This is an optimization exercise on Yosys and OpenROAD, whose aim is small area, not a production implementation.
RTL that was checked went through simulation tests only; none was proved equivalent to the original.
Some runs may be left out. An edit can pass the tests and still lose a function that they never use.
Only the layout flow was run in runs 10 and 12; the RTL was not checked for function there.
No activity file was given, so power comes from the tool's default toggle rates.

`design/flow/run.sh`:
```
#!/bin/bash
# synth_recipe.tcl (not shown) runs the flow's synth.tcl, then flattens the netlist and writes it again
# the make line also repeats each setting of config.mk as NAME=value (left out here)
make -C /OpenROAD-flow-scripts/flow DESIGN_CONFIG=/design/flow/config.mk WORK_HOME=/design/flow/orfs CLKGATE_MAP_FILE= SYNTH_SCRIPT=/design/flow/synth_recipe.tcl finish
```
`design/flow/config.mk`:
```
export PLATFORM = sky130hd
export DESIGN_NAME = pulse_gen_tim
export DESIGN_NICKNAME = pulse_gen_tim
export VERILOG_FILES = /design/flow/design.v
export SDC_FILE = /design/flow/constraint.sdc
export NUM_CORES = 4
export LEC_CHECK = 0
export CAP_MARGIN = 20
export CORE_MARGIN = 2
export CORE_UTILIZATION = 40
export PLACE_DENSITY = 0.6
export SLEW_MARGIN = 20
```
`design/flow/constraint.sdc`:
```
create_clock -name core_clock -period 5.0 [get_ports {clk}]
set_input_delay 1.0000 -clock core_clock [delete_from_list [all_inputs] [get_ports {clk}]]
set_output_delay 1.0000 -clock core_clock [all_outputs]
set_load 0.01 [all_outputs]
```
`design/flow/design.v`:
```
module pulse_gen_tim
#(parameter WIDTH=25)
(
	input clk, enable, reset,
	input tim,  
	input [WIDTH-1:0] delay_in,
	input [WIDTH-1:0] duration_in,
	input [WIDTH-1:0] T_in,
	output reg out_signal
);
	reg [7:0] count [3:0];
	reg[31:0] value;
	reg		state;
	localparam S0 = 1'b0, S1 = 1'b1;
	reg [31:0] duration;
	reg [31:0] pulse_time;
	reg [31:0] delay;
	reg[20:0] count_tim; 
	reg equality_delay;
	reg equality_time;
	reg equality_dur;
	reg equality_zero;
	reg cout1;
	reg cout2;
	reg cout3;
always @ (posedge clk ) 
begin
	if (reset) begin
		out_signal<=1'b0;
		state <= S0;
		count_tim <= 21'd0;
		count[0] <= 8'd0;
		count[1] <= 8'd0;
		count[2] <= 8'd0;
		count[3] <= 8'd0;end
	else begin
		case (state)
			S0:begin
			  count[0] <= 8'd0;
			  count[1]    <= 8'd0;
			  count[2]    <= 8'd0;
			  count[3]    <= 8'd0;
			if(tim)count_tim<=count_tim+1'b1;
			else if (enable) begin
				state <= S1;
			end
			end
			S1:begin
				if (equality_delay)
					out_signal<=1'b1;
				if (equality_time)
					out_signal<=1'b0;
				if (equality_dur)
				begin
					out_signal<=1'b0;
					state <= S0;
					count_tim<=21'd0;
				end
			  count[0] <= count[0] + 8'd1;
			end
			default:state <= S0;
			endcase
			if(cout1)count[1]  <=count[1]+8'd1;
			if(cout2&&cout1)count[2]  <= count[2]+8'd1;
			if(cout3&&cout2&&cout1)count[3] <= count[3]+8'd1;
	end
end
always @ (posedge clk )begin
	if (reset) begin
	 equality_time <= 1'b0;
	 equality_delay <= 1'b0;
	 equality_dur <= 1'b0;
	 pulse_time <= 32'd0;
	 delay <= 32'd0;
	 duration <= 32'd0;
	 cout1 <= 1'b0;
	 cout2 <= 1'b0;
	 cout3 <= 1'b0;
	 value <= 32'd0;
	end else begin
	 equality_time<=value==pulse_time;
	 equality_delay<=value==delay;
	 equality_dur<=(value>=duration);
	if(state==S0)	begin
		 pulse_time<=T_in;
		 delay<=delay_in;
	end
	if(count_tim>duration_in)
		duration<=duration_in;
	else duration<=duration_in-count_tim;
	 cout1<=(count[0]==8'hfe);
	 cout2<=&count[1]; 
	 cout3<=&count[2]; 
	 value[(7):(0)] <= count[0];
	 value[(15):(8)] <= count[1];
	 value[(23):(16)] <= count[2];
	 value[(31):(24)] <= count[3];
	end
end
endmodule
```
==> run_1/zoom.png <==
Region (61, 92) to (91, 122) um. Cells in grey, sequential cells in the stronger grey; small squares are vias.
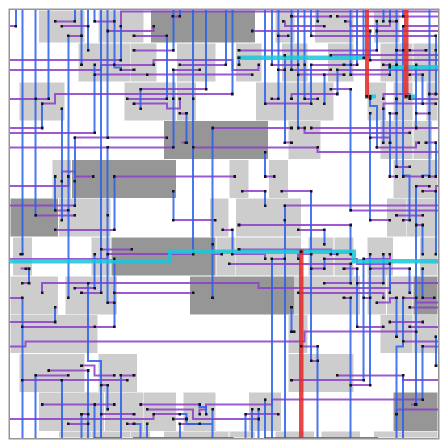
[met3] cyan
[met4] red
[met1] purple
[met2] blue
netlist names of flops here include: `duration` (5)
sequential cells in the window: 5
cells with their middle in the window: 61
most frequent: inv_1 (8), nor2_1 (7), ha_1 (7)

==> run_1/registers.png <==
Scale: 3 px per um.
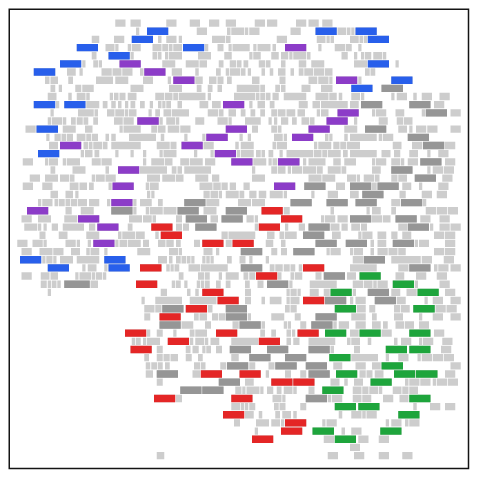
[`count_tim`] blue | flops: 21
[`duration`] purple | flops: 26
[`count`] red | flops: 32
[`pulse_time`] green | flops: 25 | where: south-east
not coloured: 65

==> run_1/final_congestion.png <==
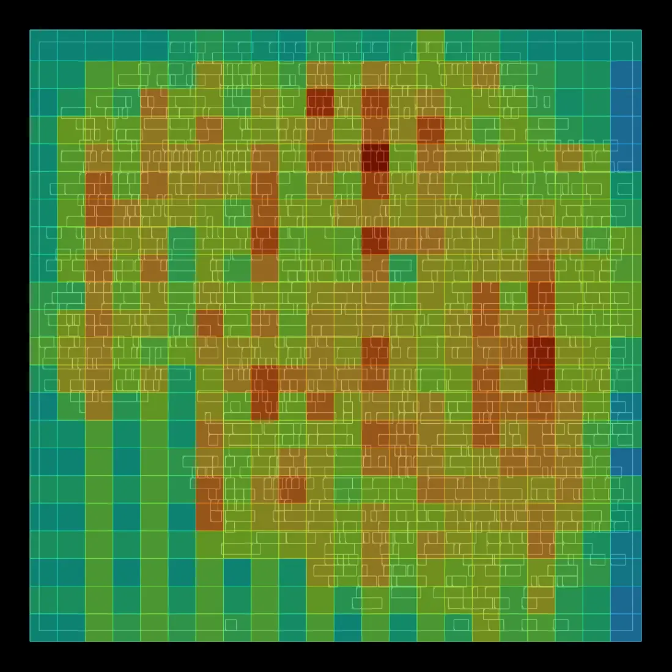
WL/cell: 16.1 um
utilization after layout: 48.0%
met2 Track Usage GR: 30.0%
met3 Usage GRT: 3.44%

==> flow_summary.json, run 1 <==
{
  "status": "complete, no violations",
  "first_pass_iters": 4,
  "syn-num-nets": 1119,
  "hp-start": "equality_time$_SDFF_PP0_",
  "synth_edf_count": 0,
  "dpl.hpwl_um": 15500,
  "async_reset_ff_share_pct": 0,
  "grt_usage_pct": 18.7,
  "p_sw_uw": 831,
  "setup_viol": 0,
  "met3_length_um": 773,
  "crit_type": "in2reg",
  "path_cells": "clkdlybuf4s50_1 > inv_1 > ha_1 > fa_1 > nand2b_1 > a21oi_2 > o2111ai_2 > nand3_2 > a211oi_4 > buf_4 > mux2i_1 > nor2_1",
  "via_per_inst": 5.10,
  "topRoutingLayerUsed": "met4",
  "vias": 6839,
  "finalCritPeriodShare_pct": 73.1,
  "clkTransAtPathRegs_ns": 0.07,
  "pwr-share-comb_pct": 12.4,
  "setup.worst_path.end": "duration[8]$_SDFF_PP0_",
  "grt_pass1_vias": 6606,
  "grt_pass1_wl_um": 34600,
  "port_buffers": 79,
  "maxSlewViolCount": 0,
  "intPower_uw": 2260,
  "hold_path.class": "reg2reg",
  "synth.cell_area_um2": 8830,
  "h-tree-depth": 4,
  "drc": 0,
  "yosys.area.top_type": "dfxtp_1",
  "fin_tns_setup_ns": 0,
  "crit_path_start_kind": "primary input",
  "synthDistinctLibCells": 67,
  "crit_slowest_cell": "a211oi_4",
  "postCtsHoldBufs": 0,
  "switching_share_pct": 26.9,
  "synthCells": 980,
  "core_um2": 21800,
  "max_freq_mhz": 273,
  "routed_wirelength_um": 21600,
  "cap_violations": 0,
  "io_pins": 80,
  "worst_pin_slew_ns": 0.912,
  "reg2reg_to": "duration[8]$_SDFF_PP0_",
  "clkPwrFrac_pct": 41.5,
  "netlist_top_cells_area": "dfxtp_1 (38%), ha_1 (8.4%), mux2i_1 (7.8%), nor2_1 (6.4%), xor2_1 (5.2%)",
  "drt_iter0_markers": 348,
  "min_period_ns": 3.66,
  "max_stage_delay_ns": 0.57,
  "critPathRequiredTime_ns": 5.28,
  "synth_most_common_cell": "dfxtp_1",
  "cts_tree": "done",
  "ys.flop_type": "dfxtp_1",
  "post_cts_buffers": 0,
  "synth_seq_cells": 169,
  "clockRootBuffer": "clkbuf_16",
  "ir_worst_vdd_v": 0.000218,
  "register_area_um2": 3390,
  "skew_ns": 0.0116,
  "wl_met1_um": 10700,
  "wl_met2_um": 9820,
  "dieWidth_um": 153,
  "antenna_cells": 0,
  "min_path_cells": 1,
  "die_area_um2": 23300,
  "yosysWarnings": 2,
  "numCtsBuffers": 17,
  "clock_sink_count": 169,
  "insertion_delay_ns": 0.43,
  "reg2reg_depth": 10,
  "synth.avg_cell_area_um2": 9.01,
  "multi_input_area_um2": 5080,
  "pwr-share-seq_pct": 46.1,
  "overflow": 0,
  "grt_max_degree": 85,
  "syn_to_final_growth_pct": 18.2,
  "die_y_um": 153,
  "hold_end": "out_signal$_SDFFE_PP0P_",
  "crit_start": "duration_in[0]",
  "critical_path.max_fanout": 21,
  "rr_startpoint": "count_tim[3]$_SDFFE_PP0P_"
}
run 1: cell type report:
class | instances | area share (%)
multi-input combinational | 720 | 48.7
clock inverter | 13 | 1.26
clock buffer | 19 | 4.24
timing repair buffer | 83 | 8.03
inverter | 56 | 2.01
sequential | 169 | 32.4
tap | 280 | 3.36
run 1: placed cells by master (no fill, tap or decap), drive strengths merged, types with 6 or more instances in the layout:
cell,n
and3,13
a21oi,51
nand2,39
a211oi,7
nor4,17
nor2b,44
ha,59
inv,64
nor3,12
dfxtp,169
nor2,150
o21ai,32
xor2,52
o211ai,9
nand3b,7
nand2b,9
clkdlybuf4s50,78
or3,6
a311oi,6
nand4,16
xnor2,39
o31ai,6
a21o,13
nand3,23
clkbuf,19
mux2i,69
run 1: flip-flops by register name (all words and copies together), names as in the netlist:
| register | flops |
|---|---|
| count | 32 |
| value | 32 |
| duration | 26 |
| delay | 25 |
| pulse_time | 25 |
| count_tim | 21 |
| cout1 | 1 |
| cout2 | 1 |
| cout3 | 1 |
| equality_delay | 1 |
| equality_dur | 1 |
| equality_time | 1 |
| out_signal | 1 |
| state | 1 |
run 1: cells by family after synthesis:
group                    Yosys count  synth area share (%)
flip-flops                       169                  38.3
adder cells (fa/ha/maj)           60                  8.58
AND/OR/NAND/NOR                  349                  20.1
buffers and inverters             91                  4.19
multiplexers                      73                  8.33
AO/OA/AOI/OAI                    147                  11.5
XOR/XNOR                          91                  9.02
run 1: routing by layer:
metal  track usage, %  up-vias
met3             3.44       17
met4             4.54        0
met5                0        -
met2             30.0      127
li1                 -     3524
met1             26.2     3171
run 1: stage by stage:
step	instances	total power [uW]	worst slack [ns]
after floorplan	980	1710	1.98
after global placement	1307	1830	1.01
after detailed placement	1307	1840	0.931
after CTS	1339	3120	1.39
after global routing	1340	3230	1.10
final	1340	3090	1.34
run 1: power groups by stage:
stage / sequential [uW] / combinational, uW / clock, uW
detailed placement: 1460 / 380 / 0
floorplan: 1450 / 259 / 0
CTS: 1430 / 383 / 1310
global route: 1430 / 428 / 1370
global placement: 1460 / 376 / 0
finish: 1430 / 384 / 1280
run 1: worst max-delay path: cells and delay by family:
family                   cells  cell delay [ns]
multiplexers                 1             0.23
AND/OR/NAND/NOR              3             0.43
AO/OA/AOI/OAI                3             0.97
buffers and inverters        3             0.92
adder cells (fa/ha/maj)      2             0.40
==> run_1/cell_classes.png <==
Scale: 4 px per um.
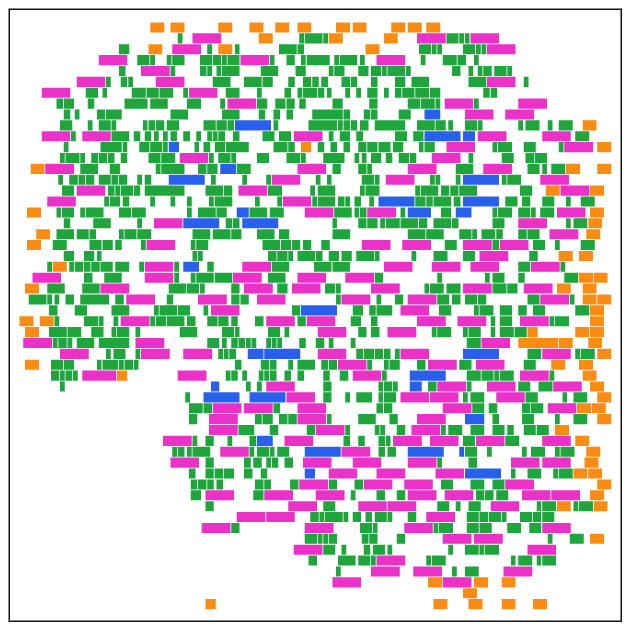

==> run 1 -> run 2 <==
==> design/flow/design.v (replaced) <==
module pulse_gen_tim
#(parameter WIDTH=25)
(
	input clk, enable, reset,
	input tim,  
	input [WIDTH-1:0] delay_in,
	input [WIDTH-1:0] duration_in,
	input [WIDTH-1:0] T_in,
	output reg out_signal
);
	reg [7:0] c0, c1, c2;
	reg [1:0] c3;
	reg cout1, cout2, cout3;
	reg state;
	localparam S0 = 1'b0, S1 = 1'b1;
	reg [WIDTH-1:0] pulse_time;
	reg [WIDTH-1:0] delay;
	reg [20:0] count_tim;
	reg [1:0] pre;
	reg [1:0] eq;
	wire [25:0] cnt = {c3, c2, c1, c0};
	wire [WIDTH-1:0] pt_nx = (state == S0) ? T_in : pulse_time;
	wire [WIDTH-1:0] dl_nx = (state == S0) ? delay_in : delay;
	wire [WIDTH-1:0] du_nx = ({4'd0, count_tim} > duration_in) ? duration_in
	                         : duration_in - {4'd0, count_tim};
	wire hit_u = cnt >= {1'b0, du_nx};
	wire hit_t = cnt == {1'b0, pt_nx};
	wire hit_d = cnt == {1'b0, dl_nx};
	wire [1:0] code = {hit_u | hit_t, hit_u | (~hit_t & hit_d)};
	wire clr = reset | (state == S0);
	wire fin = eq[1] & eq[0];
always @(posedge clk) begin
	if (state == S0) begin
		pulse_time <= T_in;
		delay <= delay_in;
	end
end
always @(posedge clk) begin
	if (reset) begin
		out_signal <= 1'b0;
		state <= S0;
		count_tim <= 21'd0;
		cout1 <= 1'b0;
		cout2 <= 1'b0;
		cout3 <= 1'b0;
		pre <= 2'b11;
		eq <= 2'b00;
	end else begin
		case (state)
		S0: begin
			if (tim) count_tim <= count_tim + 1'b1;
			else if (enable) state <= S1;
		end
		S1: begin
			if (eq[1]) out_signal <= 1'b0;
			else if (eq[0]) out_signal <= 1'b1;
			if (fin) begin
				state <= S0;
				count_tim <= 21'd0;
			end
		end
		endcase
		cout1 <= (c0 == 8'hfe);
		cout2 <= &c1;
		cout3 <= &c2;
		pre <= code;
		eq <= pre;
	end
end
always @(posedge clk) begin
	c0 <= clr ? 8'd0 : c0 + 8'd1;
	if (cout1 & ~reset) c1 <= c1 + 8'd1;
	else if (clr) c1 <= 8'd0;
	if (cout2 & cout1 & ~reset) c2 <= c2 + 8'd1;
	else if (clr) c2 <= 8'd0;
	if (cout3 & cout2 & cout1 & ~reset) c3 <= c3 + 2'd1;
	else if (clr) c3 <= 2'd0;
end
endmodule
==> run_2/cell_classes.png <==
Scale: 4 px per um.
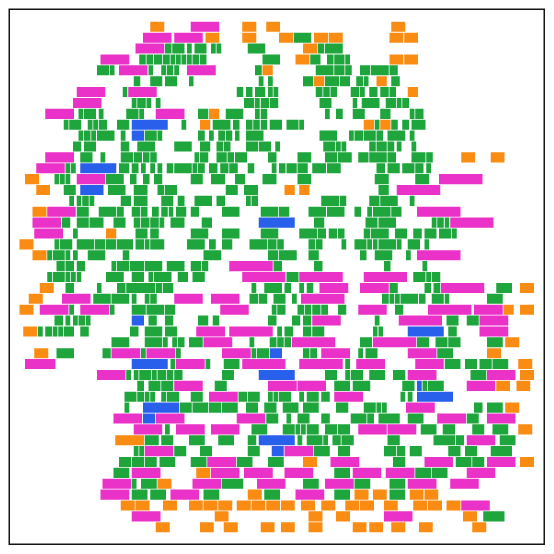
[clock drivers and dummy loads] blue | cells: 16
[flops] magenta | cells: 106
[all other logic] green | cells: 595
[other buffers and delay cells] orange | cells: 92

==> run_2/registers.png <==
Scale: 4 px per um.
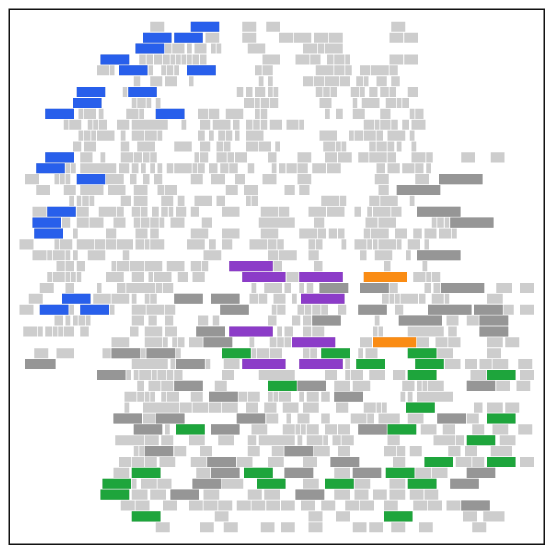
P_seq: 950 uW
utilization after layout: 48.8%

==> run 2 against run 1 <==
Worst hold slack gained 0.035 ns. Sequential share of layout area fell by 3.8 points. Wire length shrank 22%. Via count fell by 21%. Synthesized cell count shrank 26%. Die area down 24%. Register-to-register slack got worse by 0.90 ns. Sequential power down 34%. Count of clock-buffer cells in the layout is 9 lower. Final cell count fell by 23%. Non-clock buffer count rose by 9. Critical path depth up 6. Critical path type unchanged. Largest power group unchanged. Highest routed layer unchanged.
==> flow_summary.json, run 2 <==
{
  "yosysWarnings": 1,
  "use_met1_pct": 25.5,
  "critical_path.max_fanout": 10,
  "routedWlPerCell_um": 16.3,
  "maxSlewViolCount": 0,
  "cap_violations": 0,
  "synth.cell_area_um2": 6700,
  "syn-num-nets": 856,
  "grt_most_used_layer": "met2",
  "overflow": 0,
  "topRoutingLayerUsed": "met4",
  "die_y_um": 133,
  "grt_max_degree": 32,
  "min_path_cells": 1,
  "ir_worst_vdd_v": 0.000191,
  "synth_seq_cells": 106,
  "place_inst": 1013,
  "netlist_top_cells_area": "dfxtp_1 (26%), ha_1 (9.5%), edfxtp_1 (8.1%), mux2_2 (7.6%), xnor2_1 (7.3%)",
  "h-tree-depth": 3,
  "drt_iter0_markers": 260,
  "crit_type": "in2reg",
  "clock_sink_count": 106,
  "max_freq_mhz": 215,
  "grt_pass1_vias": 5299,
  "rr_startpoint": "count_tim[6]$_SDFFE_PP0P_",
  "synthCells": 725,
  "synthDistinctLibCells": 56,
  "numCtsBuffers": 9,
  "stdcell_count": 1029,
  "status": "complete, no violations",
  "grt.met2_usage_pct": 32.0,
  "dpl.hpwl_um": 13400,
  "synth_edf_count": 18,
  "dieWidth_um": 133,
  "vias": 5434,
  "clkTransAtPathRegs_ns": 0.08,
  "dpl_worst_slack_ns": -0.0221,
  "async_reset_ff_share_pct": 0,
  "hp-start": "delay[23]$_DFF_P_",
  "first_pass_iters": 5,
  "wl_met2_um": 8080,
  "min_period_ns": 4.65,
  "port_buffers": 79,
  "die_area_um2": 17800,
  "met3_length_um": 536,
  "wl_met1_um": 8000,
  "post_cts_buffers": 0,
  "yosys.area.top_type": "dfxtp_1",
  "cts_tree": "done",
  "worst_pin_slew_ns": 0.779,
  "io_pins": 80,
  "hold_end": "delay[23]$_DFF_P_"
}
## run 2: changes by cell type in the layout (fill, tap and decap cells not counted), sizes merged, moves of 9 or more
cell | previous run | this run
mux2i | 69 | 15
nor2b | 44 | 8
xnor2 | 39 | 56
edfxtp | 0 | 18
clkbuf | 19 | 10
o21ai | 32 | 23
nor2 | 150 | 76
mux2 | 4 | 50
a21oi | 51 | 36
inv | 64 | 38
dfxtp | 169 | 88
xor2 | 52 | 39
## run 2: power breakdown
| group | total, uW | switching (uW) | internal (uW) |
|---|---|---|---|
| Combinational | 389 | 181 | 208 |
| Clock | 698 | 349 | 350 |
| Sequential | 950 | 34.6 | 916 |
| Total | 2040 | 564 | 1470 |
## run 2: logic make-up after synthesis
family	count (synthesis)	synth area share, %
and+or+nand+nor	237	17.9
muxes	65	10.9
adders and majority gates	52	9.83
buffers and inverters	59	4.02
xor gates and xnor gates	95	12.4
AOI/OAI and AO/OA	111	10.5
DFF	106	34.4
## run 2: worst max path at each step
stage,endpoint,slack [ns],cells past startpoint
floorplan,pre[0]$_SDFF_PP1_,0.85,17
detailed placement,pre[0]$_SDFF_PP1_,-0.02,17
CTS,pre[0]$_SDFF_PP1_,0.36,17
global route,pre[0]$_SDFF_PP1_,0.03,18
finish,pre[0]$_SDFF_PP1_,0.35,18
global placement,pre[0]$_SDFF_PP1_,0.03,18
## run 2: repair_timing
action,CTS,global route
setup endpoints to repair,0,1
gates resized for setup,0,1
endpoints found under the hold margin,0,0
## run 2: through the flow
step                      TNS [ns]  hold WS, ns  area [um^2]
after detailed placement   -0.0315        0.459         7740
after floorplan                  0        0.414         6700
final                            0        0.484         8030
after global routing             0        0.499         8030
after global placement           0        0.455         7740
after CTS                        0        0.484         8030
## run 2: cell type report
class | count | area, um^2
clock buffers | 10 | 229
clock inverters | 6 | 60.1
fillers | 1575 | 8430
inverters | 35 | 131
multi-input cells | 560 | 4130
flip-flops and latches | 106 | 2300
well taps | 220 | 275
repair buffers | 92 | 901
## run 2: critical path: stages
cell	delay, ns
clkdlybuf4s50_1	0.46
ha_1	0.39
a21oi_1	0.17
o21ai_0	0.15
or3_1	0.35
o21ai_1	0.26
o211ai_1	0.17
buf_4	0.23
nor2_1	0.09
a21oi_1	0.05
ha_1	0.26
nand2b_1	0.14
a21o_1	0.17
a21o_1	0.17
a211oi_1	0.23
o21ai_0	0.16
a211oi_1	0.33
o21ai_1	0.11
==> run_2/drive_strength.png <==
Scale: 4 px per um.
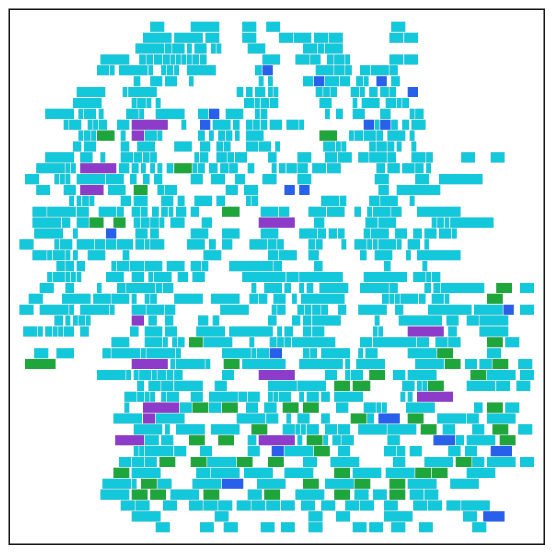

==> run 2 -> run 3 <==
--- a/design/flow/design.v
+++ b/design/flow/design.v
@@ -21,8 +21,8 @@
 	wire [25:0] cnt = {c3, c2, c1, c0};
 	wire [WIDTH-1:0] pt_nx = (state == S0) ? T_in : pulse_time;
 	wire [WIDTH-1:0] dl_nx = (state == S0) ? delay_in : delay;
-	wire [WIDTH-1:0] du_nx = ({4'd0, count_tim} > duration_in) ? duration_in
-	                         : duration_in - {4'd0, count_tim};
+	wire [25:0] dmt = {1'b0, duration_in} - {5'd0, count_tim};
+	wire [WIDTH-1:0] du_nx = dmt[25] ? duration_in : dmt[24:0];
 	wire hit_u = cnt >= {1'b0, du_nx};
 	wire hit_t = cnt == {1'b0, pt_nx};
 	wire hit_d = cnt == {1'b0, dl_nx};
==> run_3/drive_strength.png <==
Scale: 4 px per um.
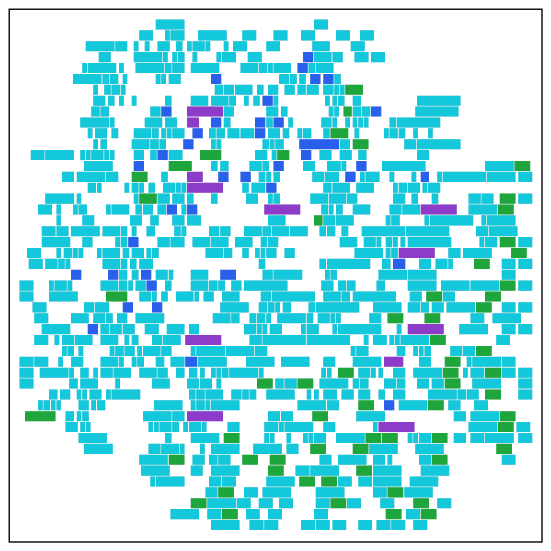
[drive 6 and up] purple | cells: 12 | share: 1.5%
[drive 3 to 4] blue | cells: 39 | share: 4.7%
[drive 2] green | cells: 62 | share: 7.5%
[drive 1 or less] cyan | cells: 714 | share: 86%

==> run 3 against run 2 <==
Still clean on timing, DRC and antenna. Combinational power is essentially flat. Via count fell by 0.86%. Largest cell class unchanged. Clock skew grew 0.0024 ns. Fmax is 3.7% lower. Critical path type unchanged. Largest power group unchanged. Count of clock-buffer cells in the layout increased by 1. Die area decreased by 0.85%. Highest routed layer unchanged. Critical path depth is 1 higher. Core utilization is 0.80 points higher.
==> flow_summary.json, run 3 <==
{
  "ys.flop_type": "dfxtp_1",
  "top_regs": "delay: 25 flops, pulse_time: 25 flops, count_tim: 21 flops",
  "synthSimpleGateAreaFrac_pct": 17.6,
  "yosysWarnings": 1,
  "drc": 0,
  "dieWidth_um": 133,
  "antenna_cells": 0,
  "critPathRequiredTime_ns": 5.27,
  "place_inst": 1029,
  "status": "complete, no violations",
  "die_y_um": 133,
  "numCtsBuffers": 9,
  "hp-start": "pre[0]$_SDFF_PP1_",
  "vias": 5387,
  "drt_iter0_markers": 277,
  "synth_mux_area_share_pct": 10.6,
  "nFillCells": 1525,
  "synth_most_common_cell": "dfxtp_1",
  "total_power_uw": 2030,
  "crit_path_start_kind": "primary input",
  "critical_path.max_fanout": 3,
  "ir_worst_vdd_v": 0.000156,
  "grt_usage_pct": 18.9,
  "switching_share_pct": 27.0,
  "hold_path.class": "reg2reg",
  "synth-xor-area-share_pct": 12.7,
  "overflow": 0,
  "syn_to_final_growth_pct": 22.5,
  "grt_pass1_wl_um": 26500,
  "pwr-share-seq_pct": 46.7,
  "dpl.hpwl_um": 13300,
  "core_um2": 16400,
  "grt_max_degree": 34,
  "finalCritPeriodShare_pct": 96.6,
  "die_area_um2": 17600,
  "async_reset_ff_share_pct": 0,
  "port_buffers": 79,
  "postCtsHoldBufs": 0,
  "io_pins": 80,
  "setup_viol": 0,
  "min_path_cells": 1,
  "synth.cell_area_um2": 6640,
  "timing.final.ws_setup_ns": 0.171,
  "rr_startpoint": "count_tim[0]$_SDFFE_PP0P_",
  "reg2reg_to": "pre[0]$_SDFF_PP1_",
  "synth_top_family_by_area": "simple AND/OR/NAND/NOR gates",
  "synthAdderAreaFrac_pct": 9.91,
  "final_common_cell": "dfxtp_1",
  "clockRootBuffer": "clkbuf_16",
  "synth_edf_count": 18,
  "stdcell_count": 1047,
  "clkPwrFrac_pct": 34.1,
  "insertion_delay_ns": 0.36,
  "dpl_worst_slack_ns": -0.215,
  "via_per_inst": 5.15,
  "final_cell_mix": "dfxtp_1 (87), nor2_1 (83), clkdlybuf4s50_1 (79)",
  "syn-num-nets": 859,
  "post_cts_buffers": 0,
  "p_sw_uw": 549,
  "routed_wirelength_um": 16600,
  "cap_violations": 0,
  "skew_ns": 0.0138,
  "clkTransAtPathRegs_ns": 0.08,
  "grt_pass1_vias": 5387,
  "synth_seq_cells": 106,
  "netlist_top_cells_area": "dfxtp_1 (27%), ha_1 (9.6%), mux2_2 (8.7%), edfxtp_1 (8.1%), xnor2_1 (6.7%)",
  "hold_end": "eq[0]$_SDFF_PP0_",
  "cts_tree": "done",
  "maxSlewViolCount": 0,
  "max_freq_mhz": 207
}
==> run_3/registers.png <==
Scale: 4 px per um.
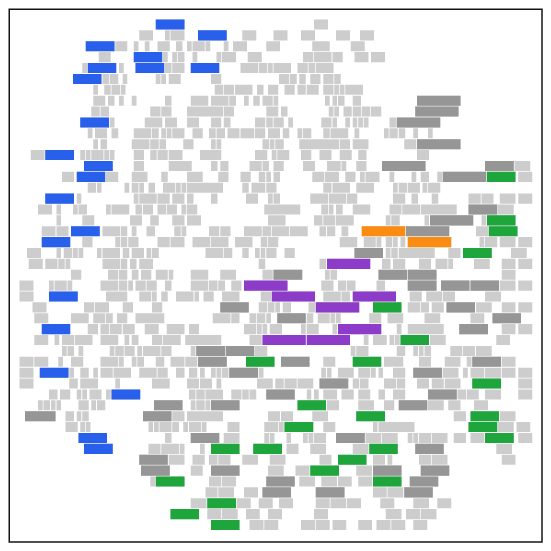
[`pulse_time`] green | flops: 25
[`c1`] purple | flops: 8 | where: centre
[`c3`] orange | flops: 2
[`count_tim`] blue | flops: 21
not coloured: 50

## run 3: stage by stage
| step | utilization [%] | setup TNS (ns) | instance area, um^2 |
|---|---|---|---|
| 4_1_cts | 49.4 | 0 | 8100 |
| 6_report | 49.6 | 0 | 8130 |
| 5_1_grt | 49.6 | -0.161 | 8130 |
| 3_5_place_dp | 47.6 | -0.407 | 7820 |
| 3_3_place_gp | 47.6 | -0.103 | 7820 |
| 2_1_floorplan | - | 0 | 6640 |
## run 3: worst max-delay path by stage
stage | startpoint | endpoint | slack [ns] | cells past startpoint
floorplan | duration_in[0] | pre[0]$_SDFF_PP1_ | 0.63 | 17
global placement | duration_in[0] | pre[0]$_SDFF_PP1_ | -0.06 | 19
detailed placement | duration_in[0] | pre[0]$_SDFF_PP1_ | -0.21 | 19
CTS | duration_in[0] | pre[0]$_SDFF_PP1_ | 0.15 | 19
global route | duration_in[0] | pre[0]$_SDFF_PP1_ | -0.09 | 19
finish | duration_in[0] | pre[0]$_SDFF_PP1_ | 0.17 | 19
## run 3: per-layer routing
metal | vias up | global-route usage, % | share of wire (%)
met4 | 0 | 7.11 | 2.3
met2 | 131 | 32.8 | 48
met1 | 2501 | 24.0 | 46
li1 | 2729 | - | -
met5 | - | 0 | 0
met3 | 26 | 2.30 | 3.7
## run 3: area by class of cell
cell class	instances	area [um^2]	area share (%)
repair buffers	113	1050	12.9
inverters	36	135	1.66
multi-input cells	556	4090	50.3
clock buffers	11	243	2.98
flip-flops and latches	106	2300	28.3
clock inverters	5	43.8	0.538
well taps	220	275	3.38
## run 3: worst max-delay path, stage by stage
cell and delay [ns]:
clkdlybuf4s50_1 0.45, inv_1 0.07, ha_1 0.16, inv_1 0.06
fa_1 0.41, a21o_1 0.22, a221oi_2 0.21, buf_4 0.17
o21ai_1 0.11, a311oi_2 0.38, o31ai_2 0.14, nor4_2 0.33
xnor2_1 0.13, ha_1 0.30, nand4b_1 0.12, nor2_2 0.13
nand2_1 0.08, or4_4 0.54, o211ai_1 0.10
## run 3: power by group through the flow
stage	combinational [uW]	sequential (uW)	clock, uW
2_1_floorplan	256	949	0
3_3_place_gp	380	967	0
3_5_place_dp	387	969	0
4_1_cts	390	949	710
5_1_grt	433	955	736
6_report	391	949	695
==> run_3/cell_classes.png <==
Scale: 4 px per um.
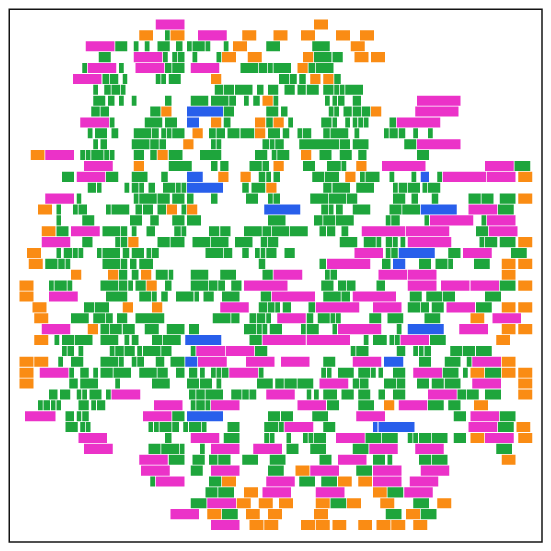

==> run 3 -> run 4 <==
==> design/flow/flow/run.sh (new file) <==
#!/bin/bash
set -euo pipefail
export BUFFER_PORTS_ARGS="-buffer_cell sky130_fd_sc_hd__buf_1"
export CTS_ARGS="-sink_clustering_enable -repair_clock_nets -dont_use_dummy_load"
bash standard.sh > standard.log 2>&1
==> design/flow/standard.sh (new file) <==
#!/bin/bash
# synth_recipe.tcl (not shown) runs the flow's synth.tcl, then flattens the netlist and writes it again
# the make line also repeats each setting of config.mk as NAME=value (left out here)
make -C /OpenROAD-flow-scripts/flow DESIGN_CONFIG=/design/flow/config.mk WORK_HOME=/design/flow/orfs CLKGATE_MAP_FILE= SYNTH_SCRIPT=/design/flow/synth_recipe.tcl "${@:-finish}"
removed: design/flow/run.sh
==> run_4/cell_classes.png <==
Scale: 4 px per um.
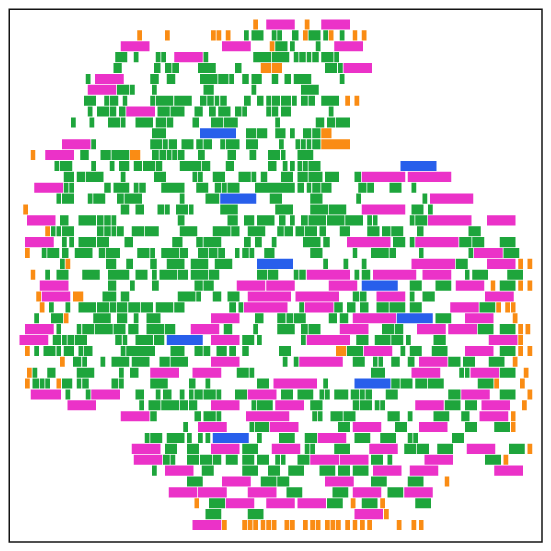
sequential cell area share: 31.3%
utilization after layout: 44.9%
# rows: 47
Core Region: 16400 um^2
Finished Cell Area: 7370 um^2

==> run_4/zoom.png <==
Region (51, 78) to (81, 108) um. Cells in grey, sequential cells in the stronger grey; small squares are vias.
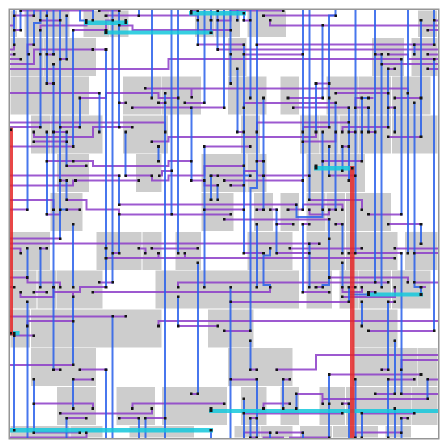
[met2] blue
[met4] red
[met3] cyan
[met1] purple
sequential cells in the window: 0
cells with their middle in the window: 69
most frequent: nor2_1 (9), nand2_1 (8)

==> run 4 against run 3 <==
Count of clock-buffer cells in the layout is 2 lower. Flip-flop and latch count stayed put. Core utilization shrank 4.7 points. Synthesized cell count unchanged. Still clean on timing, DRC and antenna. Sequential share of layout area grew 2.9 points. Power decreased by 6.7%.
==> flow_summary.json, run 4 <==
{
  "status": "complete, no violations",
  "critPathRequiredTime_ns": 5.27,
  "max_stage_delay_ns": 0.57,
  "drt_iter0_markers": 351,
  "synth.cell_area_um2": 6640,
  "rr_startpoint": "count_tim[0]$_SDFFE_PP0P_",
  "synth_seq_cells": 106,
  "p_sw_uw": 507,
  "postCtsHoldBufs": 0,
  "cts_tree": "done",
  "critPathBufInv": 3,
  "min_period_ns": 4.52,
  "dpl_cell_area_um2": 7150,
  "numCtsBuffers": 9,
  "grt_pass1_wl_um": 24900,
  "synth_most_common_cell": "dfxtp_1",
  "path_cells": "buf_1 > inv_1 > ha_1 > inv_1 > fa_1 > a21o_1 > a221oi_2 > o21ai_1 > a311oi_2 > o31ai_1 > nor4_1 > xnor2_1 > ha_1 > nand4b_1 > nor2_1 > nand2_1 > or4_1 > o211ai_1",
  "synth_edf_count": 18,
  "min_path_cells": 1,
  "vias": 5175,
  "clock_sink_count": 106,
  "crit_type": "in2reg",
  "routedWlPerCell_um": 15.2,
  "register_area_um2": 2300,
  "ys.flop_type": "dfxtp_1",
  "die_y_um": 133,
  "pwr-share-seq_pct": 49.8,
  "crit_start": "duration_in[0]",
  "path_depth": 18,
  "insertion_delay_ns": 0.36,
  "final_cell_mix": "dfxtp_1 (87), nor2_1 (84), buf_1 (79)",
  "fin_tns_setup_ns": 0,
  "synthDistinctLibCells": 57,
  "grt_pass1_vias": 4953,
  "dpl_worst_slack_ns": 0.126,
  "yosys.area.top_type": "dfxtp_1",
  "worst_pin_slew_ns": 0.847,
  "cap_violations": 0,
  "clkTransAtPathRegs_ns": 0.07,
  "final_common_cell": "dfxtp_1",
  "timing.final.ws_setup_ns": 0.478,
  "maxSlewViolCount": 0,
  "place_inst": 1004,
  "syn_to_final_growth_pct": 11.0,
  "die_area_um2": 17600,
  "synthCells": 728,
  "first_pass_iters": 5,
  "dpl.hpwl_um": 12200,
  "hold_path.class": "reg2reg",
  "hold_end": "out_signal$_SDFFE_PP0P_",
  "top_regs": "delay: 25 flops, pulse_time: 25 flops, count_tim: 21 flops",
  "nFillCells": 1648,
  "grt_usage_pct": 17.8,
  "crit_slowest_cell": "or4_1",
  "routed_wirelength_um": 15400,
  "clockRootBuffer": "clkbuf_16",
  "grt_max_degree": 38,
  "h-tree-depth": 3,
  "stdcell_count": 1013,
  "io_pins": 80,
  "finalCritPeriodShare_pct": 90.4,
  "multi_input_area_um2": 4070,
  "async_reset_ff_share_pct": 0,
  "max_freq_mhz": 221,
  "hp-start": "eq[1]$_SDFF_PP0_",
  "post_cts_buffers": 0,
  "intPower_uw": 1390,
  "critical_path.top_delay_family": "compound AO/OA/AOI/OAI gates"
}
run 4: cell families after synthesis:
logic type	synth area share, %
flip-flops	34.7
multiplexers	10.6
AO/OA/AOI/OAI	10.5
buffers and inverters	4.01
XOR/XNOR	12.7
AND/OR/NAND/NOR	17.6
adder cells (fa/ha/maj)	9.91
run 4: power by group through the flow:
| stage | logic [uW] | registers, uW | clock network (uW) |
|---|---|---|---|
| 2_1_floorplan | 256 | 949 | 0 |
| 3_3_place_gp | 331 | 965 | 0 |
| 3_5_place_dp | 333 | 967 | 0 |
| 4_1_cts | 335 | 947 | 634 |
| 5_1_grt | 372 | 953 | 668 |
| 6_report | 333 | 946 | 620 |
run 4: how the worst max path moves through the flow:
stage	slack (ns)	endpoint
after floorplan	0.63	pre[0]$_SDFF_PP1_
after global placement	0.22	pre[0]$_SDFF_PP1_
after detailed placement	0.13	pre[0]$_SDFF_PP1_
after CTS	0.48	pre[0]$_SDFF_PP1_
after global routing	0.14	pre[0]$_SDFF_PP1_
final	0.48	pre[0]$_SDFF_PP1_
run 4: worst reg2reg max path, stage by stage, from the launching register on:
cell and delay, ns:
dfxtp_1 0.40, ha_1 0.19, inv_1 0.05, fa_1 0.40, a21o_1 0.22, a221oi_2 0.40, o21ai_1 0.19, a311oi_2 0.42
o31ai_1 0.14, nor4_1 0.23, xnor2_1 0.11, ha_1 0.29, nand4b_1 0.12, nor2_1 0.14, nand2_1 0.09, or4_1 0.57
o211ai_1 0.10
run 4: final cells by class:
class / instances / area share [%]
flip-flops and latches: 106 / 31.3
inverters: 36 / 1.83
clock buffers: 9 / 3.06
multi-input cells: 556 / 55.2
well taps: 220 / 3.73
repair buffers: 86 / 4.91
run 4: routing by layer:
metal  global-route usage, %  vias to the layer above  wire length (um)
met3                    2.53                       21               562
met2                    28.2                      117              6860
met1                    24.9                     2378              7710
met4                    6.27                        0               300
met5                       0                        -                 0
li1                        -                     2659                 -
run 4: per-stage QoR:
step / hold slack [ns] / total power (uW) / util [%]
global placement: 0.433 / 1300 / 43.6
CTS: 0.448 / 1920 / 44.9
global route: 0.465 / 1990 / 44.9
floorplan: 0.414 / 1210 / -
finish: 0.444 / 1900 / 44.9
detailed placement: 0.439 / 1300 / 43.6
==> run 4 -> run 5 <==
--- a/design/flow/config.mk
+++ b/design/flow/config.mk
@@ -8,5 +8,6 @@
 export CAP_MARGIN = 20
 export CORE_MARGIN = 2
 export CORE_UTILIZATION = 40
+export CTS_BUF_LIST = sky130_fd_sc_hd__clkbuf_8
 export PLACE_DENSITY = 0.6
 export SLEW_MARGIN = 20
==> run_5/final_congestion.png <==
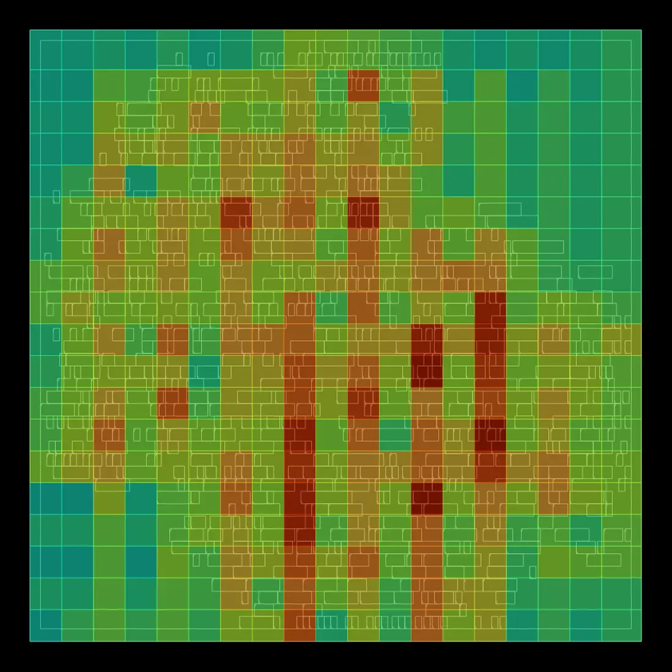
WL/cell: 15.2 um
met3 Usage GRT: 2.53%

==> run_5/drive_strength.png <==
Scale: 4 px per um.
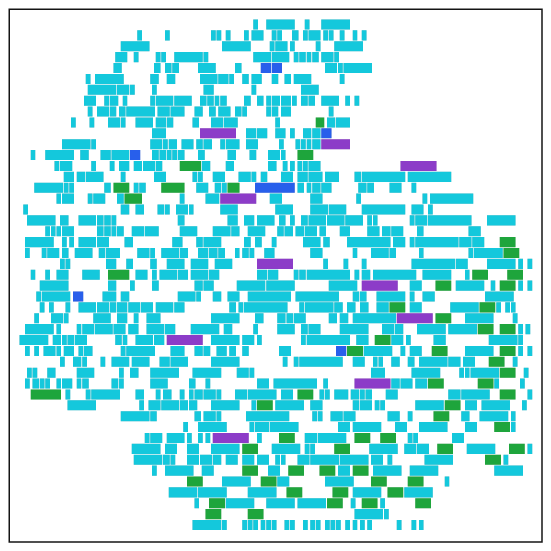
final worst slack: 0.478 ns
P&R area growth vs syn: 11.0%
Non-CTS buffers: 86

==> run 5 against run 4 <==
Via count did not move. Largest power group unchanged. Synthesized area did not move. Sequential power barely moved. Still clean on timing, DRC and antenna. Clock skew did not move. Register-to-register slack barely moved. Sequential share of layout area did not move. Worst hold slack did not move.
==> flow_summary.json, run 5 <==
{
  "status": "complete, no violations",
  "cts_resized": 0,
  "multi_input_area_um2": 4070,
  "worst_pin_slew_ns": 0.847,
  "gp_congestion": 0.882,
  "numCtsBuffers": 9,
  "dieWidth_um": 133,
  "fin_tns_setup_ns": 0,
  "reg2reg_depth": 16,
  "synthDistinctLibCells": 57,
  "syn-num-nets": 859,
  "min_path_cells": 1,
  "drive_gt1_share_pct": 9.58,
  "grt_max_degree": 38,
  "ant_nets": 0,
  "hold_path.class": "reg2reg",
  "end_kind": "flip-flop",
  "antenna_found_initial": 0,
  "final_cell_mix": "dfxtp_1 (87), nor2_1 (84), buf_1 (79)",
  "post_cts_buffers": 0,
  "cap_violations": 0,
  "hold_viol": 0,
  "clkTransAtPathRegs_ns": 0.07,
  "ir_worst_vdd_v": 0.000156,
  "ys.flop_type": "dfxtp_1",
  "via_per_inst": 5.11,
  "crit_slowest_cell": "or4_1",
  "core_um2": 16400,
  "nFillCells": 1648,
  "maxSlewHeadroom_pct": 43.5,
  "p_leak_uw": 0.00297,
  "core.rowCount": 47,
  "min_period_ns": 4.52,
  "critPathBufInv": 3,
  "drt_iter0_markers": 351,
  "first_pass_iters": 5,
  "crit_path_start_kind": "primary input",
  "yosysWarnings": 1,
  "max_stage_delay_ns": 0.57,
  "synthCells": 728,
  "overflow": 0,
  "power_density_nw_per_um2": 258,
  "path_depth": 18,
  "final_common_cell": "dfxtp_1",
  "insertion_delay_ns": 0.36,
  "clk_path_buf_depth": 2,
  "synth.avg_cell_area_um2": 9.12,
  "die_area_um2": 17600,
  "nets": 926,
  "cp_data_arrival_time_ns": 4.79,
  "routed_wirelength_um": 15400,
  "critical_path.top_delay_family": "compound AO/OA/AOI/OAI gates",
  "finalCritPeriodShare_pct": 90.4,
  "grt_pass1_vias": 4953,
  "synth.cell_area_um2": 6640,
  "synth_most_common_cell": "dfxtp_1",
  "dpl.hpwl_um": 12200,
  "h-tree-depth": 3,
  "grt_usage_pct": 17.8,
  "top_regs": "delay: 25 flops, pulse_time: 25 flops, count_tim: 21 flops",
  "clock_sink_count": 106,
  "grt_setup_unrepaired": "no",
  "yosys.area.top_type": "dfxtp_1",
  "vias": 5175,
  "start_util_pct": 40.5,
  "antenna_cells": 0,
  "register_area_um2": 2300,
  "skew_ns": 0.0172,
  "synth_top_area_share_pct": 26.5,
  "final_core_util_pct": 44.9,
  "port_buffers": 79,
  "io_pins": 80,
  "netlist_top_cells_area": "dfxtp_1 (27%), ha_1 (9.6%), mux2_2 (8.7%), edfxtp_1 (8.1%), xnor2_1 (6.7%)",
  "synth_seq_cells": 106,
  "clockRootBuffer": "clkbuf_16",
  "path_cells": "buf_1 > inv_1 > ha_1 > inv_1 > fa_1 > a21o_1 > a221oi_2 > o21ai_1 > a311oi_2 > o31ai_1 > nor4_1 > xnor2_1 > ha_1 > nand4b_1 > nor2_1 > nand2_1 > or4_1 > o211ai_1",
  "ys_seq_area_share_pct": 34.7,
  "maxSlewViolCount": 0,
  "critical_path.max_fanout": 4,
  "max_freq_mhz": 221,
  "die_y_um": 133,
  "cts_tree": "done",
  "async_reset_ff_share_pct": 0,
  "postCtsHoldBufs": 0,
  "grt_pass1_wl_um": 24900,
  "synth_edf_count": 18,
  "critPathRequiredTime_ns": 5.27,
  "ys_top_cells_by_count": "dfxtp_1 (88), nor2_1 (84)",
  "drc": 0,
  "setup_viol": 0,
  "crit_type": "in2reg"
}
## run 5: worst paths after layout
kind	end	slack, ns	from
setup / recovery	pre[0]$_SDFF_PP1_	0.48	duration_in[0]
hold / removal	out_signal$_SDFFE_PP0P_	0.44	eq[1]$_SDFF_PP0_
setup reg to reg	pre[0]$_SDFF_PP1_	0.85	count_tim[0]$_SDFFE_PP0P_
hold reg to reg	out_signal$_SDFFE_PP0P_	0.44	eq[1]$_SDFF_PP0_
## run 5: stage by stage
step	setup WS (ns)	power, uW	cell area (um^2)	hold slack, ns	std cells
3_3_place_gp	0.217	1300	7150	0.433	1004
6_report	0.478	1900	7370	0.444	1013
3_5_place_dp	0.126	1300	7150	0.439	1004
4_1_cts	0.485	1920	7370	0.448	1013
5_1_grt	0.138	1990	7370	0.465	1013
2_1_floorplan	0.634	1210	6640	0.414	728
## run 5: cells by family after synthesis
logic type / Yosys count / synth area share (%)
simple gates: 241 / 17.6
xor+xnor: 96 / 12.7
flops: 106 / 34.7
mux: 64 / 10.6
buf+inv: 66 / 4.01
compound gates: 103 / 10.5
fa+ha+maj: 52 / 9.91
## run 5: area by class of cell
class | count | area share, %
Sequential cell | 106 | 31.3
Tap cell | 220 | 3.73
Timing Repair Buffer | 86 | 4.91
Clock buffer | 9 | 3.06
Inverter | 36 | 1.83
Multi-Input combinational cell | 556 | 55.2
## run 5: routing by layer
| metal | up-vias | share of wire (%) | track usage [%] |
|---|---|---|---|
| li1 | 2659 | - | - |
| met1 | 2378 | 50 | 24.9 |
| met2 | 117 | 44 | 28.2 |
| met3 | 21 | 3.6 | 2.53 |
| met4 | 0 | 1.9 | 6.27 |
| met5 | - | 0 | 0 |
## run 5: power breakdown
| part | internal, uW | switching, uW |
|---|---|---|
| combinational | 158 | 175 |
| sequential | 916 | 30.3 |
| clock | 319 | 301 |
| total | 1390 | 507 |
==> run_5/registers.png <==
Scale: 4 px per um.
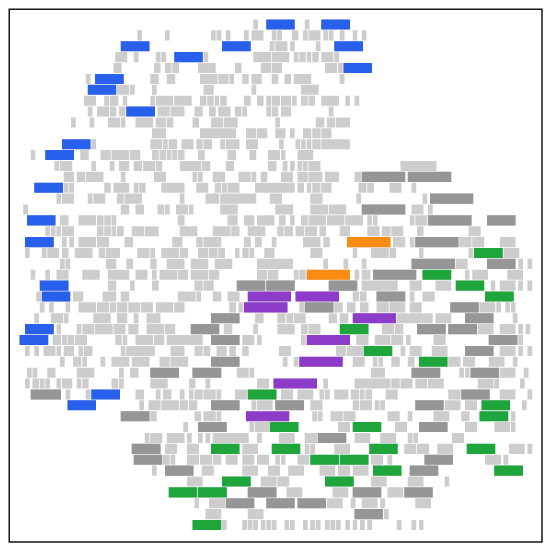

==> run 5 -> run 6 <==
--- a/design/flow/config.mk
+++ b/design/flow/config.mk
@@ -7,7 +7,6 @@
 export LEC_CHECK = 0
 export CAP_MARGIN = 20
 export CORE_MARGIN = 2
-export CORE_UTILIZATION = 40
-export CTS_BUF_LIST = sky130_fd_sc_hd__clkbuf_8
-export PLACE_DENSITY = 0.6
+export CORE_UTILIZATION = 60
+export PLACE_DENSITY = 0.8
 export SLEW_MARGIN = 20
==> run_6/registers.png <==
Scale: 4 px per um.
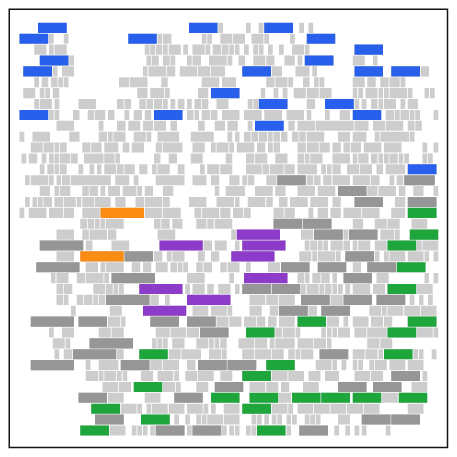
total area of sequential cells: 2300 um^2
P_seq: 943 uW
utilization after layout: 66.2%
sequential cell area share: 32.1%

==> run_6/zoom.png <==
Region (40, 61) to (70, 91) um. Cells in grey, sequential cells in the stronger grey; small squares are vias.
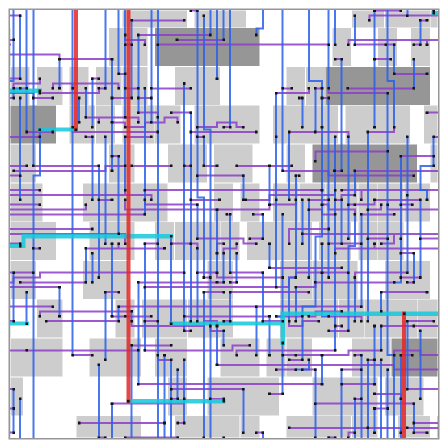
[met3] cyan
[met4] red
[met2] blue
[met1] purple
most frequent: nand2_1 (9), a21oi_1 (8), ha_1 (7)
netlist names of flops here include: `count_tim` (3)
sequential cells in the window: 3
cells with their middle in the window: 76

==> run 6 against run 5 <==
Via count rose by 5.2%. Non-clock buffer count did not move. First-iteration DRC count fell by 9.1%. Worst hold slack better by 0.013 ns. Final cell count shrank 7.9%. Combinational power increased by 3%. Sequential power is essentially flat. Sequential share of layout area is 0.83 points higher. Power fell by 9.2%. Critical path depth unchanged. Setup slack got worse by 0.11 ns. Clock power is about 30% lower. Critical path type unchanged. Highest routed layer unchanged.
==> flow_summary.json, run 6 <==
{
  "netlist_top_cells_area": "dfxtp_1 (27%), ha_1 (9.6%), mux2_2 (8.7%), edfxtp_1 (8.1%), xnor2_1 (6.7%)",
  "skew_ns": 0.0347,
  "core.rowCount": 38,
  "synth.cell_area_um2": 6640,
  "yosys.area.top_type": "dfxtp_1",
  "h-tree-depth": 3,
  "grt_pass1_wl_um": 24900,
  "crit_path_start_kind": "primary input",
  "critical_path.max_fanout": 4,
  "io_pins": 80,
  "setup_viol": 0,
  "p_leak_uw": 0.00293,
  "synthDistinctLibCells": 57,
  "end_kind": "flip-flop",
  "cts_tree": "done",
  "status": "complete, no violations",
  "synth_top_area_share_pct": 26.5,
  "synth_seq_cells": 106,
  "clkTransAtPathRegs_ns": 0.09,
  "regToRegSetupSlack_ns": 0.68,
  "synth_edf_count": 18,
  "via_per_inst": 5.84,
  "async_reset_ff_share_pct": 0,
  "reg2reg_depth": 16,
  "max_freq_mhz": 216,
  "postCtsHoldBufs": 0,
  "maxSlewHeadroom_pct": 47.5,
  "maxSlewViolCount": 0,
  "fin_tns_setup_ns": 0,
  "nets": 926,
  "die_y_um": 109,
  "maxPowerGroup": "registers",
  "worst_pin_slew_ns": 0.787,
  "yosysWarnings": 1,
  "pwr-share-seq_pct": 54.7,
  "power_clock_uw": 437,
  "synth.avg_cell_area_um2": 9.12,
  "rr_startpoint": "count_tim[0]$_SDFFE_PP0P_",
  "ys_seq_area_share_pct": 34.7,
  "final_cell_mix": "dfxtp_1 (87), nor2_1 (84), buf_1 (79)",
  "hp-start": "eq[1]$_SDFF_PP0_",
  "clock_sink_count": 106,
  "cap_violations": 0,
  "grt_pass1_vias": 5363,
  "first_pass_iters": 5,
  "cp_data_arrival_time_ns": 4.94,
  "ant_nets": 0,
  "drc": 0,
  "die_area_um2": 11900,
  "syn-num-nets": 859,
  "grt_usage_pct": 26.8,
  "ys.flop_type": "dfxtp_1",
  "hold_path.class": "reg2reg",
  "clockRootBuffer": "clkbuf_8",
  "grt_max_degree": 58,
  "comb_power_uw": 344,
  "hold-worst-slack_ns": 0.457,
  "grt_setup_unrepaired": "no",
  "dpl.hpwl_um": 11900,
  "drt_iter0_markers": 319,
  "critPathRequiredTime_ns": 5.30,
  "overflow": 0,
  "synthCells": 728,
  "start_util_pct": 61.2,
  "routedWlPerCell_um": 16.4,
  "port_buffers": 79,
  "ys_top_cells_by_count": "dfxtp_1 (88), nor2_1 (84)",
  "finalCritPeriodShare_pct": 92.7,
  "crit_type": "in2reg",
  "intPower_uw": 1240,
  "switching_share_pct": 28.1,
  "nFillCells": 891
}
-- run 6: cell counts after synthesis --
Identical to the previous run, type by type.
-- run 6: kinds of logic (layout without fill, tap and decap cells) --
group / after synthesis / after routing / share of synthesized area (%)
xor gates and xnor gates: 96 / 96 / 12.7
AOI/OAI and AO/OA: 103 / 103 / 10.5
and+or+nand+nor: 241 / 241 / 17.6
buffers and inverters: 66 / 131 / 4.01
adders and majority gates: 52 / 52 / 9.91
DFF: 106 / 106 / 34.7
muxes: 64 / 64 / 10.6
-- run 6: metrics by stage --
step	setup WS, ns	instances	instance area, um^2	util [%]
6_report	0.365	933	7180	66.2
2_1_floorplan	0.634	728	6640	-
5_1_grt	0.109	933	7180	66.2
3_5_place_dp	0.000135	924	7050	65.0
3_3_place_gp	0.147	924	7050	65.0
4_1_cts	0.371	933	7170	66.1
-- run 6: worst max path at each step --
stage	from	cells after the start	end	slack (ns)
6_report	duration_in[0]	18	pre[0]$_SDFF_PP1_	0.36
5_1_grt	duration_in[0]	18	pre[0]$_SDFF_PP1_	0.11
4_1_cts	duration_in[0]	18	pre[0]$_SDFF_PP1_	0.37
3_5_place_dp	duration_in[0]	18	pre[0]$_SDFF_PP1_	0.0001
3_3_place_gp	duration_in[0]	18	pre[0]$_SDFF_PP1_	0.15
2_1_floorplan	duration_in[0]	17	pre[0]$_SDFF_PP1_	0.63
-- run 6: metal layers --
metal | wire [um] | share of wire [%] | global-route usage [%] | up-vias
li1 | - | - | - | 2659
met1 | 6740 | 44 | 33.6 | 2622
met2 | 7460 | 49 | 47.3 | 140
met3 | 803 | 5.2 | 5.14 | 25
met4 | 295 | 1.9 | 6.78 | 0
met5 | 0 | 0 | 0 | -
-- run 6: worst max-delay path, cell delays in order --
cell,delay [ns]
buf_1,0.09
inv_1,0.06
ha_1,0.17
inv_1,0.06
fa_1,0.40
a21o_1,0.23
a221oi_4,0.32
o21ai_1,0.19
a311oi_2,0.44
o31ai_1,0.16
nor4_1,0.27
xnor2_1,0.12
ha_1,0.31
nand4b_1,0.11
nor2_1,0.22
nand2_1,0.11
or4_1,0.57
o211ai_1,0.11
-- run 6: area by class of cell --
cell class / count / area share, %
clock buffers: 9 / 1.73
inverters: 36 / 1.88
multi-input cells: 556 / 56.8
flip-flops and latches: 106 / 32.1
well taps: 140 / 2.44
repair buffers: 86 / 5.04
==> run_6/final_congestion.png <==
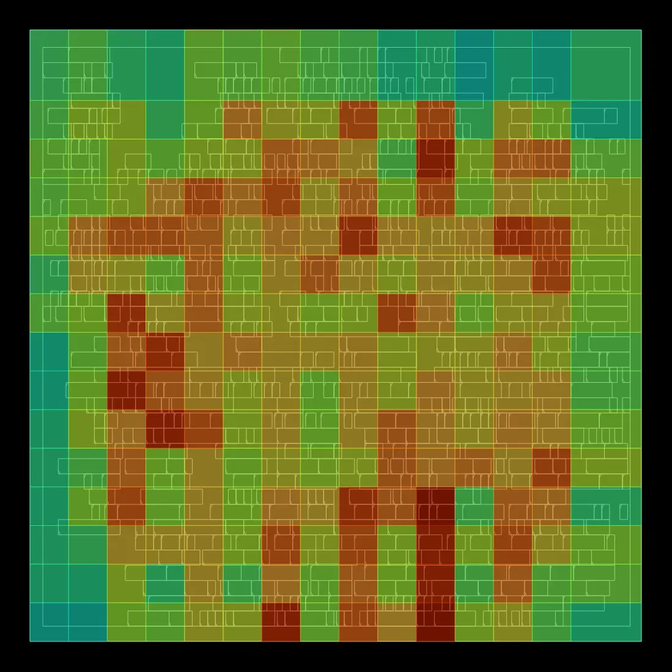

==> run 6 -> run 7 <==
==> design/flow/flow/run.sh (replaced) <==
#!/bin/bash
set -euo pipefail
export BUFFER_PORTS_ARGS="-buffer_cell sky130_fd_sc_hd__buf_1"
export CTS_ARGS="-sink_clustering_enable -repair_clock_nets -dont_use_dummy_load -buf_list sky130_fd_sc_hd__clkbuf_8"
bash standard.sh > standard.log 2>&1
--- a/design/flow/config.mk
+++ b/design/flow/config.mk
@@ -7,6 +7,6 @@
 export LEC_CHECK = 0
 export CAP_MARGIN = 20
 export CORE_MARGIN = 2
-export CORE_UTILIZATION = 60
-export PLACE_DENSITY = 0.8
+export CORE_UTILIZATION = 40
+export PLACE_DENSITY = 0.6
 export SLEW_MARGIN = 20
==> run_7/final_congestion.png <==
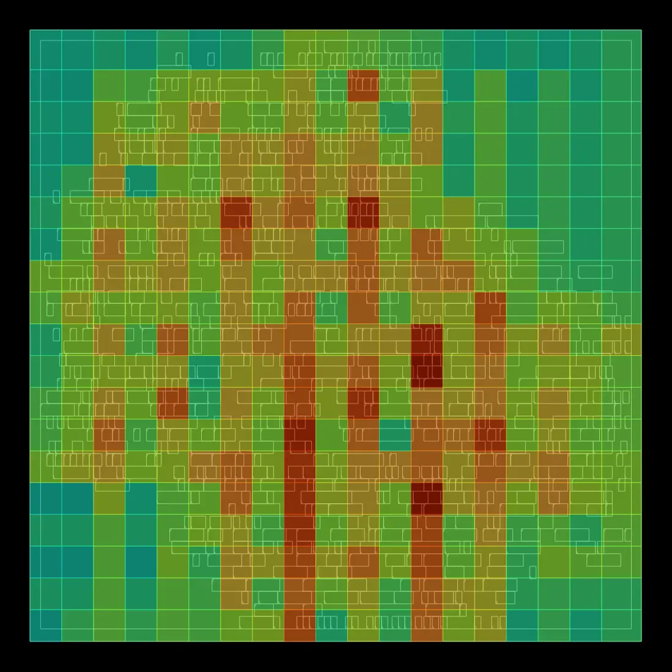
WL/cell: 15.2 um
gr busiest metal: met2

==> run 7 against run 6 <==
Count of clock-buffer cells in the layout stayed put. Flip-flop and latch count stayed put. Fmax is 3.1% higher. First-iteration DRC count is 0.63% higher. Final cell count is 8.6% higher. Power is 0.36% lower. Critical path type unchanged.
==> flow_summary.json, run 7 <==
{
  "status": "complete, no violations",
  "insertion_delay_ns": 0.38,
  "grt_usage_pct": 17.8,
  "ys.flop_type": "dfxtp_1",
  "grt_pass1_vias": 4946,
  "hold_path.class": "reg2reg",
  "final_common_cell": "dfxtp_1",
  "io_pins": 80,
  "fin_tns_setup_ns": 0,
  "grt_max_degree": 38,
  "synth.cell_area_um2": 6640,
  "place_inst": 1004,
  "drt_iter0_markers": 321,
  "clockRootBuffer": "clkbuf_8",
  "critPathRequiredTime_ns": 5.30,
  "maxSlewHeadroom_pct": 43.7,
  "clkPwrFrac_pct": 25.6,
  "dpl_cell_area_um2": 7150,
  "async_reset_ff_share_pct": 0,
  "final_core_util_pct": 44.3,
  "core_um2": 16400,
  "synth_top_area_share_pct": 26.5,
  "die_y_um": 133,
  "final_cell_mix": "dfxtp_1 (87), nor2_1 (84), buf_1 (79)",
  "hold_end": "out_signal$_SDFFE_PP0P_",
  "synthCells": 728,
  "numCtsBuffers": 9,
  "pwr-share-comb_pct": 19.4,
  "ys_seq_area_share_pct": 34.7,
  "register_area_um2": 2300,
  "synth_most_common_cell": "dfxtp_1",
  "hp-start": "eq[1]$_SDFF_PP0_",
  "min_path_cells": 1,
  "synthDistinctLibCells": 57,
  "multi_input_area_um2": 4070,
  "grt_pass1_wl_um": 24800,
  "nets": 926,
  "first_pass_iters": 4,
  "skew_ns": 0.0218,
  "grt_setup_unrepaired": "no",
  "rr_startpoint": "count_tim[0]$_SDFFE_PP0P_",
  "yosys.area.top_type": "dfxtp_1",
  "p_sw_uw": 482,
  "netlist_top_cells_area": "dfxtp_1 (27%), ha_1 (9.6%), mux2_2 (8.7%), edfxtp_1 (8.1%), xnor2_1 (6.7%)",
  "ir_worst_vdd_v": 0.000116,
  "cts_tree": "done",
  "start_util_pct": 40.5,
  "power_density_nw_per_um2": 236,
  "setup_viol": 0,
  "ys_top_cells_by_count": "dfxtp_1 (88), nor2_1 (84)"
}
==> run_7/zoom.png <==
Region (51, 78) to (81, 108) um. Cells in grey, sequential cells in the stronger grey; small squares are vias.
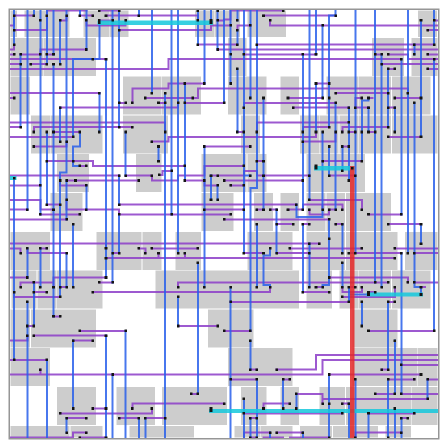
[met2] blue
[met3] cyan
[met1] purple
[met4] red
most frequent: nor2_1 (9), nand2_1 (8)
sequential cells in the window: 0
cells with their middle in the window: 68

[run 7: cell counts after synthesis]
Identical to the previous run, type by type.
[run 7: power groups by stage]
stage	registers (uW)	logic (uW)	clock network [uW]
CTS	947	335	458
finish	946	333	439
global placement	965	331	0
detailed placement	967	333	0
global route	953	372	490
floorplan	949	256	0
[run 7: final cells by class]
type | count | share of cell area [%]
well taps | 220 | 3.79
inverters | 36 | 1.86
clock buffers | 9 | 1.70
multi-input cells | 556 | 56.0
repair buffers | 86 | 4.97
flip-flops and latches | 106 | 31.7
[run 7: cells by family (layout without fill, tap and decap cells)]
kind of cell	count (synthesis)	after routing	synth area share, %
compound gates	103	103	10.5
xor+xnor	96	96	12.7
fa+ha+maj	52	52	9.91
buf+inv	66	131	4.01
flops	106	106	34.7
mux	64	64	10.6
simple gates	241	241	17.6
[run 7: worst max path at each step]
| stage | end | slack, ns | cells past startpoint |
|---|---|---|---|
| global placement | pre[0]$_SDFF_PP1_ | 0.22 | 18 |
| detailed placement | pre[0]$_SDFF_PP1_ | 0.13 | 18 |
| global route | pre[0]$_SDFF_PP1_ | 0.17 | 18 |
| finish | pre[1]$_SDFF_PP1_ | 0.51 | 18 |
| floorplan | pre[0]$_SDFF_PP1_ | 0.63 | 17 |
| CTS | pre[0]$_SDFF_PP1_ | 0.52 | 18 |
[run 7: worst max-delay path: stages]
cell,delay (ns)
buf_1,0.09
inv_1,0.06
ha_1,0.16
inv_1,0.05
fa_1,0.40
a21o_1,0.22
a221oi_2,0.40
o21ai_1,0.19
a311oi_2,0.42
o31ai_1,0.14
nor4_1,0.23
xnor2_1,0.11
ha_1,0.29
nand4b_1,0.12
nor2_1,0.14
nand2_1,0.09
or4_1,0.57
nand3b_1,0.12
[run 7: routing by layer]
metal  global-route usage, %  vias to the layer above  part of all wire [%]
met1                    24.8                     2384                    50
li1                        -                     2659                     -
met4                    6.45                        0                   1.9
met3                    2.41                       20                   3.5
met5                       0                        -                     0
met2                    28.4                       97                    45
[run 7: metrics by stage]
| step | total power (uW) | worst slack [ns] |
|---|---|---|
| 3_5_place_dp | 1300 | 0.126 |
| 4_1_cts | 1740 | 0.521 |
| 2_1_floorplan | 1210 | 0.634 |
| 3_3_place_gp | 1300 | 0.217 |
| 5_1_grt | 1820 | 0.172 |
| 6_report | 1720 | 0.505 |
==> run_7/cell_classes.png <==
Scale: 4 px per um.
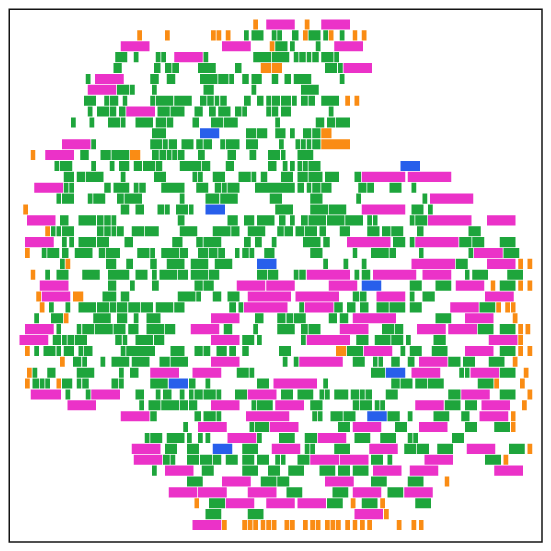

==> run 7 -> run 8 <==
--- a/design/flow/design.v
+++ b/design/flow/design.v
@@ -21,9 +21,60 @@
 	wire [25:0] cnt = {c3, c2, c1, c0};
 	wire [WIDTH-1:0] pt_nx = (state == S0) ? T_in : pulse_time;
 	wire [WIDTH-1:0] dl_nx = (state == S0) ? delay_in : delay;
-	wire [25:0] dmt = {1'b0, duration_in} - {5'd0, count_tim};
-	wire [WIDTH-1:0] du_nx = dmt[25] ? duration_in : dmt[24:0];
-	wire hit_u = cnt >= {1'b0, du_nx};
+	reg [26:0] cs_s, cs_c;
+	reg [26:0] yg, yp;
+	reg [25:0] xg, xp;
+	reg [24:0] bg, bp;
+	reg a0, a1, a2;
+	integer i, w;
+	always @(*) begin
+		for (i = 0; i < 27; i = i + 1) begin
+			a0 = (i < 26) ? cnt[i] : 1'b0;
+			a1 = (i < 21) ? count_tim[i] : 1'b0;
+			a2 = (i < 25) ? ~duration_in[i] : 1'b1;
+			cs_s[i] = a0 ^ a1 ^ a2;
+			cs_c[i] = (a0 & a1) | (a0 & a2) | (a1 & a2);
+		end
+		yg = cs_s & {cs_c[25:0], 1'b1};
+		yp = cs_s | {cs_c[25:0], 1'b1};
+		for (w = 27; w > 1; w = (w + 1) / 2) begin
+			for (i = 0; i < w / 2; i = i + 1) begin
+				yg[i] = yg[2*i+1] | (yp[2*i+1] & yg[2*i]);
+				yp[i] = yp[2*i+1] & yp[2*i];
+			end
+			if (w % 2) begin
+				yg[w/2] = yg[w-1];
+				yp[w/2] = yp[w-1];
+			end
+		end
+		xg = cnt & ~{1'b0, duration_in};
+		xp = cnt | ~{1'b0, duration_in};
+		xg[0] = xg[0] | xp[0];
+		for (w = 26; w > 1; w = (w + 1) / 2) begin
+			for (i = 0; i < w / 2; i = i + 1) begin
+				xg[i] = xg[2*i+1] | (xp[2*i+1] & xg[2*i]);
+				xp[i] = xp[2*i+1] & xp[2*i];
+			end
+			if (w % 2) begin
+				xg[w/2] = xg[w-1];
+				xp[w/2] = xp[w-1];
+			end
+		end
+		bg = duration_in & ~{4'd0, count_tim};
+		bp = duration_in | ~{4'd0, count_tim};
+		bg[0] = bg[0] | bp[0];
+		for (w = 25; w > 1; w = (w + 1) / 2) begin
+			for (i = 0; i < w / 2; i = i + 1) begin
+				bg[i] = bg[2*i+1] | (bp[2*i+1] & bg[2*i]);
+				bp[i] = bp[2*i+1] & bp[2*i];
+			end
+			if (w % 2) begin
+				bg[w/2] = bg[w-1];
+				bp[w/2] = bp[w-1];
+			end
+		end
+	end
+	wire hit_u = xg[0] | (bg[0] & yg[0]);
 	wire hit_t = cnt == {1'b0, pt_nx};
 	wire hit_d = cnt == {1'b0, dl_nx};
 	wire [1:0] code = {hit_u | hit_t, hit_u | (~hit_t & hit_d)};
==> run_8/cell_classes.png <==
Scale: 4 px per um.
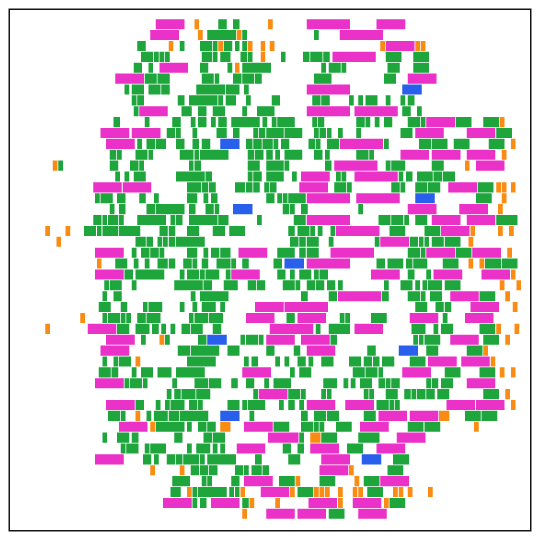
Finished Cell Area: 6960 um^2
Core Region: 15700 um^2
# rows: 46
sequential cell area share: 33.1%
utilization after layout: 44.3%

==> run 8 against run 7 <==
Sequential share of layout area is 1.4 points higher. Synthesized area shrank 4.3%. Power shrank 4.1%. Clock power is essentially flat. Global-route usage is 1.3 points higher. First-iteration DRC count down 1.6%. Clock skew down 0.0041 ns. Final cell count decreased by 3.6%. Worst hold slack worse by 0.00085 ns. Fmax increased by 34%. Critical path type unchanged.
==> flow_summary.json, run 8 <==
{
  "nets": 876,
  "final_common_cell": "dfxtp_1",
  "reg2reg_to": "pre[0]$_SDFF_PP1_",
  "regToRegSetupSlack_ns": 1.99,
  "met3_usage_pct": 3.32,
  "skew_ns": 0.0177,
  "setup_viol": 0,
  "postCtsHoldBufs": 0,
  "status": "complete, no violations",
  "post_cts_buffers": 0,
  "grt.met2_usage_pct": 33.2,
  "pwr-share-seq_pct": 57.6,
  "async_reset_ff_share_pct": 0,
  "synth_seq_cells": 106,
  "nFillCells": 1581,
  "path_cells": "buf_1 > inv_1 > fa_1 > o22ai_1 > or4_1 > or4_1 > a211oi_1 > a2111o_1 > o211a_1 > nor2_1 > nand3_1",
  "end_kind": "flip-flop",
  "grt_usage_pct": 19.2,
  "routed_wirelength_um": 15700,
  "intPower_uw": 1200,
  "antenna_found_initial": 0,
  "drive_gt1_share_pct": 10.6,
  "die_area_um2": 16900,
  "crit_slowest_cell": "fa_1",
  "routedWlPerCell_um": 16.1,
  "hold_path.class": "reg2reg",
  "clkTransAtPathRegs_ns": 0.09,
  "min_path_cells": 1,
  "clkPwrFrac_pct": 26.6,
  "hold_end": "eq[0]$_SDFF_PP0_",
  "crit_type": "in2reg",
  "grt_pass1_vias": 5097,
  "ys.flop_type": "dfxtp_1",
  "synth_edf_count": 18,
  "hp-start": "pre[0]$_SDFF_PP1_",
  "synth_top_area_share_pct": 27.7,
  "use_met1_pct": 24.0,
  "synth.cell_area_um2": 6350,
  "critPathBufInv": 2,
  "maxSlewViolCount": 0,
  "final_cell_mix": "dfxtp_1 (87), nor2_1 (86), buf_1 (79), inv_1 (59), mux2_2 (48)",
  "syn_to_final_growth_pct": 9.59,
  "reg2reg_depth": 8,
  "vias": 5005,
  "finalCritPeriodShare_pct": 67.3,
  "max_freq_mhz": 297,
  "drc": 0,
  "syn-num-nets": 800,
  "grt_max_degree": 25,
  "cap_violations": 0
}
==> run_8/drive_strength.png <==
Scale: 4 px per um.
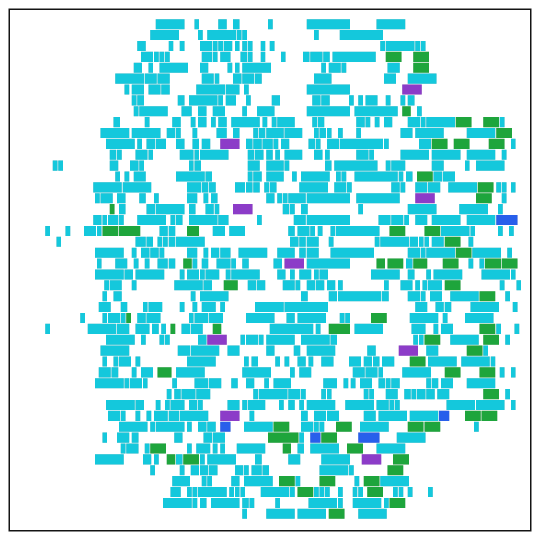
[drive 2] green | cells: 67 | share: 8.8%
[drive 3 to 4] blue | cells: 5 | share: 0.66%
[drive 1 or less] cyan | cells: 680 | share: 89%
[drive 6 and up] purple | cells: 9 | share: 1.2%

==> run 8: cell count changes after synthesis, moves of 11 or more <==
cell / previous run / this run
a21o_1: 20 / 0
fa_1: 1 / 21
ha_1: 51 / 13
maj3_1: 0 / 11
mux2i_1: 13 / 0
xor2_1: 45 / 16
inv_1: 36 / 59
a21oi_1: 31 / 20
==> run 8: cell families after synthesis <==
| group | share of synthesized area [%] |
|---|---|
| AO/OA/AOI/OAI | 8.90 |
| buffers and inverters | 5.38 |
| adder cells (fa/ha/maj) | 11.4 |
| flip-flops | 36.2 |
| AND/OR/NAND/NOR | 20.5 |
| XOR/XNOR | 8.55 |
| multiplexers | 8.98 |
==> run 8: how the worst max path moves through the flow <==
stage / cells past startpoint / end / slack (ns)
6_report: 11 / pre[0]$_SDFF_PP1_ / 1.63
4_1_cts: 11 / pre[0]$_SDFF_PP1_ / 1.65
5_1_grt: 11 / pre[0]$_SDFF_PP1_ / 1.44
2_1_floorplan: 10 / pre[0]$_SDFF_PP1_ / 1.73
3_5_place_dp: 11 / pre[0]$_SDFF_PP1_ / 1.26
3_3_place_gp: 11 / pre[0]$_SDFF_PP1_ / 1.37
==> run 8: stage by stage <==
stage | instances | hold slack (ns)
after global placement | 968 | 0.448
after CTS | 977 | 0.447
after floorplan | 687 | 0.414
after detailed placement | 968 | 0.445
final | 977 | 0.446
after global routing | 977 | 0.457
==> run 8: layout make-up <==
class                   count  area (um^2)  share of cell area (%)
multi-input cells         501         3710                    53.3
flip-flops and latches    106         2300                    33.1
repair buffers             82          319                    4.58
well taps                 216          270                    3.88
inverters                  63          236                    3.40
clock buffers               9          124                    1.78
==> run 8: per-layer routing <==
layer | vias to the layer above | part of all wire [%] | routed length, um
li1 | 2509 | - | -
met1 | 2405 | 45 | 7140
met2 | 78 | 49 | 7720
met3 | 13 | 3.8 | 601
met4 | 0 | 1.6 | 246
met5 | - | 0 | 0
==> run 8: power by group through the flow <==
stage	registers (uW)	logic [uW]	clock network (uW)
2_1_floorplan	951	201	0
3_3_place_gp	966	254	0
3_5_place_dp	969	262	0
4_1_cts	949	263	451
5_1_grt	955	293	481
6_report	948	261	439
==> run 8: worst register-to-register path, delay by kind of cell (launching register included) <==
family	cells	cell delay, ns
simple gates	6	1.36
flops	1	0.72
buf+inv	1	0.43
mux	1	0.40
==> run_8/registers.png <==
Scale: 4 px per um.
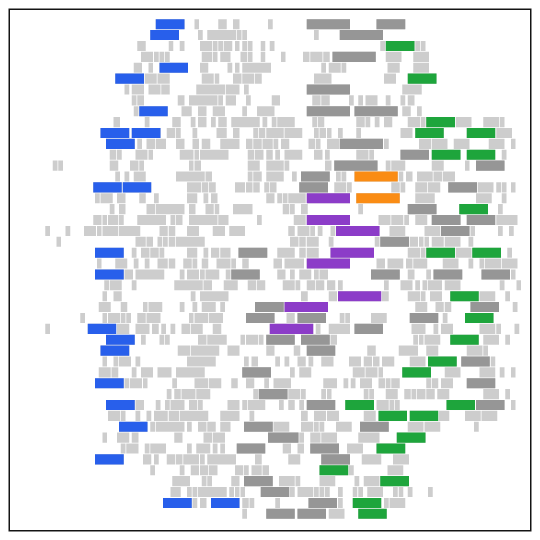

==> run 8 -> run 9 <==
--- a/design/flow/config.mk
+++ b/design/flow/config.mk
@@ -7,6 +7,6 @@
 export LEC_CHECK = 0
 export CAP_MARGIN = 20
 export CORE_MARGIN = 2
-export CORE_UTILIZATION = 40
-export PLACE_DENSITY = 0.6
+export CORE_UTILIZATION = 60
+export PLACE_DENSITY = 0.8
 export SLEW_MARGIN = 20
==> run_9/registers.png <==
Scale: 4 px per um.
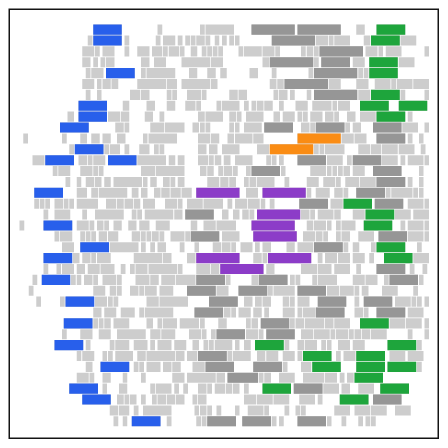
[`c1`] purple | flops: 8
[`c3`] orange | flops: 2
[`pulse_time`] green | flops: 25
[`count_tim`] blue | flops: 21

==> run_9/cell_classes.png <==
Scale: 6 px per um.
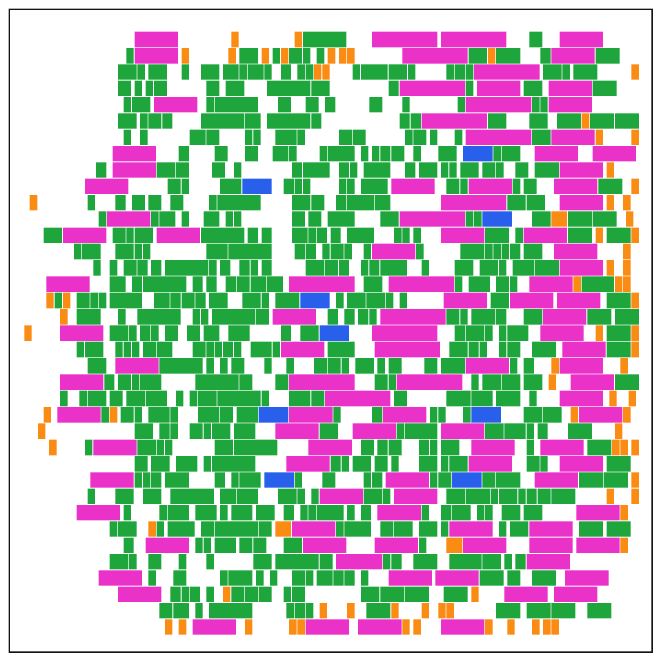
[flops] magenta | cells: 106
[all other logic] green | cells: 564
[other buffers and delay cells] orange | cells: 82
[cells driving clock nets] blue | cells: 9

==> run 9 against run 8 <==
Wire length is 5.9% lower. Count of clock-buffer cells in the layout stayed put. Sequential share of layout area is 0.48 points higher. Synthesized area stayed put. Still clean. Design area is 1.4% lower. Fmax is 0.65% lower. Largest cell class unchanged. Non-clock buffer count stayed put. Clock power is 1% lower. Final cell count is 8.2% lower. Highest routed layer unchanged.
==> flow_summary.json, run 9 <==
{
  "switching_share_pct": 26.8,
  "routedWlPerCell_um": 16.5,
  "fin_tns_setup_ns": 0,
  "drive_gt1_share_pct": 10.6,
  "die_area_um2": 11400,
  "syn-num-nets": 800,
  "grt_pass1_wl_um": 24300,
  "insertion_delay_ns": 0.38,
  "max_freq_mhz": 295,
  "place_inst": 888,
  "nets": 876,
  "clkPwrFrac_pct": 26.3,
  "final_cell_mix": "dfxtp_1 (87), nor2_1 (86), buf_1 (79), inv_1 (59), mux2_2 (48)",
  "hold_viol": 0,
  "nFillCells": 842,
  "gp_congestion": 0.885,
  "synthCells": 687,
  "cts_tree": "done",
  "ys.flop_type": "dfxtp_1",
  "ir_worst_vdd_v": 0.000113,
  "die_y_um": 107,
  "power_density_nw_per_um2": 240,
  "critical_path.max_fanout": 6,
  "postCtsHoldBufs": 0,
  "pwr-share-comb_pct": 16.0,
  "maxSlewViolCount": 0,
  "setup_viol": 0,
  "hold_path.class": "reg2reg",
  "dpl.hpwl_um": 11800,
  "stdcell_count": 897,
  "final_common_cell": "dfxtp_1",
  "crit_path_start_kind": "primary input",
  "critPathRequiredTime_ns": 5.30,
  "maxSlewHeadroom_pct": 47.4,
  "cp_data_arrival_time_ns": 3.68,
  "overflow": 0,
  "pwr-share-seq_pct": 57.7,
  "register_area_um2": 2300,
  "synth.avg_cell_area_um2": 9.25,
  "antenna_cells": 0,
  "netlist_top_cells_area": "dfxtp_1 (28%), edfxtp_1 (8.5%), mux2_2 (8.5%), fa_1 (6.6%), xnor2_1 (6.3%)",
  "skew_ns": 0.0274,
  "ys_seq_area_share_pct": 36.2,
  "yosysWarnings": 1,
  "h-tree-depth": 3,
  "synth_most_common_cell": "dfxtp_1",
  "antenna_found_initial": 0,
  "p_leak_uw": 0.00255,
  "post_cts_buffers": 0,
  "core_um2": 10300,
  "end_kind": "flip-flop",
  "core.rowCount": 37,
  "clockRootBuffer": "clkbuf_8",
  "drc": 0,
  "synth.cell_area_um2": 6350,
  "clkTransAtPathRegs_ns": 0.08,
  "synthDistinctLibCells": 63,
  "grt_pass1_vias": 5132,
  "synth_seq_cells": 106,
  "multi_input_area_um2": 3710,
  "top_regs": "delay: 25 flops, pulse_time: 25 flops, count_tim: 21 flops",
  "clk_path_buf_depth": 2,
  "clock_sink_count": 106,
  "intPower_uw": 1200,
  "synth_top_area_share_pct": 27.7,
  "routed_wirelength_um": 14800,
  "grt_max_degree": 26,
  "cap_violations": 0,
  "status": "complete, no violations",
  "numCtsBuffers": 9,
  "worst_pin_slew_ns": 0.789,
  "cts_resized": 0,
  "crit_type": "in2reg",
  "start_util_pct": 61.5,
  "syn_to_final_growth_pct": 8.01,
  "ys_top_cells_by_count": "dfxtp_1 (88), nor2_1 (86), inv_1 (59), mux2_2 (48), xnor2_1 (46)",
  "io_pins": 80,
  "drt_iter0_markers": 408,
  "async_reset_ff_share_pct": 0,
  "synth_edf_count": 18,
  "grt_setup_unrepaired": "no",
  "yosys.area.top_type": "dfxtp_1",
  "vias": 5200,
  "first_pass_iters": 5,
  "finalCritPeriodShare_pct": 67.7,
  "port_buffers": 79,
  "ant_nets": 0,
  "p_sw_uw": 441,
  "via_per_inst": 5.80,
  "grt_usage_pct": 27.1,
  "dieWidth_um": 107,
  "min_period_ns": 3.39
}
-- run 9: cell counts after synthesis --
No cell type changed its count.
-- run 9: final timing paths --
check / cells past startpoint / end / slack (ns) / from
worst max-delay path: 11 / pre[0]$_SDFF_PP1_ / 1.61 / duration_in[19]
worst max register to register: 8 / pre[0]$_SDFF_PP1_ / 1.95 / state$_SDFF_PP0_
worst min register to register: 1 / eq[0]$_SDFF_PP0_ / 0.46 / pre[0]$_SDFF_PP1_
worst min-delay path: 1 / eq[0]$_SDFF_PP0_ / 0.46 / pre[0]$_SDFF_PP1_
-- run 9: power groups by stage --
stage,logic (uW),registers [uW],clock network (uW)
after floorplan,201,951,0
after global placement,249,964,0
after detailed placement,261,968,0
after CTS,262,949,431
after global routing,295,955,468
final,263,949,433
-- run 9: layout make-up --
type | instances | share of cell area (%)
multi-input cells | 501 | 54.1
flip-flops and latches | 106 | 33.6
repair buffers | 82 | 4.65
inverters | 63 | 3.45
well taps | 136 | 2.48
clock buffers | 9 | 1.80
-- run 9: layer usage --
| layer | vias to the layer above | global-route usage (%) | routed length (um) |
|---|---|---|---|
| met2 | 186 | 45.1 | 6980 |
| met5 | - | 0 | 0 |
| met1 | 2467 | 35.9 | 6510 |
| met3 | 29 | 4.07 | 904 |
| li1 | 2518 | - | - |
| met4 | 0 | 10.0 | 382 |
-- run 9: through the flow --
step	hold WS, ns	utilization (%)	area [um^2]	power (uW)	setup slack [ns]
after global placement	0.441	65.3	6740	1210	1.37
final	0.457	66.5	6860	1640	1.61
after detailed placement	0.446	65.3	6740	1230	1.27
after floorplan	0.414	-	6350	1150	1.73
after global routing	0.473	66.5	6860	1720	1.50
after CTS	0.460	66.5	6860	1640	1.63
-- run 9: critical path, cell delays in order --
cell and delay, ns:
buf_1 0.20, inv_1 0.10, fa_1 0.58, o22ai_1 0.12, or4_1 0.51, or4_1 0.45, a211oi_1 0.25, a2111o_1 0.15
o211a_1 0.19, nor2_1 0.05, nand3_1 0.09
-- run 9: logic make-up (layout without fill, tap and decap cells) --
group	Yosys count	count (layout)	synth area share [%]
xor gates and xnor gates	62	62	8.55
AOI/OAI and AO/OA	82	82	8.90
and+or+nand+nor	259	259	20.5
adders and majority gates	48	48	11.4
DFF	106	106	36.2
buffers and inverters	80	154	5.38
muxes	50	50	8.98
==> run_9/final_congestion.png <==
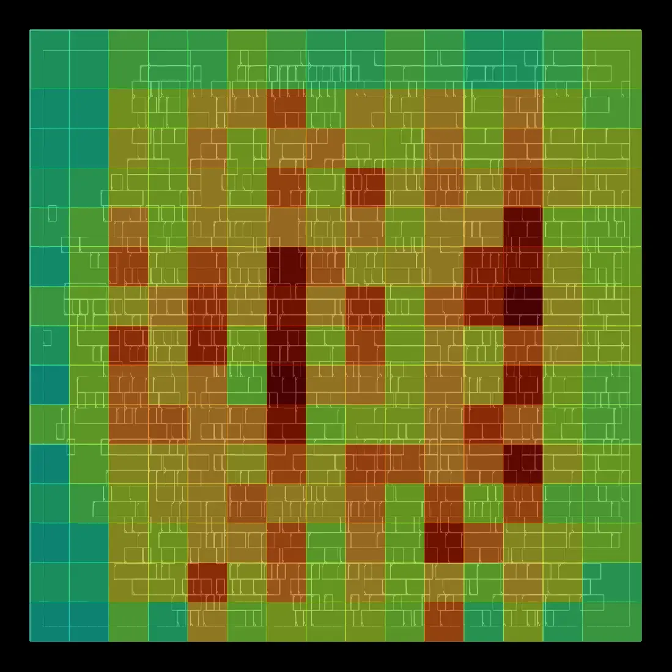

==> run 9 -> run 10 <==
==> design/flow/design.v (replaced) <==
module pulse_gen_tim
#(parameter WIDTH=25)
(
	input clk, enable, reset,
	input tim,  
	input [WIDTH-1:0] delay_in,
	input [WIDTH-1:0] duration_in,
	input [WIDTH-1:0] T_in,
	output reg out_signal
);
	reg [7:0] c0, c1, c2;
	reg [1:0] c3;
	reg cout1, cout2, cout3;
	reg state;
	localparam S0 = 1'b0, S1 = 1'b1;
	reg [WIDTH-1:0] pulse_time;
	reg [WIDTH-1:0] delay;
	reg [20:0] count_tim;
	reg [1:0] pre;
	reg [1:0] eq;
	wire [25:0] cnt = {c3, c2, c1, c0};
	integer i;
	reg [7:0] c0_inc, c1_inc, c2_inc;
	reg [1:0] c3_inc;
	reg [20:0] t_inc;
	reg [25:0] dmt;      
	reg [WIDTH-1:0] du_nx;
	reg hit_u;
	reg k;
	always @(*) begin
		k = 1'b1;
		for (i = 0; i < 8; i = i + 1) begin c0_inc[i] = c0[i] ^ k; k = k & c0[i]; end
		k = 1'b1;
		for (i = 0; i < 8; i = i + 1) begin c1_inc[i] = c1[i] ^ k; k = k & c1[i]; end
		k = 1'b1;
		for (i = 0; i < 8; i = i + 1) begin c2_inc[i] = c2[i] ^ k; k = k & c2[i]; end
		c3_inc = {c3[1] ^ c3[0], ~c3[0]};
		k = 1'b1;
		for (i = 0; i < 21; i = i + 1) begin t_inc[i] = count_tim[i] ^ k; k = k & count_tim[i]; end
		k = 1'b0;
		for (i = 0; i < 25; i = i + 1) begin
			if (i < 21) begin
				dmt[i] = duration_in[i] ^ count_tim[i] ^ k;
				k = (~duration_in[i] & (count_tim[i] | k)) | (count_tim[i] & k);
			end else begin
				dmt[i] = duration_in[i] ^ k;
				k = ~duration_in[i] & k;
			end
		end
		dmt[25] = k;
		du_nx = dmt[25] ? duration_in : dmt[24:0];
		k = 1'b1;
		for (i = 0; i < 25; i = i + 1)
			k = (cnt[i] & ~du_nx[i]) | (~(cnt[i] ^ du_nx[i]) & k);
		hit_u = cnt[25] | k;
	end
	wire [WIDTH-1:0] pt_nx = (state == S0) ? T_in : pulse_time;
	wire [WIDTH-1:0] dl_nx = (state == S0) ? delay_in : delay;
	wire hit_t = cnt == {1'b0, pt_nx};
	wire hit_d = cnt == {1'b0, dl_nx};
	wire [1:0] code = {hit_u | hit_t, hit_u | (~hit_t & hit_d)};
	wire clr = reset | (state == S0);
	wire fin = eq[1] & eq[0];
always @(posedge clk) begin
	if (state == S0) begin
		pulse_time <= T_in;
		delay <= delay_in;
	end
end
always @(posedge clk) begin
	if (reset) begin
		out_signal <= 1'b0;
		state <= S0;
		count_tim <= 21'd0;
		cout1 <= 1'b0;
		cout2 <= 1'b0;
		cout3 <= 1'b0;
		pre <= 2'b11;
		eq <= 2'b00;
	end else begin
		case (state)
		S0: begin
			if (tim) count_tim <= t_inc;
			else if (enable) state <= S1;
		end
		S1: begin
			if (eq[1]) out_signal <= 1'b0;
			else if (eq[0]) out_signal <= 1'b1;
			if (fin) begin
				state <= S0;
				count_tim <= 21'd0;
			end
		end
		endcase
		cout1 <= (c0 == 8'hfe);
		cout2 <= &c1;
		cout3 <= &c2;
		pre <= code;
		eq <= pre;
	end
end
always @(posedge clk) begin
	c0 <= clr ? 8'd0 : c0_inc;
	if (cout1 & ~reset) c1 <= c1_inc;
	else if (clr) c1 <= 8'd0;
	if (cout2 & cout1 & ~reset) c2 <= c2_inc;
	else if (clr) c2 <= 8'd0;
	if (cout3 & cout2 & cout1 & ~reset) c3 <= c3_inc;
	else if (clr) c3 <= 2'd0;
end
endmodule
==> design/flow/flow/run.sh (replaced) <==
#!/bin/bash
set -euo pipefail
export BUFFER_PORTS_ARGS="-buffer_cell sky130_fd_sc_hd__buf_1"
export CTS_ARGS="-sink_clustering_enable -repair_clock_nets -dont_use_dummy_load"
bash standard.sh > standard.log 2>&1
--- a/design/flow/config.mk
+++ b/design/flow/config.mk
@@ -7,6 +7,6 @@
 export LEC_CHECK = 0
 export CAP_MARGIN = 20
 export CORE_MARGIN = 2
-export CORE_UTILIZATION = 60
-export PLACE_DENSITY = 0.8
+export CORE_UTILIZATION = 40
+export PLACE_DENSITY = 0.6
 export SLEW_MARGIN = 20
==> run_10/final_congestion.png <==
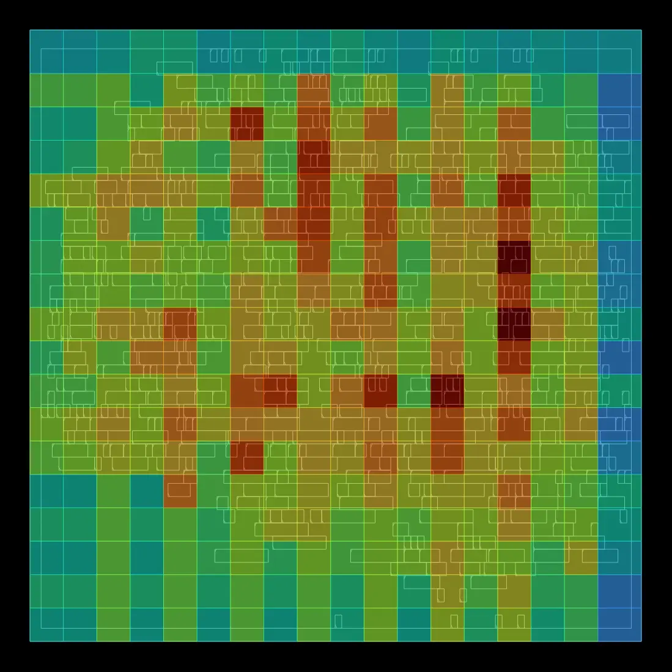
met2 Track Usage GR: 29.4%
GRT Total Usage: 17.7%

==> run_10/registers.png <==
Scale: 4 px per um.
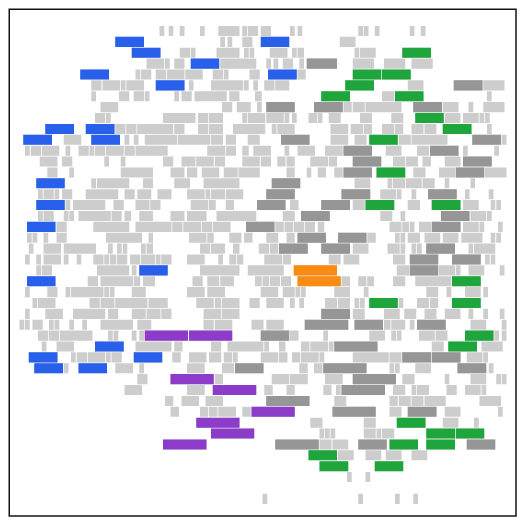
[`count_tim`] blue | flops: 21
[`c1`] purple | flops: 8 | where: south
[`c3`] orange | flops: 2
[`pulse_time`] green | flops: 25
not coloured: 50

==> run 10 against run 9 <==
Die area is 40% higher. Register-to-register slack got worse by 6.5 ns. Non-clock buffer count up 43. Sequential power about the same. Fmax decreased by 66%. Now fails the layout checks on negative setup slack. Worst hold slack worse by 0.017 ns. Critical endpoint unchanged. Largest power group unchanged. Largest cell class unchanged. Wire length shrank 7.8%.
==> flow_summary.json, run 10 <==
{
  "final_cell_mix": "dfxtp_1 (87), buf_1 (78), ha_1 (62), buf_4 (45), nor2_1 (43)",
  "postCtsHoldBufs": 0,
  "switching_share_pct": 24.5,
  "finalCritPeriodShare_pct": 199,
  "antenna_cells": 0,
  "final_common_cell": "dfxtp_1",
  "cp_data_arrival_time_ns": 10.18,
  "nets": 822,
  "end_kind": "flip-flop",
  "clkTransAtPathRegs_ns": 0.05,
  "intPower_uw": 1370,
  "top_regs": "delay: 25 flops, pulse_time: 25 flops, count_tim: 21 flops",
  "synth.cell_area_um2": 5980,
  "p_leak_uw": 0.00307,
  "synth_seq_cells": 106,
  "dpl_worst_slack_ns": -5.49,
  "hold_path.class": "reg2reg",
  "clkPwrFrac_pct": 33.4,
  "synthCells": 538,
  "yosys.area.top_type": "dfxtp_1",
  "dpl.hpwl_um": 10900,
  "numCtsBuffers": 9,
  "yosysWarnings": 1,
  "cap_violations": 0,
  "synth_most_common_cell": "dfxtp_1",
  "vias": 4292,
  "failed_layout_checks": "negative setup slack",
  "ant_nets": 0,
  "finish.instance_area_um2": 7170,
  "pwr-share-comb_pct": 13.9,
  "fin_tns_setup_ns": -9.91,
  "port_buffers": 79,
  "max_stage_delay_ns": 0.36,
  "start_util_pct": 41.0,
  "ys.flop_type": "dfxtp_1",
  "place_inst": 828,
  "crit_type": "in2reg",
  "synth.avg_cell_area_um2": 11.1,
  "grt_pass1_wl_um": 22100,
  "first_pass_iters": 4,
  "grt_pass1_vias": 4378,
  "io_pins": 80,
  "stdcell_count": 839,
  "drt_iter0_markers": 163,
  "p_sw_uw": 443,
  "regToRegSetupSlack_ns": -4.56,
  "status": "failed layout checks",
  "netlist_top_cells_area": "dfxtp_1 (29%), ha_1 (14%), edfxtp_1 (9.0%), mux2_2 (7.3%), fa_1 (6.7%)",
  "hold_viol": 0,
  "cts_tree": "done",
  "cpMostUsedCell": "fa_2",
  "synthDistinctLibCells": 43,
  "critical_path.max_fanout": 7,
  "ys_top_cells_by_count": "dfxtp_1 (88), ha_1 (66), nor2_1 (44), mux2_2 (39), inv_1 (35)",
  "ir_worst_vdd_v": 0.000162,
  "grt_max_degree": 40,
  "via_per_inst": 5.12,
  "synth_edf_count": 18,
  "routed_wirelength_um": 13600,
  "maxSlewHeadroom_pct": 33.6,
  "pwr-share-seq_pct": 52.6,
  "dieWidth_um": 126,
  "power_density_nw_per_um2": 252,
  "setup_viol": 2,
  "crit_path_start_kind": "primary input",
  "die_area_um2": 15900,
  "h-tree-depth": 3,
  "routedWlPerCell_um": 16.2,
  "critPathRequiredTime_ns": 5.22,
  "gp_congestion": 0.860,
  "clock_sink_count": 106,
  "die_y_um": 126,
  "async_reset_ff_share_pct": 0,
  "core_um2": 14600,
  "max_freq_mhz": 100,
  "timing.final.ws_setup_ns": -4.96,
  "hold-worst-slack_ns": 0.440,
  "worst_pin_slew_ns": 0.995,
  "clk_path_buf_depth": 2,
  "core.rowCount": 44,
  "syn-num-nets": 703,
  "drive_gt1_share_pct": 21.8
}
==> run 10: changes by cell type in the layout (fill, tap and decap cells not counted), moves of 20 or more <==
cell	previous run	this run
inv_1	59	32
nand2_1	45	21
buf_4	3	45
xnor2_1	46	17
ha_1	13	62
nor2_1	86	43
fa_1	21	0
fa_2	0	20
==> run 10: kinds of logic (layout without fill, tap and decap cells) <==
group / after synthesis / in the layout / synth area share, %
compound gates: 53 / 53 / 6.38
xor+xnor: 47 / 47 / 6.88
fa+ha+maj: 86 / 86 / 20.5
buf+inv: 52 / 169 / 3.87
flops: 106 / 106 / 38.5
mux: 69 / 69 / 13.3
simple gates: 125 / 125 / 10.6
==> run 10: through the flow <==
step / util [%] / power (uW)
final: 49.1 / 1810
after global routing: 49.1 / 1890
after CTS: 49.0 / 1830
after detailed placement: 47.2 / 1220
after global placement: 47.2 / 1210
after floorplan: - / 1130
==> run 10: metal layers <==
layer | wire length (um) | GRT usage (%)
met4 | 261 | 6.01
met1 | 6390 | 23.1
met2 | 6320 | 29.4
met5 | 0 | 0
met3 | 658 | 3.58
==> run 10: cell type report <==
type,count,area (um^2)
timing repair buffer,125,657
sequential,106,2300
fill,1361,7420
inverter,35,144
tap,184,230
multi-input combinational,380,3610
clock buffer,9,225
==> run 10: final timing paths <==
check | from | end | cells past startpoint
worst min-delay path | pre[1]$_SDFF_PP1_ | eq[1]$_SDFF_PP0_ | 1
worst max-delay path | duration_in[0] | pre[0]$_SDFF_PP1_ | 38
worst max register to register | count_tim[0]$_SDFFE_PP0P_ | pre[0]$_SDFF_PP1_ | 36
worst min register to register | pre[1]$_SDFF_PP1_ | eq[1]$_SDFF_PP0_ | 1
==> run 10: critical path, delay by kind of cell <==
kind / cells / cell delay [ns]
mux: 1 / 0.22
simple gates: 1 / 0.16
fa+ha+maj: 25 / 7.38
buf+inv: 5 / 0.40
compound gates: 6 / 0.98
==> run 10: timing repair <==
item,in CTS,in global routing
resized for setup,10,2
hold endpoints to repair,0,0
cloned,0,0
setup buffers,1,1
setup endpoints to repair,2,2
==> run 10: power by group through the flow <==
stage / Clock [uW] / Combinational (uW) / Sequential (uW)
after floorplan: 0 / 175 / 953
after detailed placement: 0 / 248 / 972
after global placement: 0 / 241 / 969
after global routing: 649 / 281 / 958
final: 605 / 252 / 952
after CTS: 621 / 253 / 952
==> run_10/drive_strength.png <==
Scale: 6 px per um.
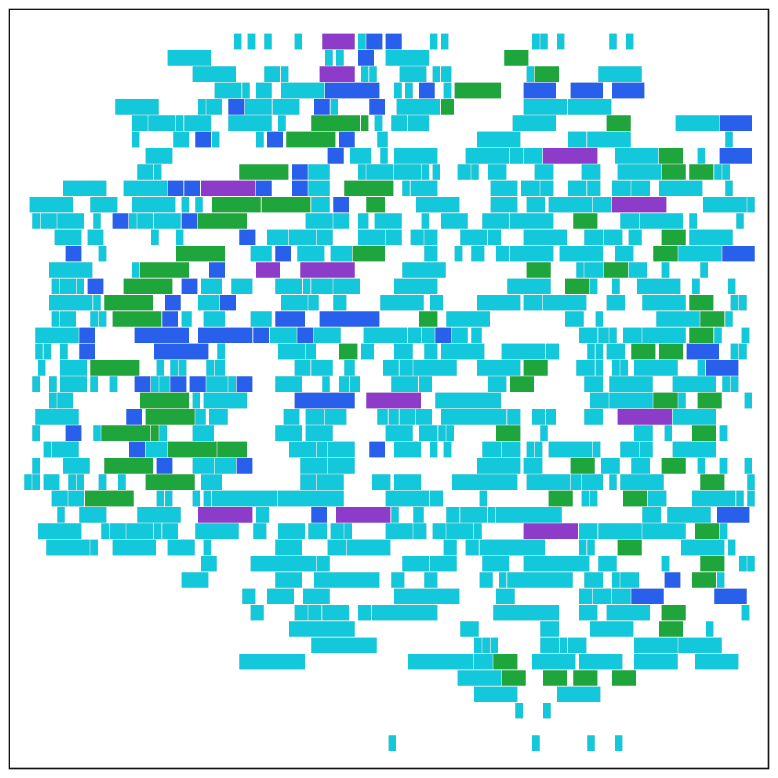

--- run 11 (changed files replaced; the others as in run 10) ---
==> design/flow/design.v <==
module pulse_gen_tim
#(parameter WIDTH=25)
(
	input clk, enable, reset,
	input tim,  
	input [WIDTH-1:0] delay_in,
	input [WIDTH-1:0] duration_in,
	input [WIDTH-1:0] T_in,
	output reg out_signal
);
	reg [7:0] c0, c1, c2;
	reg [1:0] c3;
	reg cout1, cout2, cout3;
	reg state;
	localparam S0 = 1'b0, S1 = 1'b1;
	reg [WIDTH-1:0] pulse_time;
	reg [WIDTH-1:0] delay;
	reg [20:0] count_tim;
	reg [1:0] pre;
	reg [1:0] eq;
	wire [25:0] cnt = {c3, c2, c1, c0};
	wire [WIDTH-1:0] pt_nx = (state == S0) ? T_in : pulse_time;
	wire [WIDTH-1:0] dl_nx = (state == S0) ? delay_in : delay;
	reg [26:0] cs_s, cs_c;
	reg [26:0] yg, yp;
	reg [25:0] xg, xp;
	reg [24:0] bg, bp;
	reg a0, a1, a2;
	integer i, w;
	always @(*) begin
		for (i = 0; i < 27; i = i + 1) begin
			a0 = (i < 26) ? cnt[i] : 1'b0;
			a1 = (i < 21) ? count_tim[i] : 1'b0;
			a2 = (i < 25) ? ~duration_in[i] : 1'b1;
			cs_s[i] = a0 ^ a1 ^ a2;
			cs_c[i] = (a0 & a1) | (a0 & a2) | (a1 & a2);
		end
		yg = cs_s & {cs_c[25:0], 1'b1};
		yp = cs_s | {cs_c[25:0], 1'b1};
		for (w = 27; w > 1; w = (w + 1) / 2) begin
			for (i = 0; i < w / 2; i = i + 1) begin
				yg[i] = yg[2*i+1] | (yp[2*i+1] & yg[2*i]);
				yp[i] = yp[2*i+1] & yp[2*i];
			end
			if (w % 2) begin
				yg[w/2] = yg[w-1];
				yp[w/2] = yp[w-1];
			end
		end
		xg = cnt & ~{1'b0, duration_in};
		xp = cnt | ~{1'b0, duration_in};
		xg[0] = xg[0] | xp[0];
		for (w = 26; w > 1; w = (w + 1) / 2) begin
			for (i = 0; i < w / 2; i = i + 1) begin
				xg[i] = xg[2*i+1] | (xp[2*i+1] & xg[2*i]);
				xp[i] = xp[2*i+1] & xp[2*i];
			end
			if (w % 2) begin
				xg[w/2] = xg[w-1];
				xp[w/2] = xp[w-1];
			end
		end
		bg = duration_in & ~{4'd0, count_tim};
		bp = duration_in | ~{4'd0, count_tim};
		bg[0] = bg[0] | bp[0];
		for (w = 25; w > 1; w = (w + 1) / 2) begin
			for (i = 0; i < w / 2; i = i + 1) begin
				bg[i] = bg[2*i+1] | (bp[2*i+1] & bg[2*i]);
				bp[i] = bp[2*i+1] & bp[2*i];
			end
			if (w % 2) begin
				bg[w/2] = bg[w-1];
				bp[w/2] = bp[w-1];
			end
		end
	end
	wire hit_u = xg[0] | (bg[0] & yg[0]);
	wire hit_t = cnt == {1'b0, pt_nx};
	wire hit_d = cnt == {1'b0, dl_nx};
	wire [1:0] code = {hit_u | hit_t, hit_u | (~hit_t & hit_d)};
	wire clr = reset | (state == S0);
	wire fin = eq[1] & eq[0];
always @(posedge clk) begin
	if (state == S0) begin
		pulse_time <= T_in;
		delay <= delay_in;
	end
end
always @(posedge clk) begin
	if (reset) begin
		out_signal <= 1'b0;
		state <= S0;
		count_tim <= 21'd0;
		cout1 <= 1'b0;
		cout2 <= 1'b0;
		cout3 <= 1'b0;
		pre <= 2'b11;
		eq <= 2'b00;
	end else begin
		case (state)
		S0: begin
			if (tim) count_tim <= count_tim + 1'b1;
			else if (enable) state <= S1;
		end
		S1: begin
			if (eq[1]) out_signal <= 1'b0;
			else if (eq[0]) out_signal <= 1'b1;
			if (fin) begin
				state <= S0;
				count_tim <= 21'd0;
			end
		end
		endcase
		cout1 <= (c0 == 8'hfe);
		cout2 <= &c1;
		cout3 <= &c2;
		pre <= code;
		eq <= pre;
	end
end
always @(posedge clk) begin
	c0 <= clr ? 8'd0 : c0 + 8'd1;
	if (cout1 & ~reset) c1 <= c1 + 8'd1;
	else if (clr) c1 <= 8'd0;
	if (cout2 & cout1 & ~reset) c2 <= c2 + 8'd1;
	else if (clr) c2 <= 8'd0;
	if (cout3 & cout2 & cout1 & ~reset) c3 <= c3 + 2'd1;
	else if (clr) c3 <= 2'd0;
end
endmodule
==> design/flow/flow/run.sh <==
#!/bin/bash
# The standard layout with these changes:
#  - after the standard synthesis, the combinational logic is mapped again
#    by ABC with an area-oriented script (flow/area.abc); flip-flops are
#    kept as they are (same instances, names and cells);
#  - port buffers are the smallest buffer cell (buf_1);
#  - CTS uses clkbuf_8 and inserts no dummy loads.
set -euo pipefail
here=$(pwd)
R=$here/orfs/results/$FLOW_PLATFORM/pulse_gen_tim/base
LIB=$FLOW_HOME/platforms/$FLOW_PLATFORM/lib/sky130_fd_sc_hd__tt_025C_1v80.lib
YOSYS=$(command -v yosys || echo $FLOW_HOME/../tools/install/yosys/bin/yosys)
export BUFFER_PORTS_ARGS="-buffer_cell sky130_fd_sc_hd__buf_1"
export CTS_ARGS="-sink_clustering_enable -repair_clock_nets -dont_use_dummy_load -buf_list sky130_fd_sc_hd__clkbuf_8"

bash standard.sh synth > standard_synth.log 2>&1

cp $R/1_2_yosys.v $here/standard_netlist.v
DU=""
for c in sky130_fd_sc_hd__lpflow_bleeder_1 sky130_fd_sc_hd__lpflow_clkbufkapwr_1 sky130_fd_sc_hd__lpflow_clkbufkapwr_16 sky130_fd_sc_hd__lpflow_clkbufkapwr_2 sky130_fd_sc_hd__lpflow_clkbufkapwr_4 sky130_fd_sc_hd__lpflow_clkbufkapwr_8 sky130_fd_sc_hd__lpflow_clkinvkapwr_1 sky130_fd_sc_hd__lpflow_clkinvkapwr_16 sky130_fd_sc_hd__lpflow_clkinvkapwr_2 sky130_fd_sc_hd__lpflow_clkinvkapwr_4 sky130_fd_sc_hd__lpflow_clkinvkapwr_8 sky130_fd_sc_hd__lpflow_decapkapwr_12 sky130_fd_sc_hd__lpflow_decapkapwr_3 sky130_fd_sc_hd__lpflow_decapkapwr_4 sky130_fd_sc_hd__lpflow_decapkapwr_6 sky130_fd_sc_hd__lpflow_decapkapwr_8 sky130_fd_sc_hd__lpflow_inputiso0n_1 sky130_fd_sc_hd__lpflow_inputiso0p_1 sky130_fd_sc_hd__lpflow_inputiso1n_1 sky130_fd_sc_hd__lpflow_inputiso1p_1 sky130_fd_sc_hd__lpflow_inputisolatch_1 sky130_fd_sc_hd__lpflow_isobufsrc_1 sky130_fd_sc_hd__lpflow_isobufsrc_16 sky130_fd_sc_hd__lpflow_isobufsrc_2 sky130_fd_sc_hd__lpflow_isobufsrc_4 sky130_fd_sc_hd__lpflow_isobufsrc_8 sky130_fd_sc_hd__lpflow_isobufsrckapwr_16 sky130_fd_sc_hd__lpflow_lsbuf_lh_hl_isowell_tap_1 sky130_fd_sc_hd__lpflow_lsbuf_lh_hl_isowell_tap_2 sky130_fd_sc_hd__lpflow_lsbuf_lh_hl_isowell_tap_4 sky130_fd_sc_hd__lpflow_lsbuf_lh_isowell_4 sky130_fd_sc_hd__lpflow_lsbuf_lh_isowell_tap_1 sky130_fd_sc_hd__lpflow_lsbuf_lh_isowell_tap_2 sky130_fd_sc_hd__lpflow_lsbuf_lh_isowell_tap_4 sky130_fd_sc_hd__probe_p_8 sky130_fd_sc_hd__probec_p_8 ; do DU="$DU -dont_use $c"; done
cat > $here/remap.ys <<EOS
read_liberty -ignore_miss_func $LIB
read_verilog $here/standard_netlist.v
hierarchy -top $FLOW_TOP
setattr -mod -set blackbox 1 sky130_fd_sc_hd__df* sky130_fd_sc_hd__edf*
flatten
opt_clean
delete t:\$scopeinfo
abc -liberty $LIB $DU -script $here/flow/area.abc
opt_clean
hilomap -singleton -hicell sky130_fd_sc_hd__conb_1 HI -locell sky130_fd_sc_hd__conb_1 LO
stat -liberty $LIB
write_verilog -noattr -noexpr -nohex -nodec $here/remapped.v
EOS
$YOSYS -s $here/remap.ys > $here/remap.log 2>&1
cp $here/remapped.v $R/1_2_yosys.v
rm -f $R/1_synth.odb $R/1_synth.sdc

bash standard.sh > standard.log 2>&1
==> design/flow/flow/area.abc <==
strash; &get -n; &deepsyn -T 60; &put; dch -f; &get -n; &nf -R 1000; &put
==> run_11/drive_strength.png <==
Scale: 6 px per um.
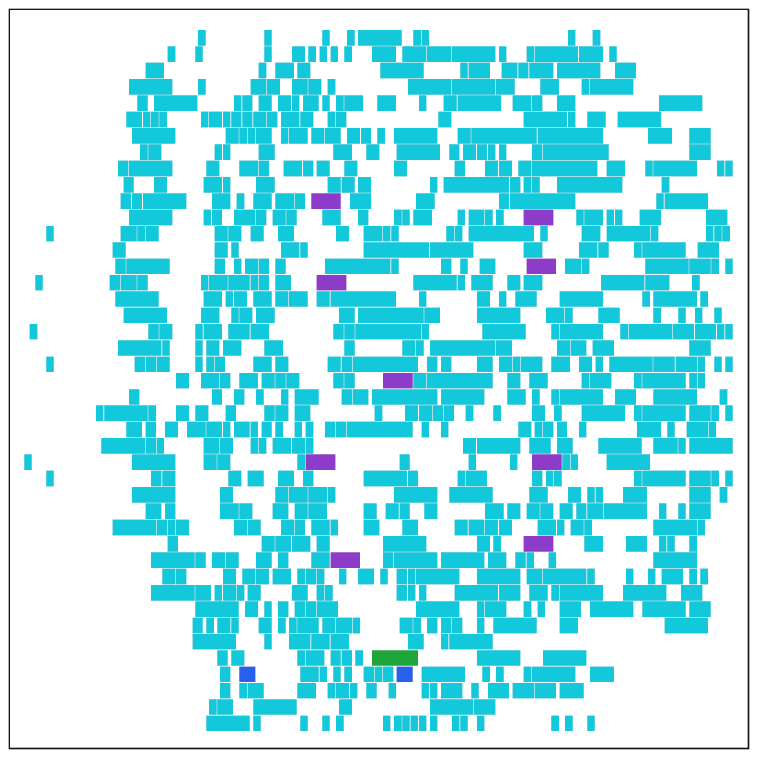
[drive 6 and up] purple | cells: 9 | share: 1.2%
[drive 3 to 4] blue | cells: 2 | share: 0.27%
[drive 1 or less] cyan | cells: 732 | share: 98%
[drive 2] green | cells: 1 | share: 0.13%

==> run_11/final_congestion.png <==
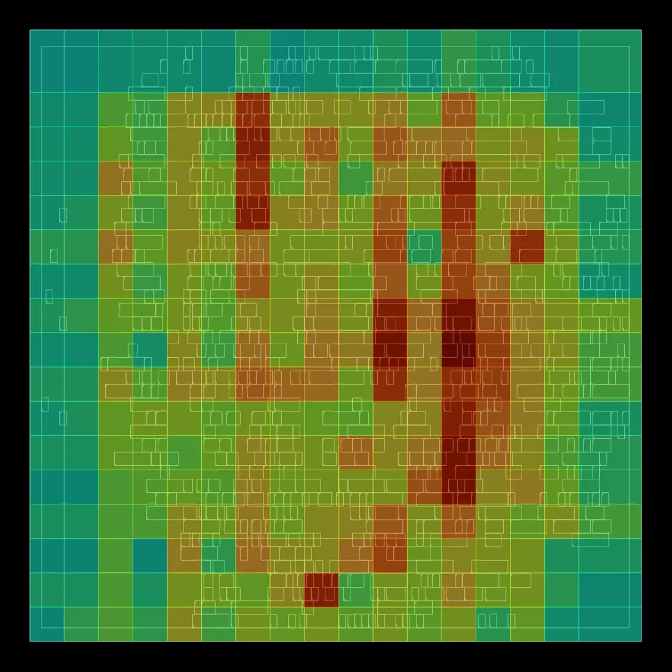
grt met1 use: 26.7%
met2 Track Usage GR: 32.2%
utilization after layout: 45.7%

==> run 11 against run 10 <==
The run now finishes clean. Wire length rose by 9.2%. Count of clock-buffer cells in the layout did not move. Design area fell by 12%. Critical path depth fell by 20. Flip-flop and latch count did not move. Critical endpoint is now count_tim[20]$_SDFFE_PP0P_. Highest routed layer unchanged.
==> flow_summary.json, run 11 <==
{
  "status": "complete, no violations",
  "die_y_um": 123,
  "antenna_found_initial": 0,
  "critical_path.max_fanout": 5,
  "path_cells": "buf_1 > clkinv_1 > nor3_1 > and3_1 > and2_0 > and3_1 > and2_0 > and3_1 > and2_0 > and3_1 > and2_0 > and3_1 > and2_0 > and3_1 > and2_0 > nand2_1 > xnor2_1 > nor2_1",
  "pwr-share-seq_pct": 58.5,
  "port_buffers": 79,
  "switching_share_pct": 27.0,
  "min_period_ns": 4.31,
  "grt_max_degree": 58,
  "regToRegSetupSlack_ns": 0.96,
  "crit_slowest_cell": "nor3_1",
  "first_pass_iters": 5,
  "clk_path_buf_depth": 2,
  "grt_pass1_vias": 4788,
  "critical_path.top_delay_family": "simple AND/OR/NAND/NOR gates",
  "numCtsBuffers": 9,
  "drc": 0,
  "overflow": 0,
  "gp_congestion": 0.877,
  "intPower_uw": 1180,
  "clkPwrFrac_pct": 26.5,
  "power_density_nw_per_um2": 256,
  "maxSlewViolCount": 0,
  "worst_pin_slew_ns": 0.861,
  "p_leak_uw": 0.00217,
  "drive_gt1_share_pct": 1.61,
  "hold_viol": 0,
  "nets": 825,
  "clkTransAtPathRegs_ns": 0.11,
  "cp_data_arrival_time_ns": 4.53,
  "via_per_inst": 5.52,
  "skew_ns": 0.0374,
  "reg2reg_depth": 17,
  "crit_start": "tim",
  "insertion_delay_ns": 0.38,
  "critPathRequiredTime_ns": 5.22,
  "dpl_cell_area_um2": 6200,
  "total_power_uw": 1620,
  "core_um2": 13800,
  "dpl.hpwl_um": 11700,
  "antenna_cells": 0,
  "grt_setup_unrepaired": "no",
  "yosysWarnings": 1,
  "top_regs": "delay: 25 flops, pulse_time: 25 flops, count_tim: 21 flops",
  "cts_resized": 0,
  "clockRootBuffer": "clkbuf_8",
  "ant_nets": 0,
  "max_freq_mhz": 232,
  "ir_worst_vdd_v": 0.000115,
  "maxSlewHeadroom_pct": 42.6,
  "end_kind": "flip-flop",
  "grt_pass1_wl_um": 23300,
  "setup.worst_path.end": "count_tim[20]$_SDFFE_PP0P_",
  "routed_wirelength_um": 14900,
  "p_sw_uw": 437,
  "synth.cell_area_um2": 5660,
  "post_cts_buffers": 0,
  "drt_iter0_markers": 374,
  "postCtsHoldBufs": 0,
  "dieWidth_um": 123,
  "syn-num-nets": 733,
  "timing.final.ws_setup_ns": 0.693,
  "max_stage_delay_ns": 0.25,
  "reg2reg_to": "count_tim[20]$_SDFFE_PP0P_",
  "pwr-share-comb_pct": 15.0,
  "path_depth": 18,
  "cap_violations": 0,
  "core.rowCount": 43
}
-- run 11: changes by cell type in the layout (fill, tap and decap cells not counted), sizes merged, moves of 28 or more --
| cell | change |
|---|---|
| nor3 | +31 |
| inv | -35 |
| a21oi | +32 |
| mux2 | -38 |
| ha | -66 |
| clkinv | +71 |
| buf | -44 |
| o22ai | +28 |
-- run 11: power groups by stage --
stage	Clock, uW	Sequential [uW]	Combinational (uW)
2_1_floorplan	0	964	157
3_3_place_gp	0	964	235
3_5_place_dp	0	966	242
4_1_cts	438	946	243
5_1_grt	465	951	270
6_report	428	946	242
-- run 11: cell type report --
cell class                      instances  area, um^2
Sequential cell                       106        2300
Fill cell                            1380        7500
Tap cell                              180         225
Clock buffer                            9         124
Multi-Input combinational cell        477        3090
Inverter                               71         267
Timing Repair Buffer                   81         312
-- run 11: routing by layer --
metal	vias to the layer above	track usage, %	routed length, um
li1	2560	-	-
met1	2370	26.7	6950
met2	140	32.2	6710
met3	28	2.58	836
met4	0	8.52	393
met5	-	0	0
-- run 11: worst min path at each step --
stage,start,slack [ns],to,cells after the start
after detailed placement,pre[1]$_SDFF_PP1_,0.44,eq[1]$_SDFF_PP0_,1
final,pre[1]$_SDFF_PP1_,0.43,eq[1]$_SDFF_PP0_,1
after global placement,eq[1]$_SDFF_PP0_,0.43,out_signal$_SDFFE_PP0P_,1
after global routing,pre[0]$_SDFF_PP1_,0.43,eq[0]$_SDFF_PP0_,1
after CTS,pre[1]$_SDFF_PP1_,0.43,eq[1]$_SDFF_PP0_,1
after floorplan,eq[1]$_SDFF_PP0_,0.41,out_signal$_SDFFE_PP0P_,1
-- run 11: per-stage QoR --
step                hold WS, ns  std cells  util (%)
floorplan                 0.412        654         -
CTS                       0.429        924      45.7
global route              0.434        924      45.7
finish                    0.426        924      45.7
detailed placement        0.435        915      44.8
global placement          0.431        915      44.8
==> run_11/zoom.png <==
Region (46, 71) to (76, 101) um. Cells in grey, sequential cells in the stronger grey; small squares are vias.
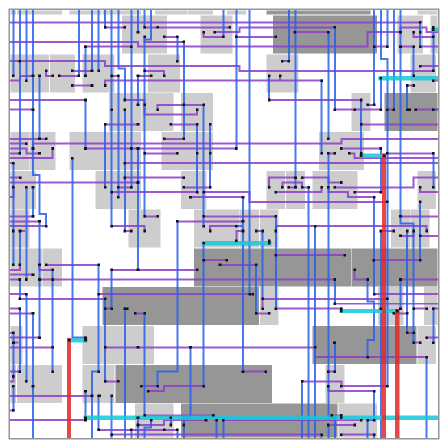

==> run 11 -> run 12 <==
--- a/design/flow/design.v
+++ b/design/flow/design.v
@@ -23,14 +23,30 @@
 	wire [WIDTH-1:0] dl_nx = (state == S0) ? delay_in : delay;
 	reg [26:0] cs_s, cs_c;
 	reg [26:0] yg, yp;
-	reg [25:0] xg, xp;
 	reg [24:0] bg, bp;
+	reg [20:0] tg;
 	reg a0, a1, a2;
+	reg y_co, b_co;
 	integer i, w;
 	always @(*) begin
+		bg = duration_in & ~{4'd0, count_tim};
+		bp = duration_in | ~{4'd0, count_tim};
+		bg[0] = bg[0] | bp[0];
+		for (w = 25; w > 1; w = (w + 1) / 2) begin
+			for (i = 0; i < w / 2; i = i + 1) begin
+				bg[i] = bg[2*i+1] | (bp[2*i+1] & bg[2*i]);
+				bp[i] = bp[2*i+1] & bp[2*i];
+			end
+			if (w % 2) begin
+				bg[w/2] = bg[w-1];
+				bp[w/2] = bp[w-1];
+			end
+		end
+		b_co = bg[0];
+		tg = count_tim & {21{b_co}};
 		for (i = 0; i < 27; i = i + 1) begin
 			a0 = (i < 26) ? cnt[i] : 1'b0;
-			a1 = (i < 21) ? count_tim[i] : 1'b0;
+			a1 = (i < 21) ? tg[i] : 1'b0;
 			a2 = (i < 25) ? ~duration_in[i] : 1'b1;
 			cs_s[i] = a0 ^ a1 ^ a2;
 			cs_c[i] = (a0 & a1) | (a0 & a2) | (a1 & a2);
@@ -47,34 +63,9 @@
 				yp[w/2] = yp[w-1];
 			end
 		end
-		xg = cnt & ~{1'b0, duration_in};
-		xp = cnt | ~{1'b0, duration_in};
-		xg[0] = xg[0] | xp[0];
-		for (w = 26; w > 1; w = (w + 1) / 2) begin
-			for (i = 0; i < w / 2; i = i + 1) begin
-				xg[i] = xg[2*i+1] | (xp[2*i+1] & xg[2*i]);
-				xp[i] = xp[2*i+1] & xp[2*i];
-			end
-			if (w % 2) begin
-				xg[w/2] = xg[w-1];
-				xp[w/2] = xp[w-1];
-			end
-		end
-		bg = duration_in & ~{4'd0, count_tim};
-		bp = duration_in | ~{4'd0, count_tim};
-		bg[0] = bg[0] | bp[0];
-		for (w = 25; w > 1; w = (w + 1) / 2) begin
-			for (i = 0; i < w / 2; i = i + 1) begin
-				bg[i] = bg[2*i+1] | (bp[2*i+1] & bg[2*i]);
-				bp[i] = bp[2*i+1] & bp[2*i];
-			end
-			if (w % 2) begin
-				bg[w/2] = bg[w-1];
-				bp[w/2] = bp[w-1];
-			end
-		end
+		y_co = yg[0];
 	end
-	wire hit_u = xg[0] | (bg[0] & yg[0]);
+	wire hit_u = y_co;
 	wire hit_t = cnt == {1'b0, pt_nx};
 	wire hit_d = cnt == {1'b0, dl_nx};
 	wire [1:0] code = {hit_u | hit_t, hit_u | (~hit_t & hit_d)};
==> design/flow/flow/area.abc (replaced) <==
strash; &get -n; &deepsyn -J 100 -T 600; &put; dch -f; amap; topo
==> run_12/zoom.png <==
Region (44, 68) to (74, 98) um. Cells in grey, sequential cells in the stronger grey; small squares are vias.
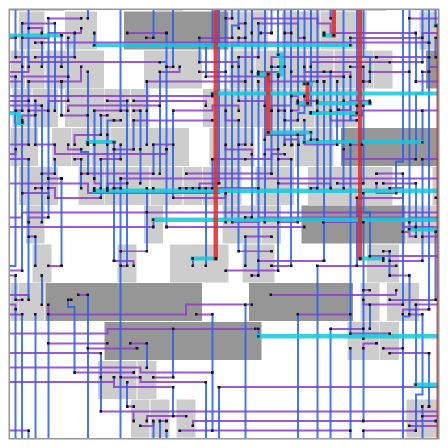
[met3] cyan
[met4] red
[met2] blue
[met1] purple
netlist names of flops here include: `c1` (2)
most frequent: nor2_1 (14), buf_4 (7)
cells with their middle in the window: 69
sequential cells in the window: 6

==> run 12 against run 11 <==
Die area is 6.9% lower. Critical endpoint is now pre[0]$_SDFF_PP1_. Setup slack worse by 0.51 ns. Largest cell class unchanged. Largest power group unchanged. Sequential share of layout area is 0.73 points lower. Final cell count rose by 3.7%.
==> flow_summary.json, run 12 <==
{
  "synthCells": 654,
  "overflow": 0,
  "max_freq_mhz": 207,
  "crit_path_start_kind": "primary input",
  "drt_iter0_markers": 429,
  "critical_path.max_fanout": 3,
  "status": "complete, no violations",
  "clkTransAtPathRegs_ns": 0.10,
  "drive_gt1_share_pct": 11.3,
  "clk_path_buf_depth": 2,
  "multi_input_area_um2": 2780,
  "synth.cell_area_um2": 5260,
  "h-tree-depth": 3,
  "ir_worst_vdd_v": 0.000149,
  "io_pins": 80,
  "max_stage_delay_ns": 0.41,
  "clock_sink_count": 106,
  "synth.avg_cell_area_um2": 8.04,
  "cap_violations": 0,
  "clockRootBuffer": "clkbuf_8",
  "finalCritPeriodShare_pct": 96.4,
  "routed_wirelength_um": 16800,
  "grt_pass1_vias": 5259,
  "min_period_ns": 4.82,
  "end_kind": "flip-flop",
  "via_per_inst": 5.76,
  "antenna_cells": 0,
  "skew_ns": 0.0282,
  "hold_path.class": "reg2reg",
  "grt_usage_pct": 23.6,
  "antenna_found_initial": 0,
  "grt_max_degree": 54,
  "gp_congestion": 0.847,
  "power_density_nw_per_um2": 256,
  "ant_nets": 0,
  "routedWlPerCell_um": 17.5,
  "yosysWarnings": 1,
  "crit_slowest_cell": "or4_1",
  "postCtsHoldBufs": 0,
  "wl_met1_um": 7480,
  "dpl.hpwl_um": 12900,
  "fin_tns_setup_ns": 0,
  "register_area_um2": 2300,
  "stdcell_count": 958,
  "met3_length_um": 1000,
  "timing.final.ws_setup_ns": 0.179,
  "insertion_delay_ns": 0.38,
  "port_buffers": 79,
  "setup_viol": 0,
  "cts_tree": "done",
  "cp_data_arrival_time_ns": 5.11,
  "total_power_uw": 1650,
  "maxSlewViolCount": 0,
  "hold_viol": 0,
  "wl_met2_um": 7750,
  "final_cell_mix": "clkinv_1 (95), nor2_1 (94), dfxtp_1 (87), buf_1 (77), o22ai_1 (72)",
  "die_y_um": 119,
  "vias": 5514,
  "syn_to_final_growth_pct": 22.8,
  "top_regs": "delay: 25 flops, pulse_time: 25 flops, count_tim: 21 flops",
  "worst_pin_slew_ns": 0.963,
  "dpl_worst_slack_ns": -0.511,
  "dieWidth_um": 119,
  "nFillCells": 1339
}
==> run_12/cell_classes.png <==
Scale: 4 px per um.
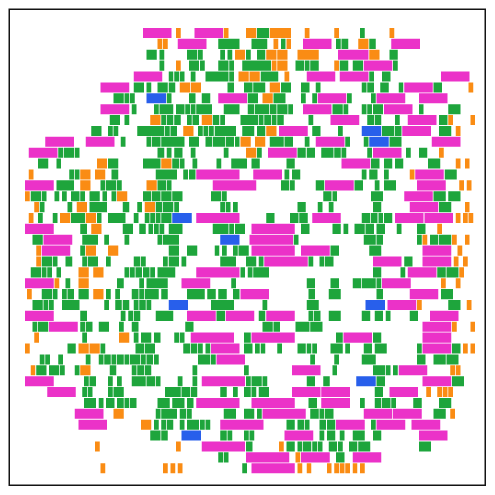
utilization after layout: 50.7%
sequential cell area share: 35.7%
Core Region: 12700 um^2

-- run 12: layout make-up --
class	instances	area share, %
Clock buffer	9	1.92
Inverter	98	5.89
Multi-Input combinational cell	450	43.1
Sequential cell	106	35.7
Tap cell	172	3.34
Timing Repair Buffer	123	10.1
-- run 12: layer usage --
| layer | vias to the layer above | GRT usage [%] |
|---|---|---|
| met4 | 0 | 10.5 |
| met5 | - | 0 |
| met3 | 45 | 3.33 |
| met1 | 2560 | 31.0 |
| li1 | 2712 | - |
| met2 | 197 | 38.5 |
-- run 12: power by group --
part           internal, uW  total (uW)  switching [uW]
Combinational           107         273             165
Sequential              918         941            23.2
Clock                   163         438             276
Total                  1190        1650             464
-- run 12: critical path: cells and delay by family --
kind,cells,cell delay (ns)
AO/OA/AOI/OAI,18,2.26
AND/OR/NAND/NOR,9,1.37
buffers and inverters,4,0.46
-- run 12: repair_timing --
action                                  in CTS  in global routing
buffers inserted                             0                  3
resized for setup                           10                 52
pin swaps                                    4                 11
endpoints found under the setup margin       2                  2
-- run 12: worst paths after layout --
| check | startpoint | end | slack (ns) | depth (start not counted) |
|---|---|---|---|---|
| hold reg to reg | eq[1]$_SDFF_PP0_ | out_signal$_SDFFE_PP0P_ | 0.43 | 1 |
| hold / removal | eq[1]$_SDFF_PP0_ | out_signal$_SDFFE_PP0P_ | 0.43 | 1 |
| setup reg to reg | count_tim[1]$_SDFFE_PP0P_ | pre[0]$_SDFF_PP1_ | 0.37 | 29 |
| setup / recovery | duration_in[1] | pre[0]$_SDFF_PP1_ | 0.18 | 31 |
-- run 12: stage by stage --
stage	cell area, um^2	hold slack [ns]
detailed placement	6080	0.430
finish	6450	0.435
global placement	6080	0.421
floorplan	5260	0.410
global route	6450	0.463
CTS	6230	0.441

==> afterwards: timing with drivers on the ports <==
Ports are ideal in the flow. The routed layouts listed here were re-timed in OpenROAD.
Step 1 sets driving cells, clkbuf_16 on the clock port and buf_2 on the other inputs (assumed; they add their load-dependent delay and slew).
Step 2 moves the port delays by t, midway between the first and last clock arrival at a register: inputs arrive t later, outputs are due t later. That takes back most of the time a late clock gives input paths.
Three values: ideal, step 1, step 2; two values: the first two.
run	t (ns)	setup WS [ns]	slew at the worst register clock pin (ns)	worst slew at a driven data input, ns
run 1	0.467	1.343 / 1.365 / 0.898	0.07 / 0.07	0.05
run 2	0.400	0.348 / 0.368 / -0.032	0.08 / 0.08	0.05
run 3	0.398	0.171 / 0.194 / -0.204	0.08 / 0.08	0.04
run 4	0.392	0.478 / 0.495 / 0.103	0.08 / 0.08	0.04
run 5	0.392	0.478 / 0.495 / 0.103	0.08 / 0.08	0.04
run 6	0.409	0.365 / 0.377 / -0.033	0.11 / 0.11	0.04
run 7	0.410	0.505 / 0.517 / 0.107	0.11 / 0.11	0.04
run 8	0.408	1.635 / 1.635 / 1.227	0.10 / 0.10	0.06
run 9	0.399	1.613 / 1.626 / 1.227	0.11 / 0.11	0.04
run 10	0.386	-4.959 / -4.957 / -5.343	0.07 / 0.07	0.05
run 11	0.392	0.693 / 0.702 / 0.310	0.11 / 0.11	0.04
run 12	0.406	0.179 / 0.172 / -0.234	0.10 / 0.10	0.05
Met with ideal ports but missed after step 2: setup timing in run 2, run 3, run 6 and run 12. For run 1, which loses most, drivers alone change the setup slack by +0.022 ns; drivers and shift together by -0.445 ns.
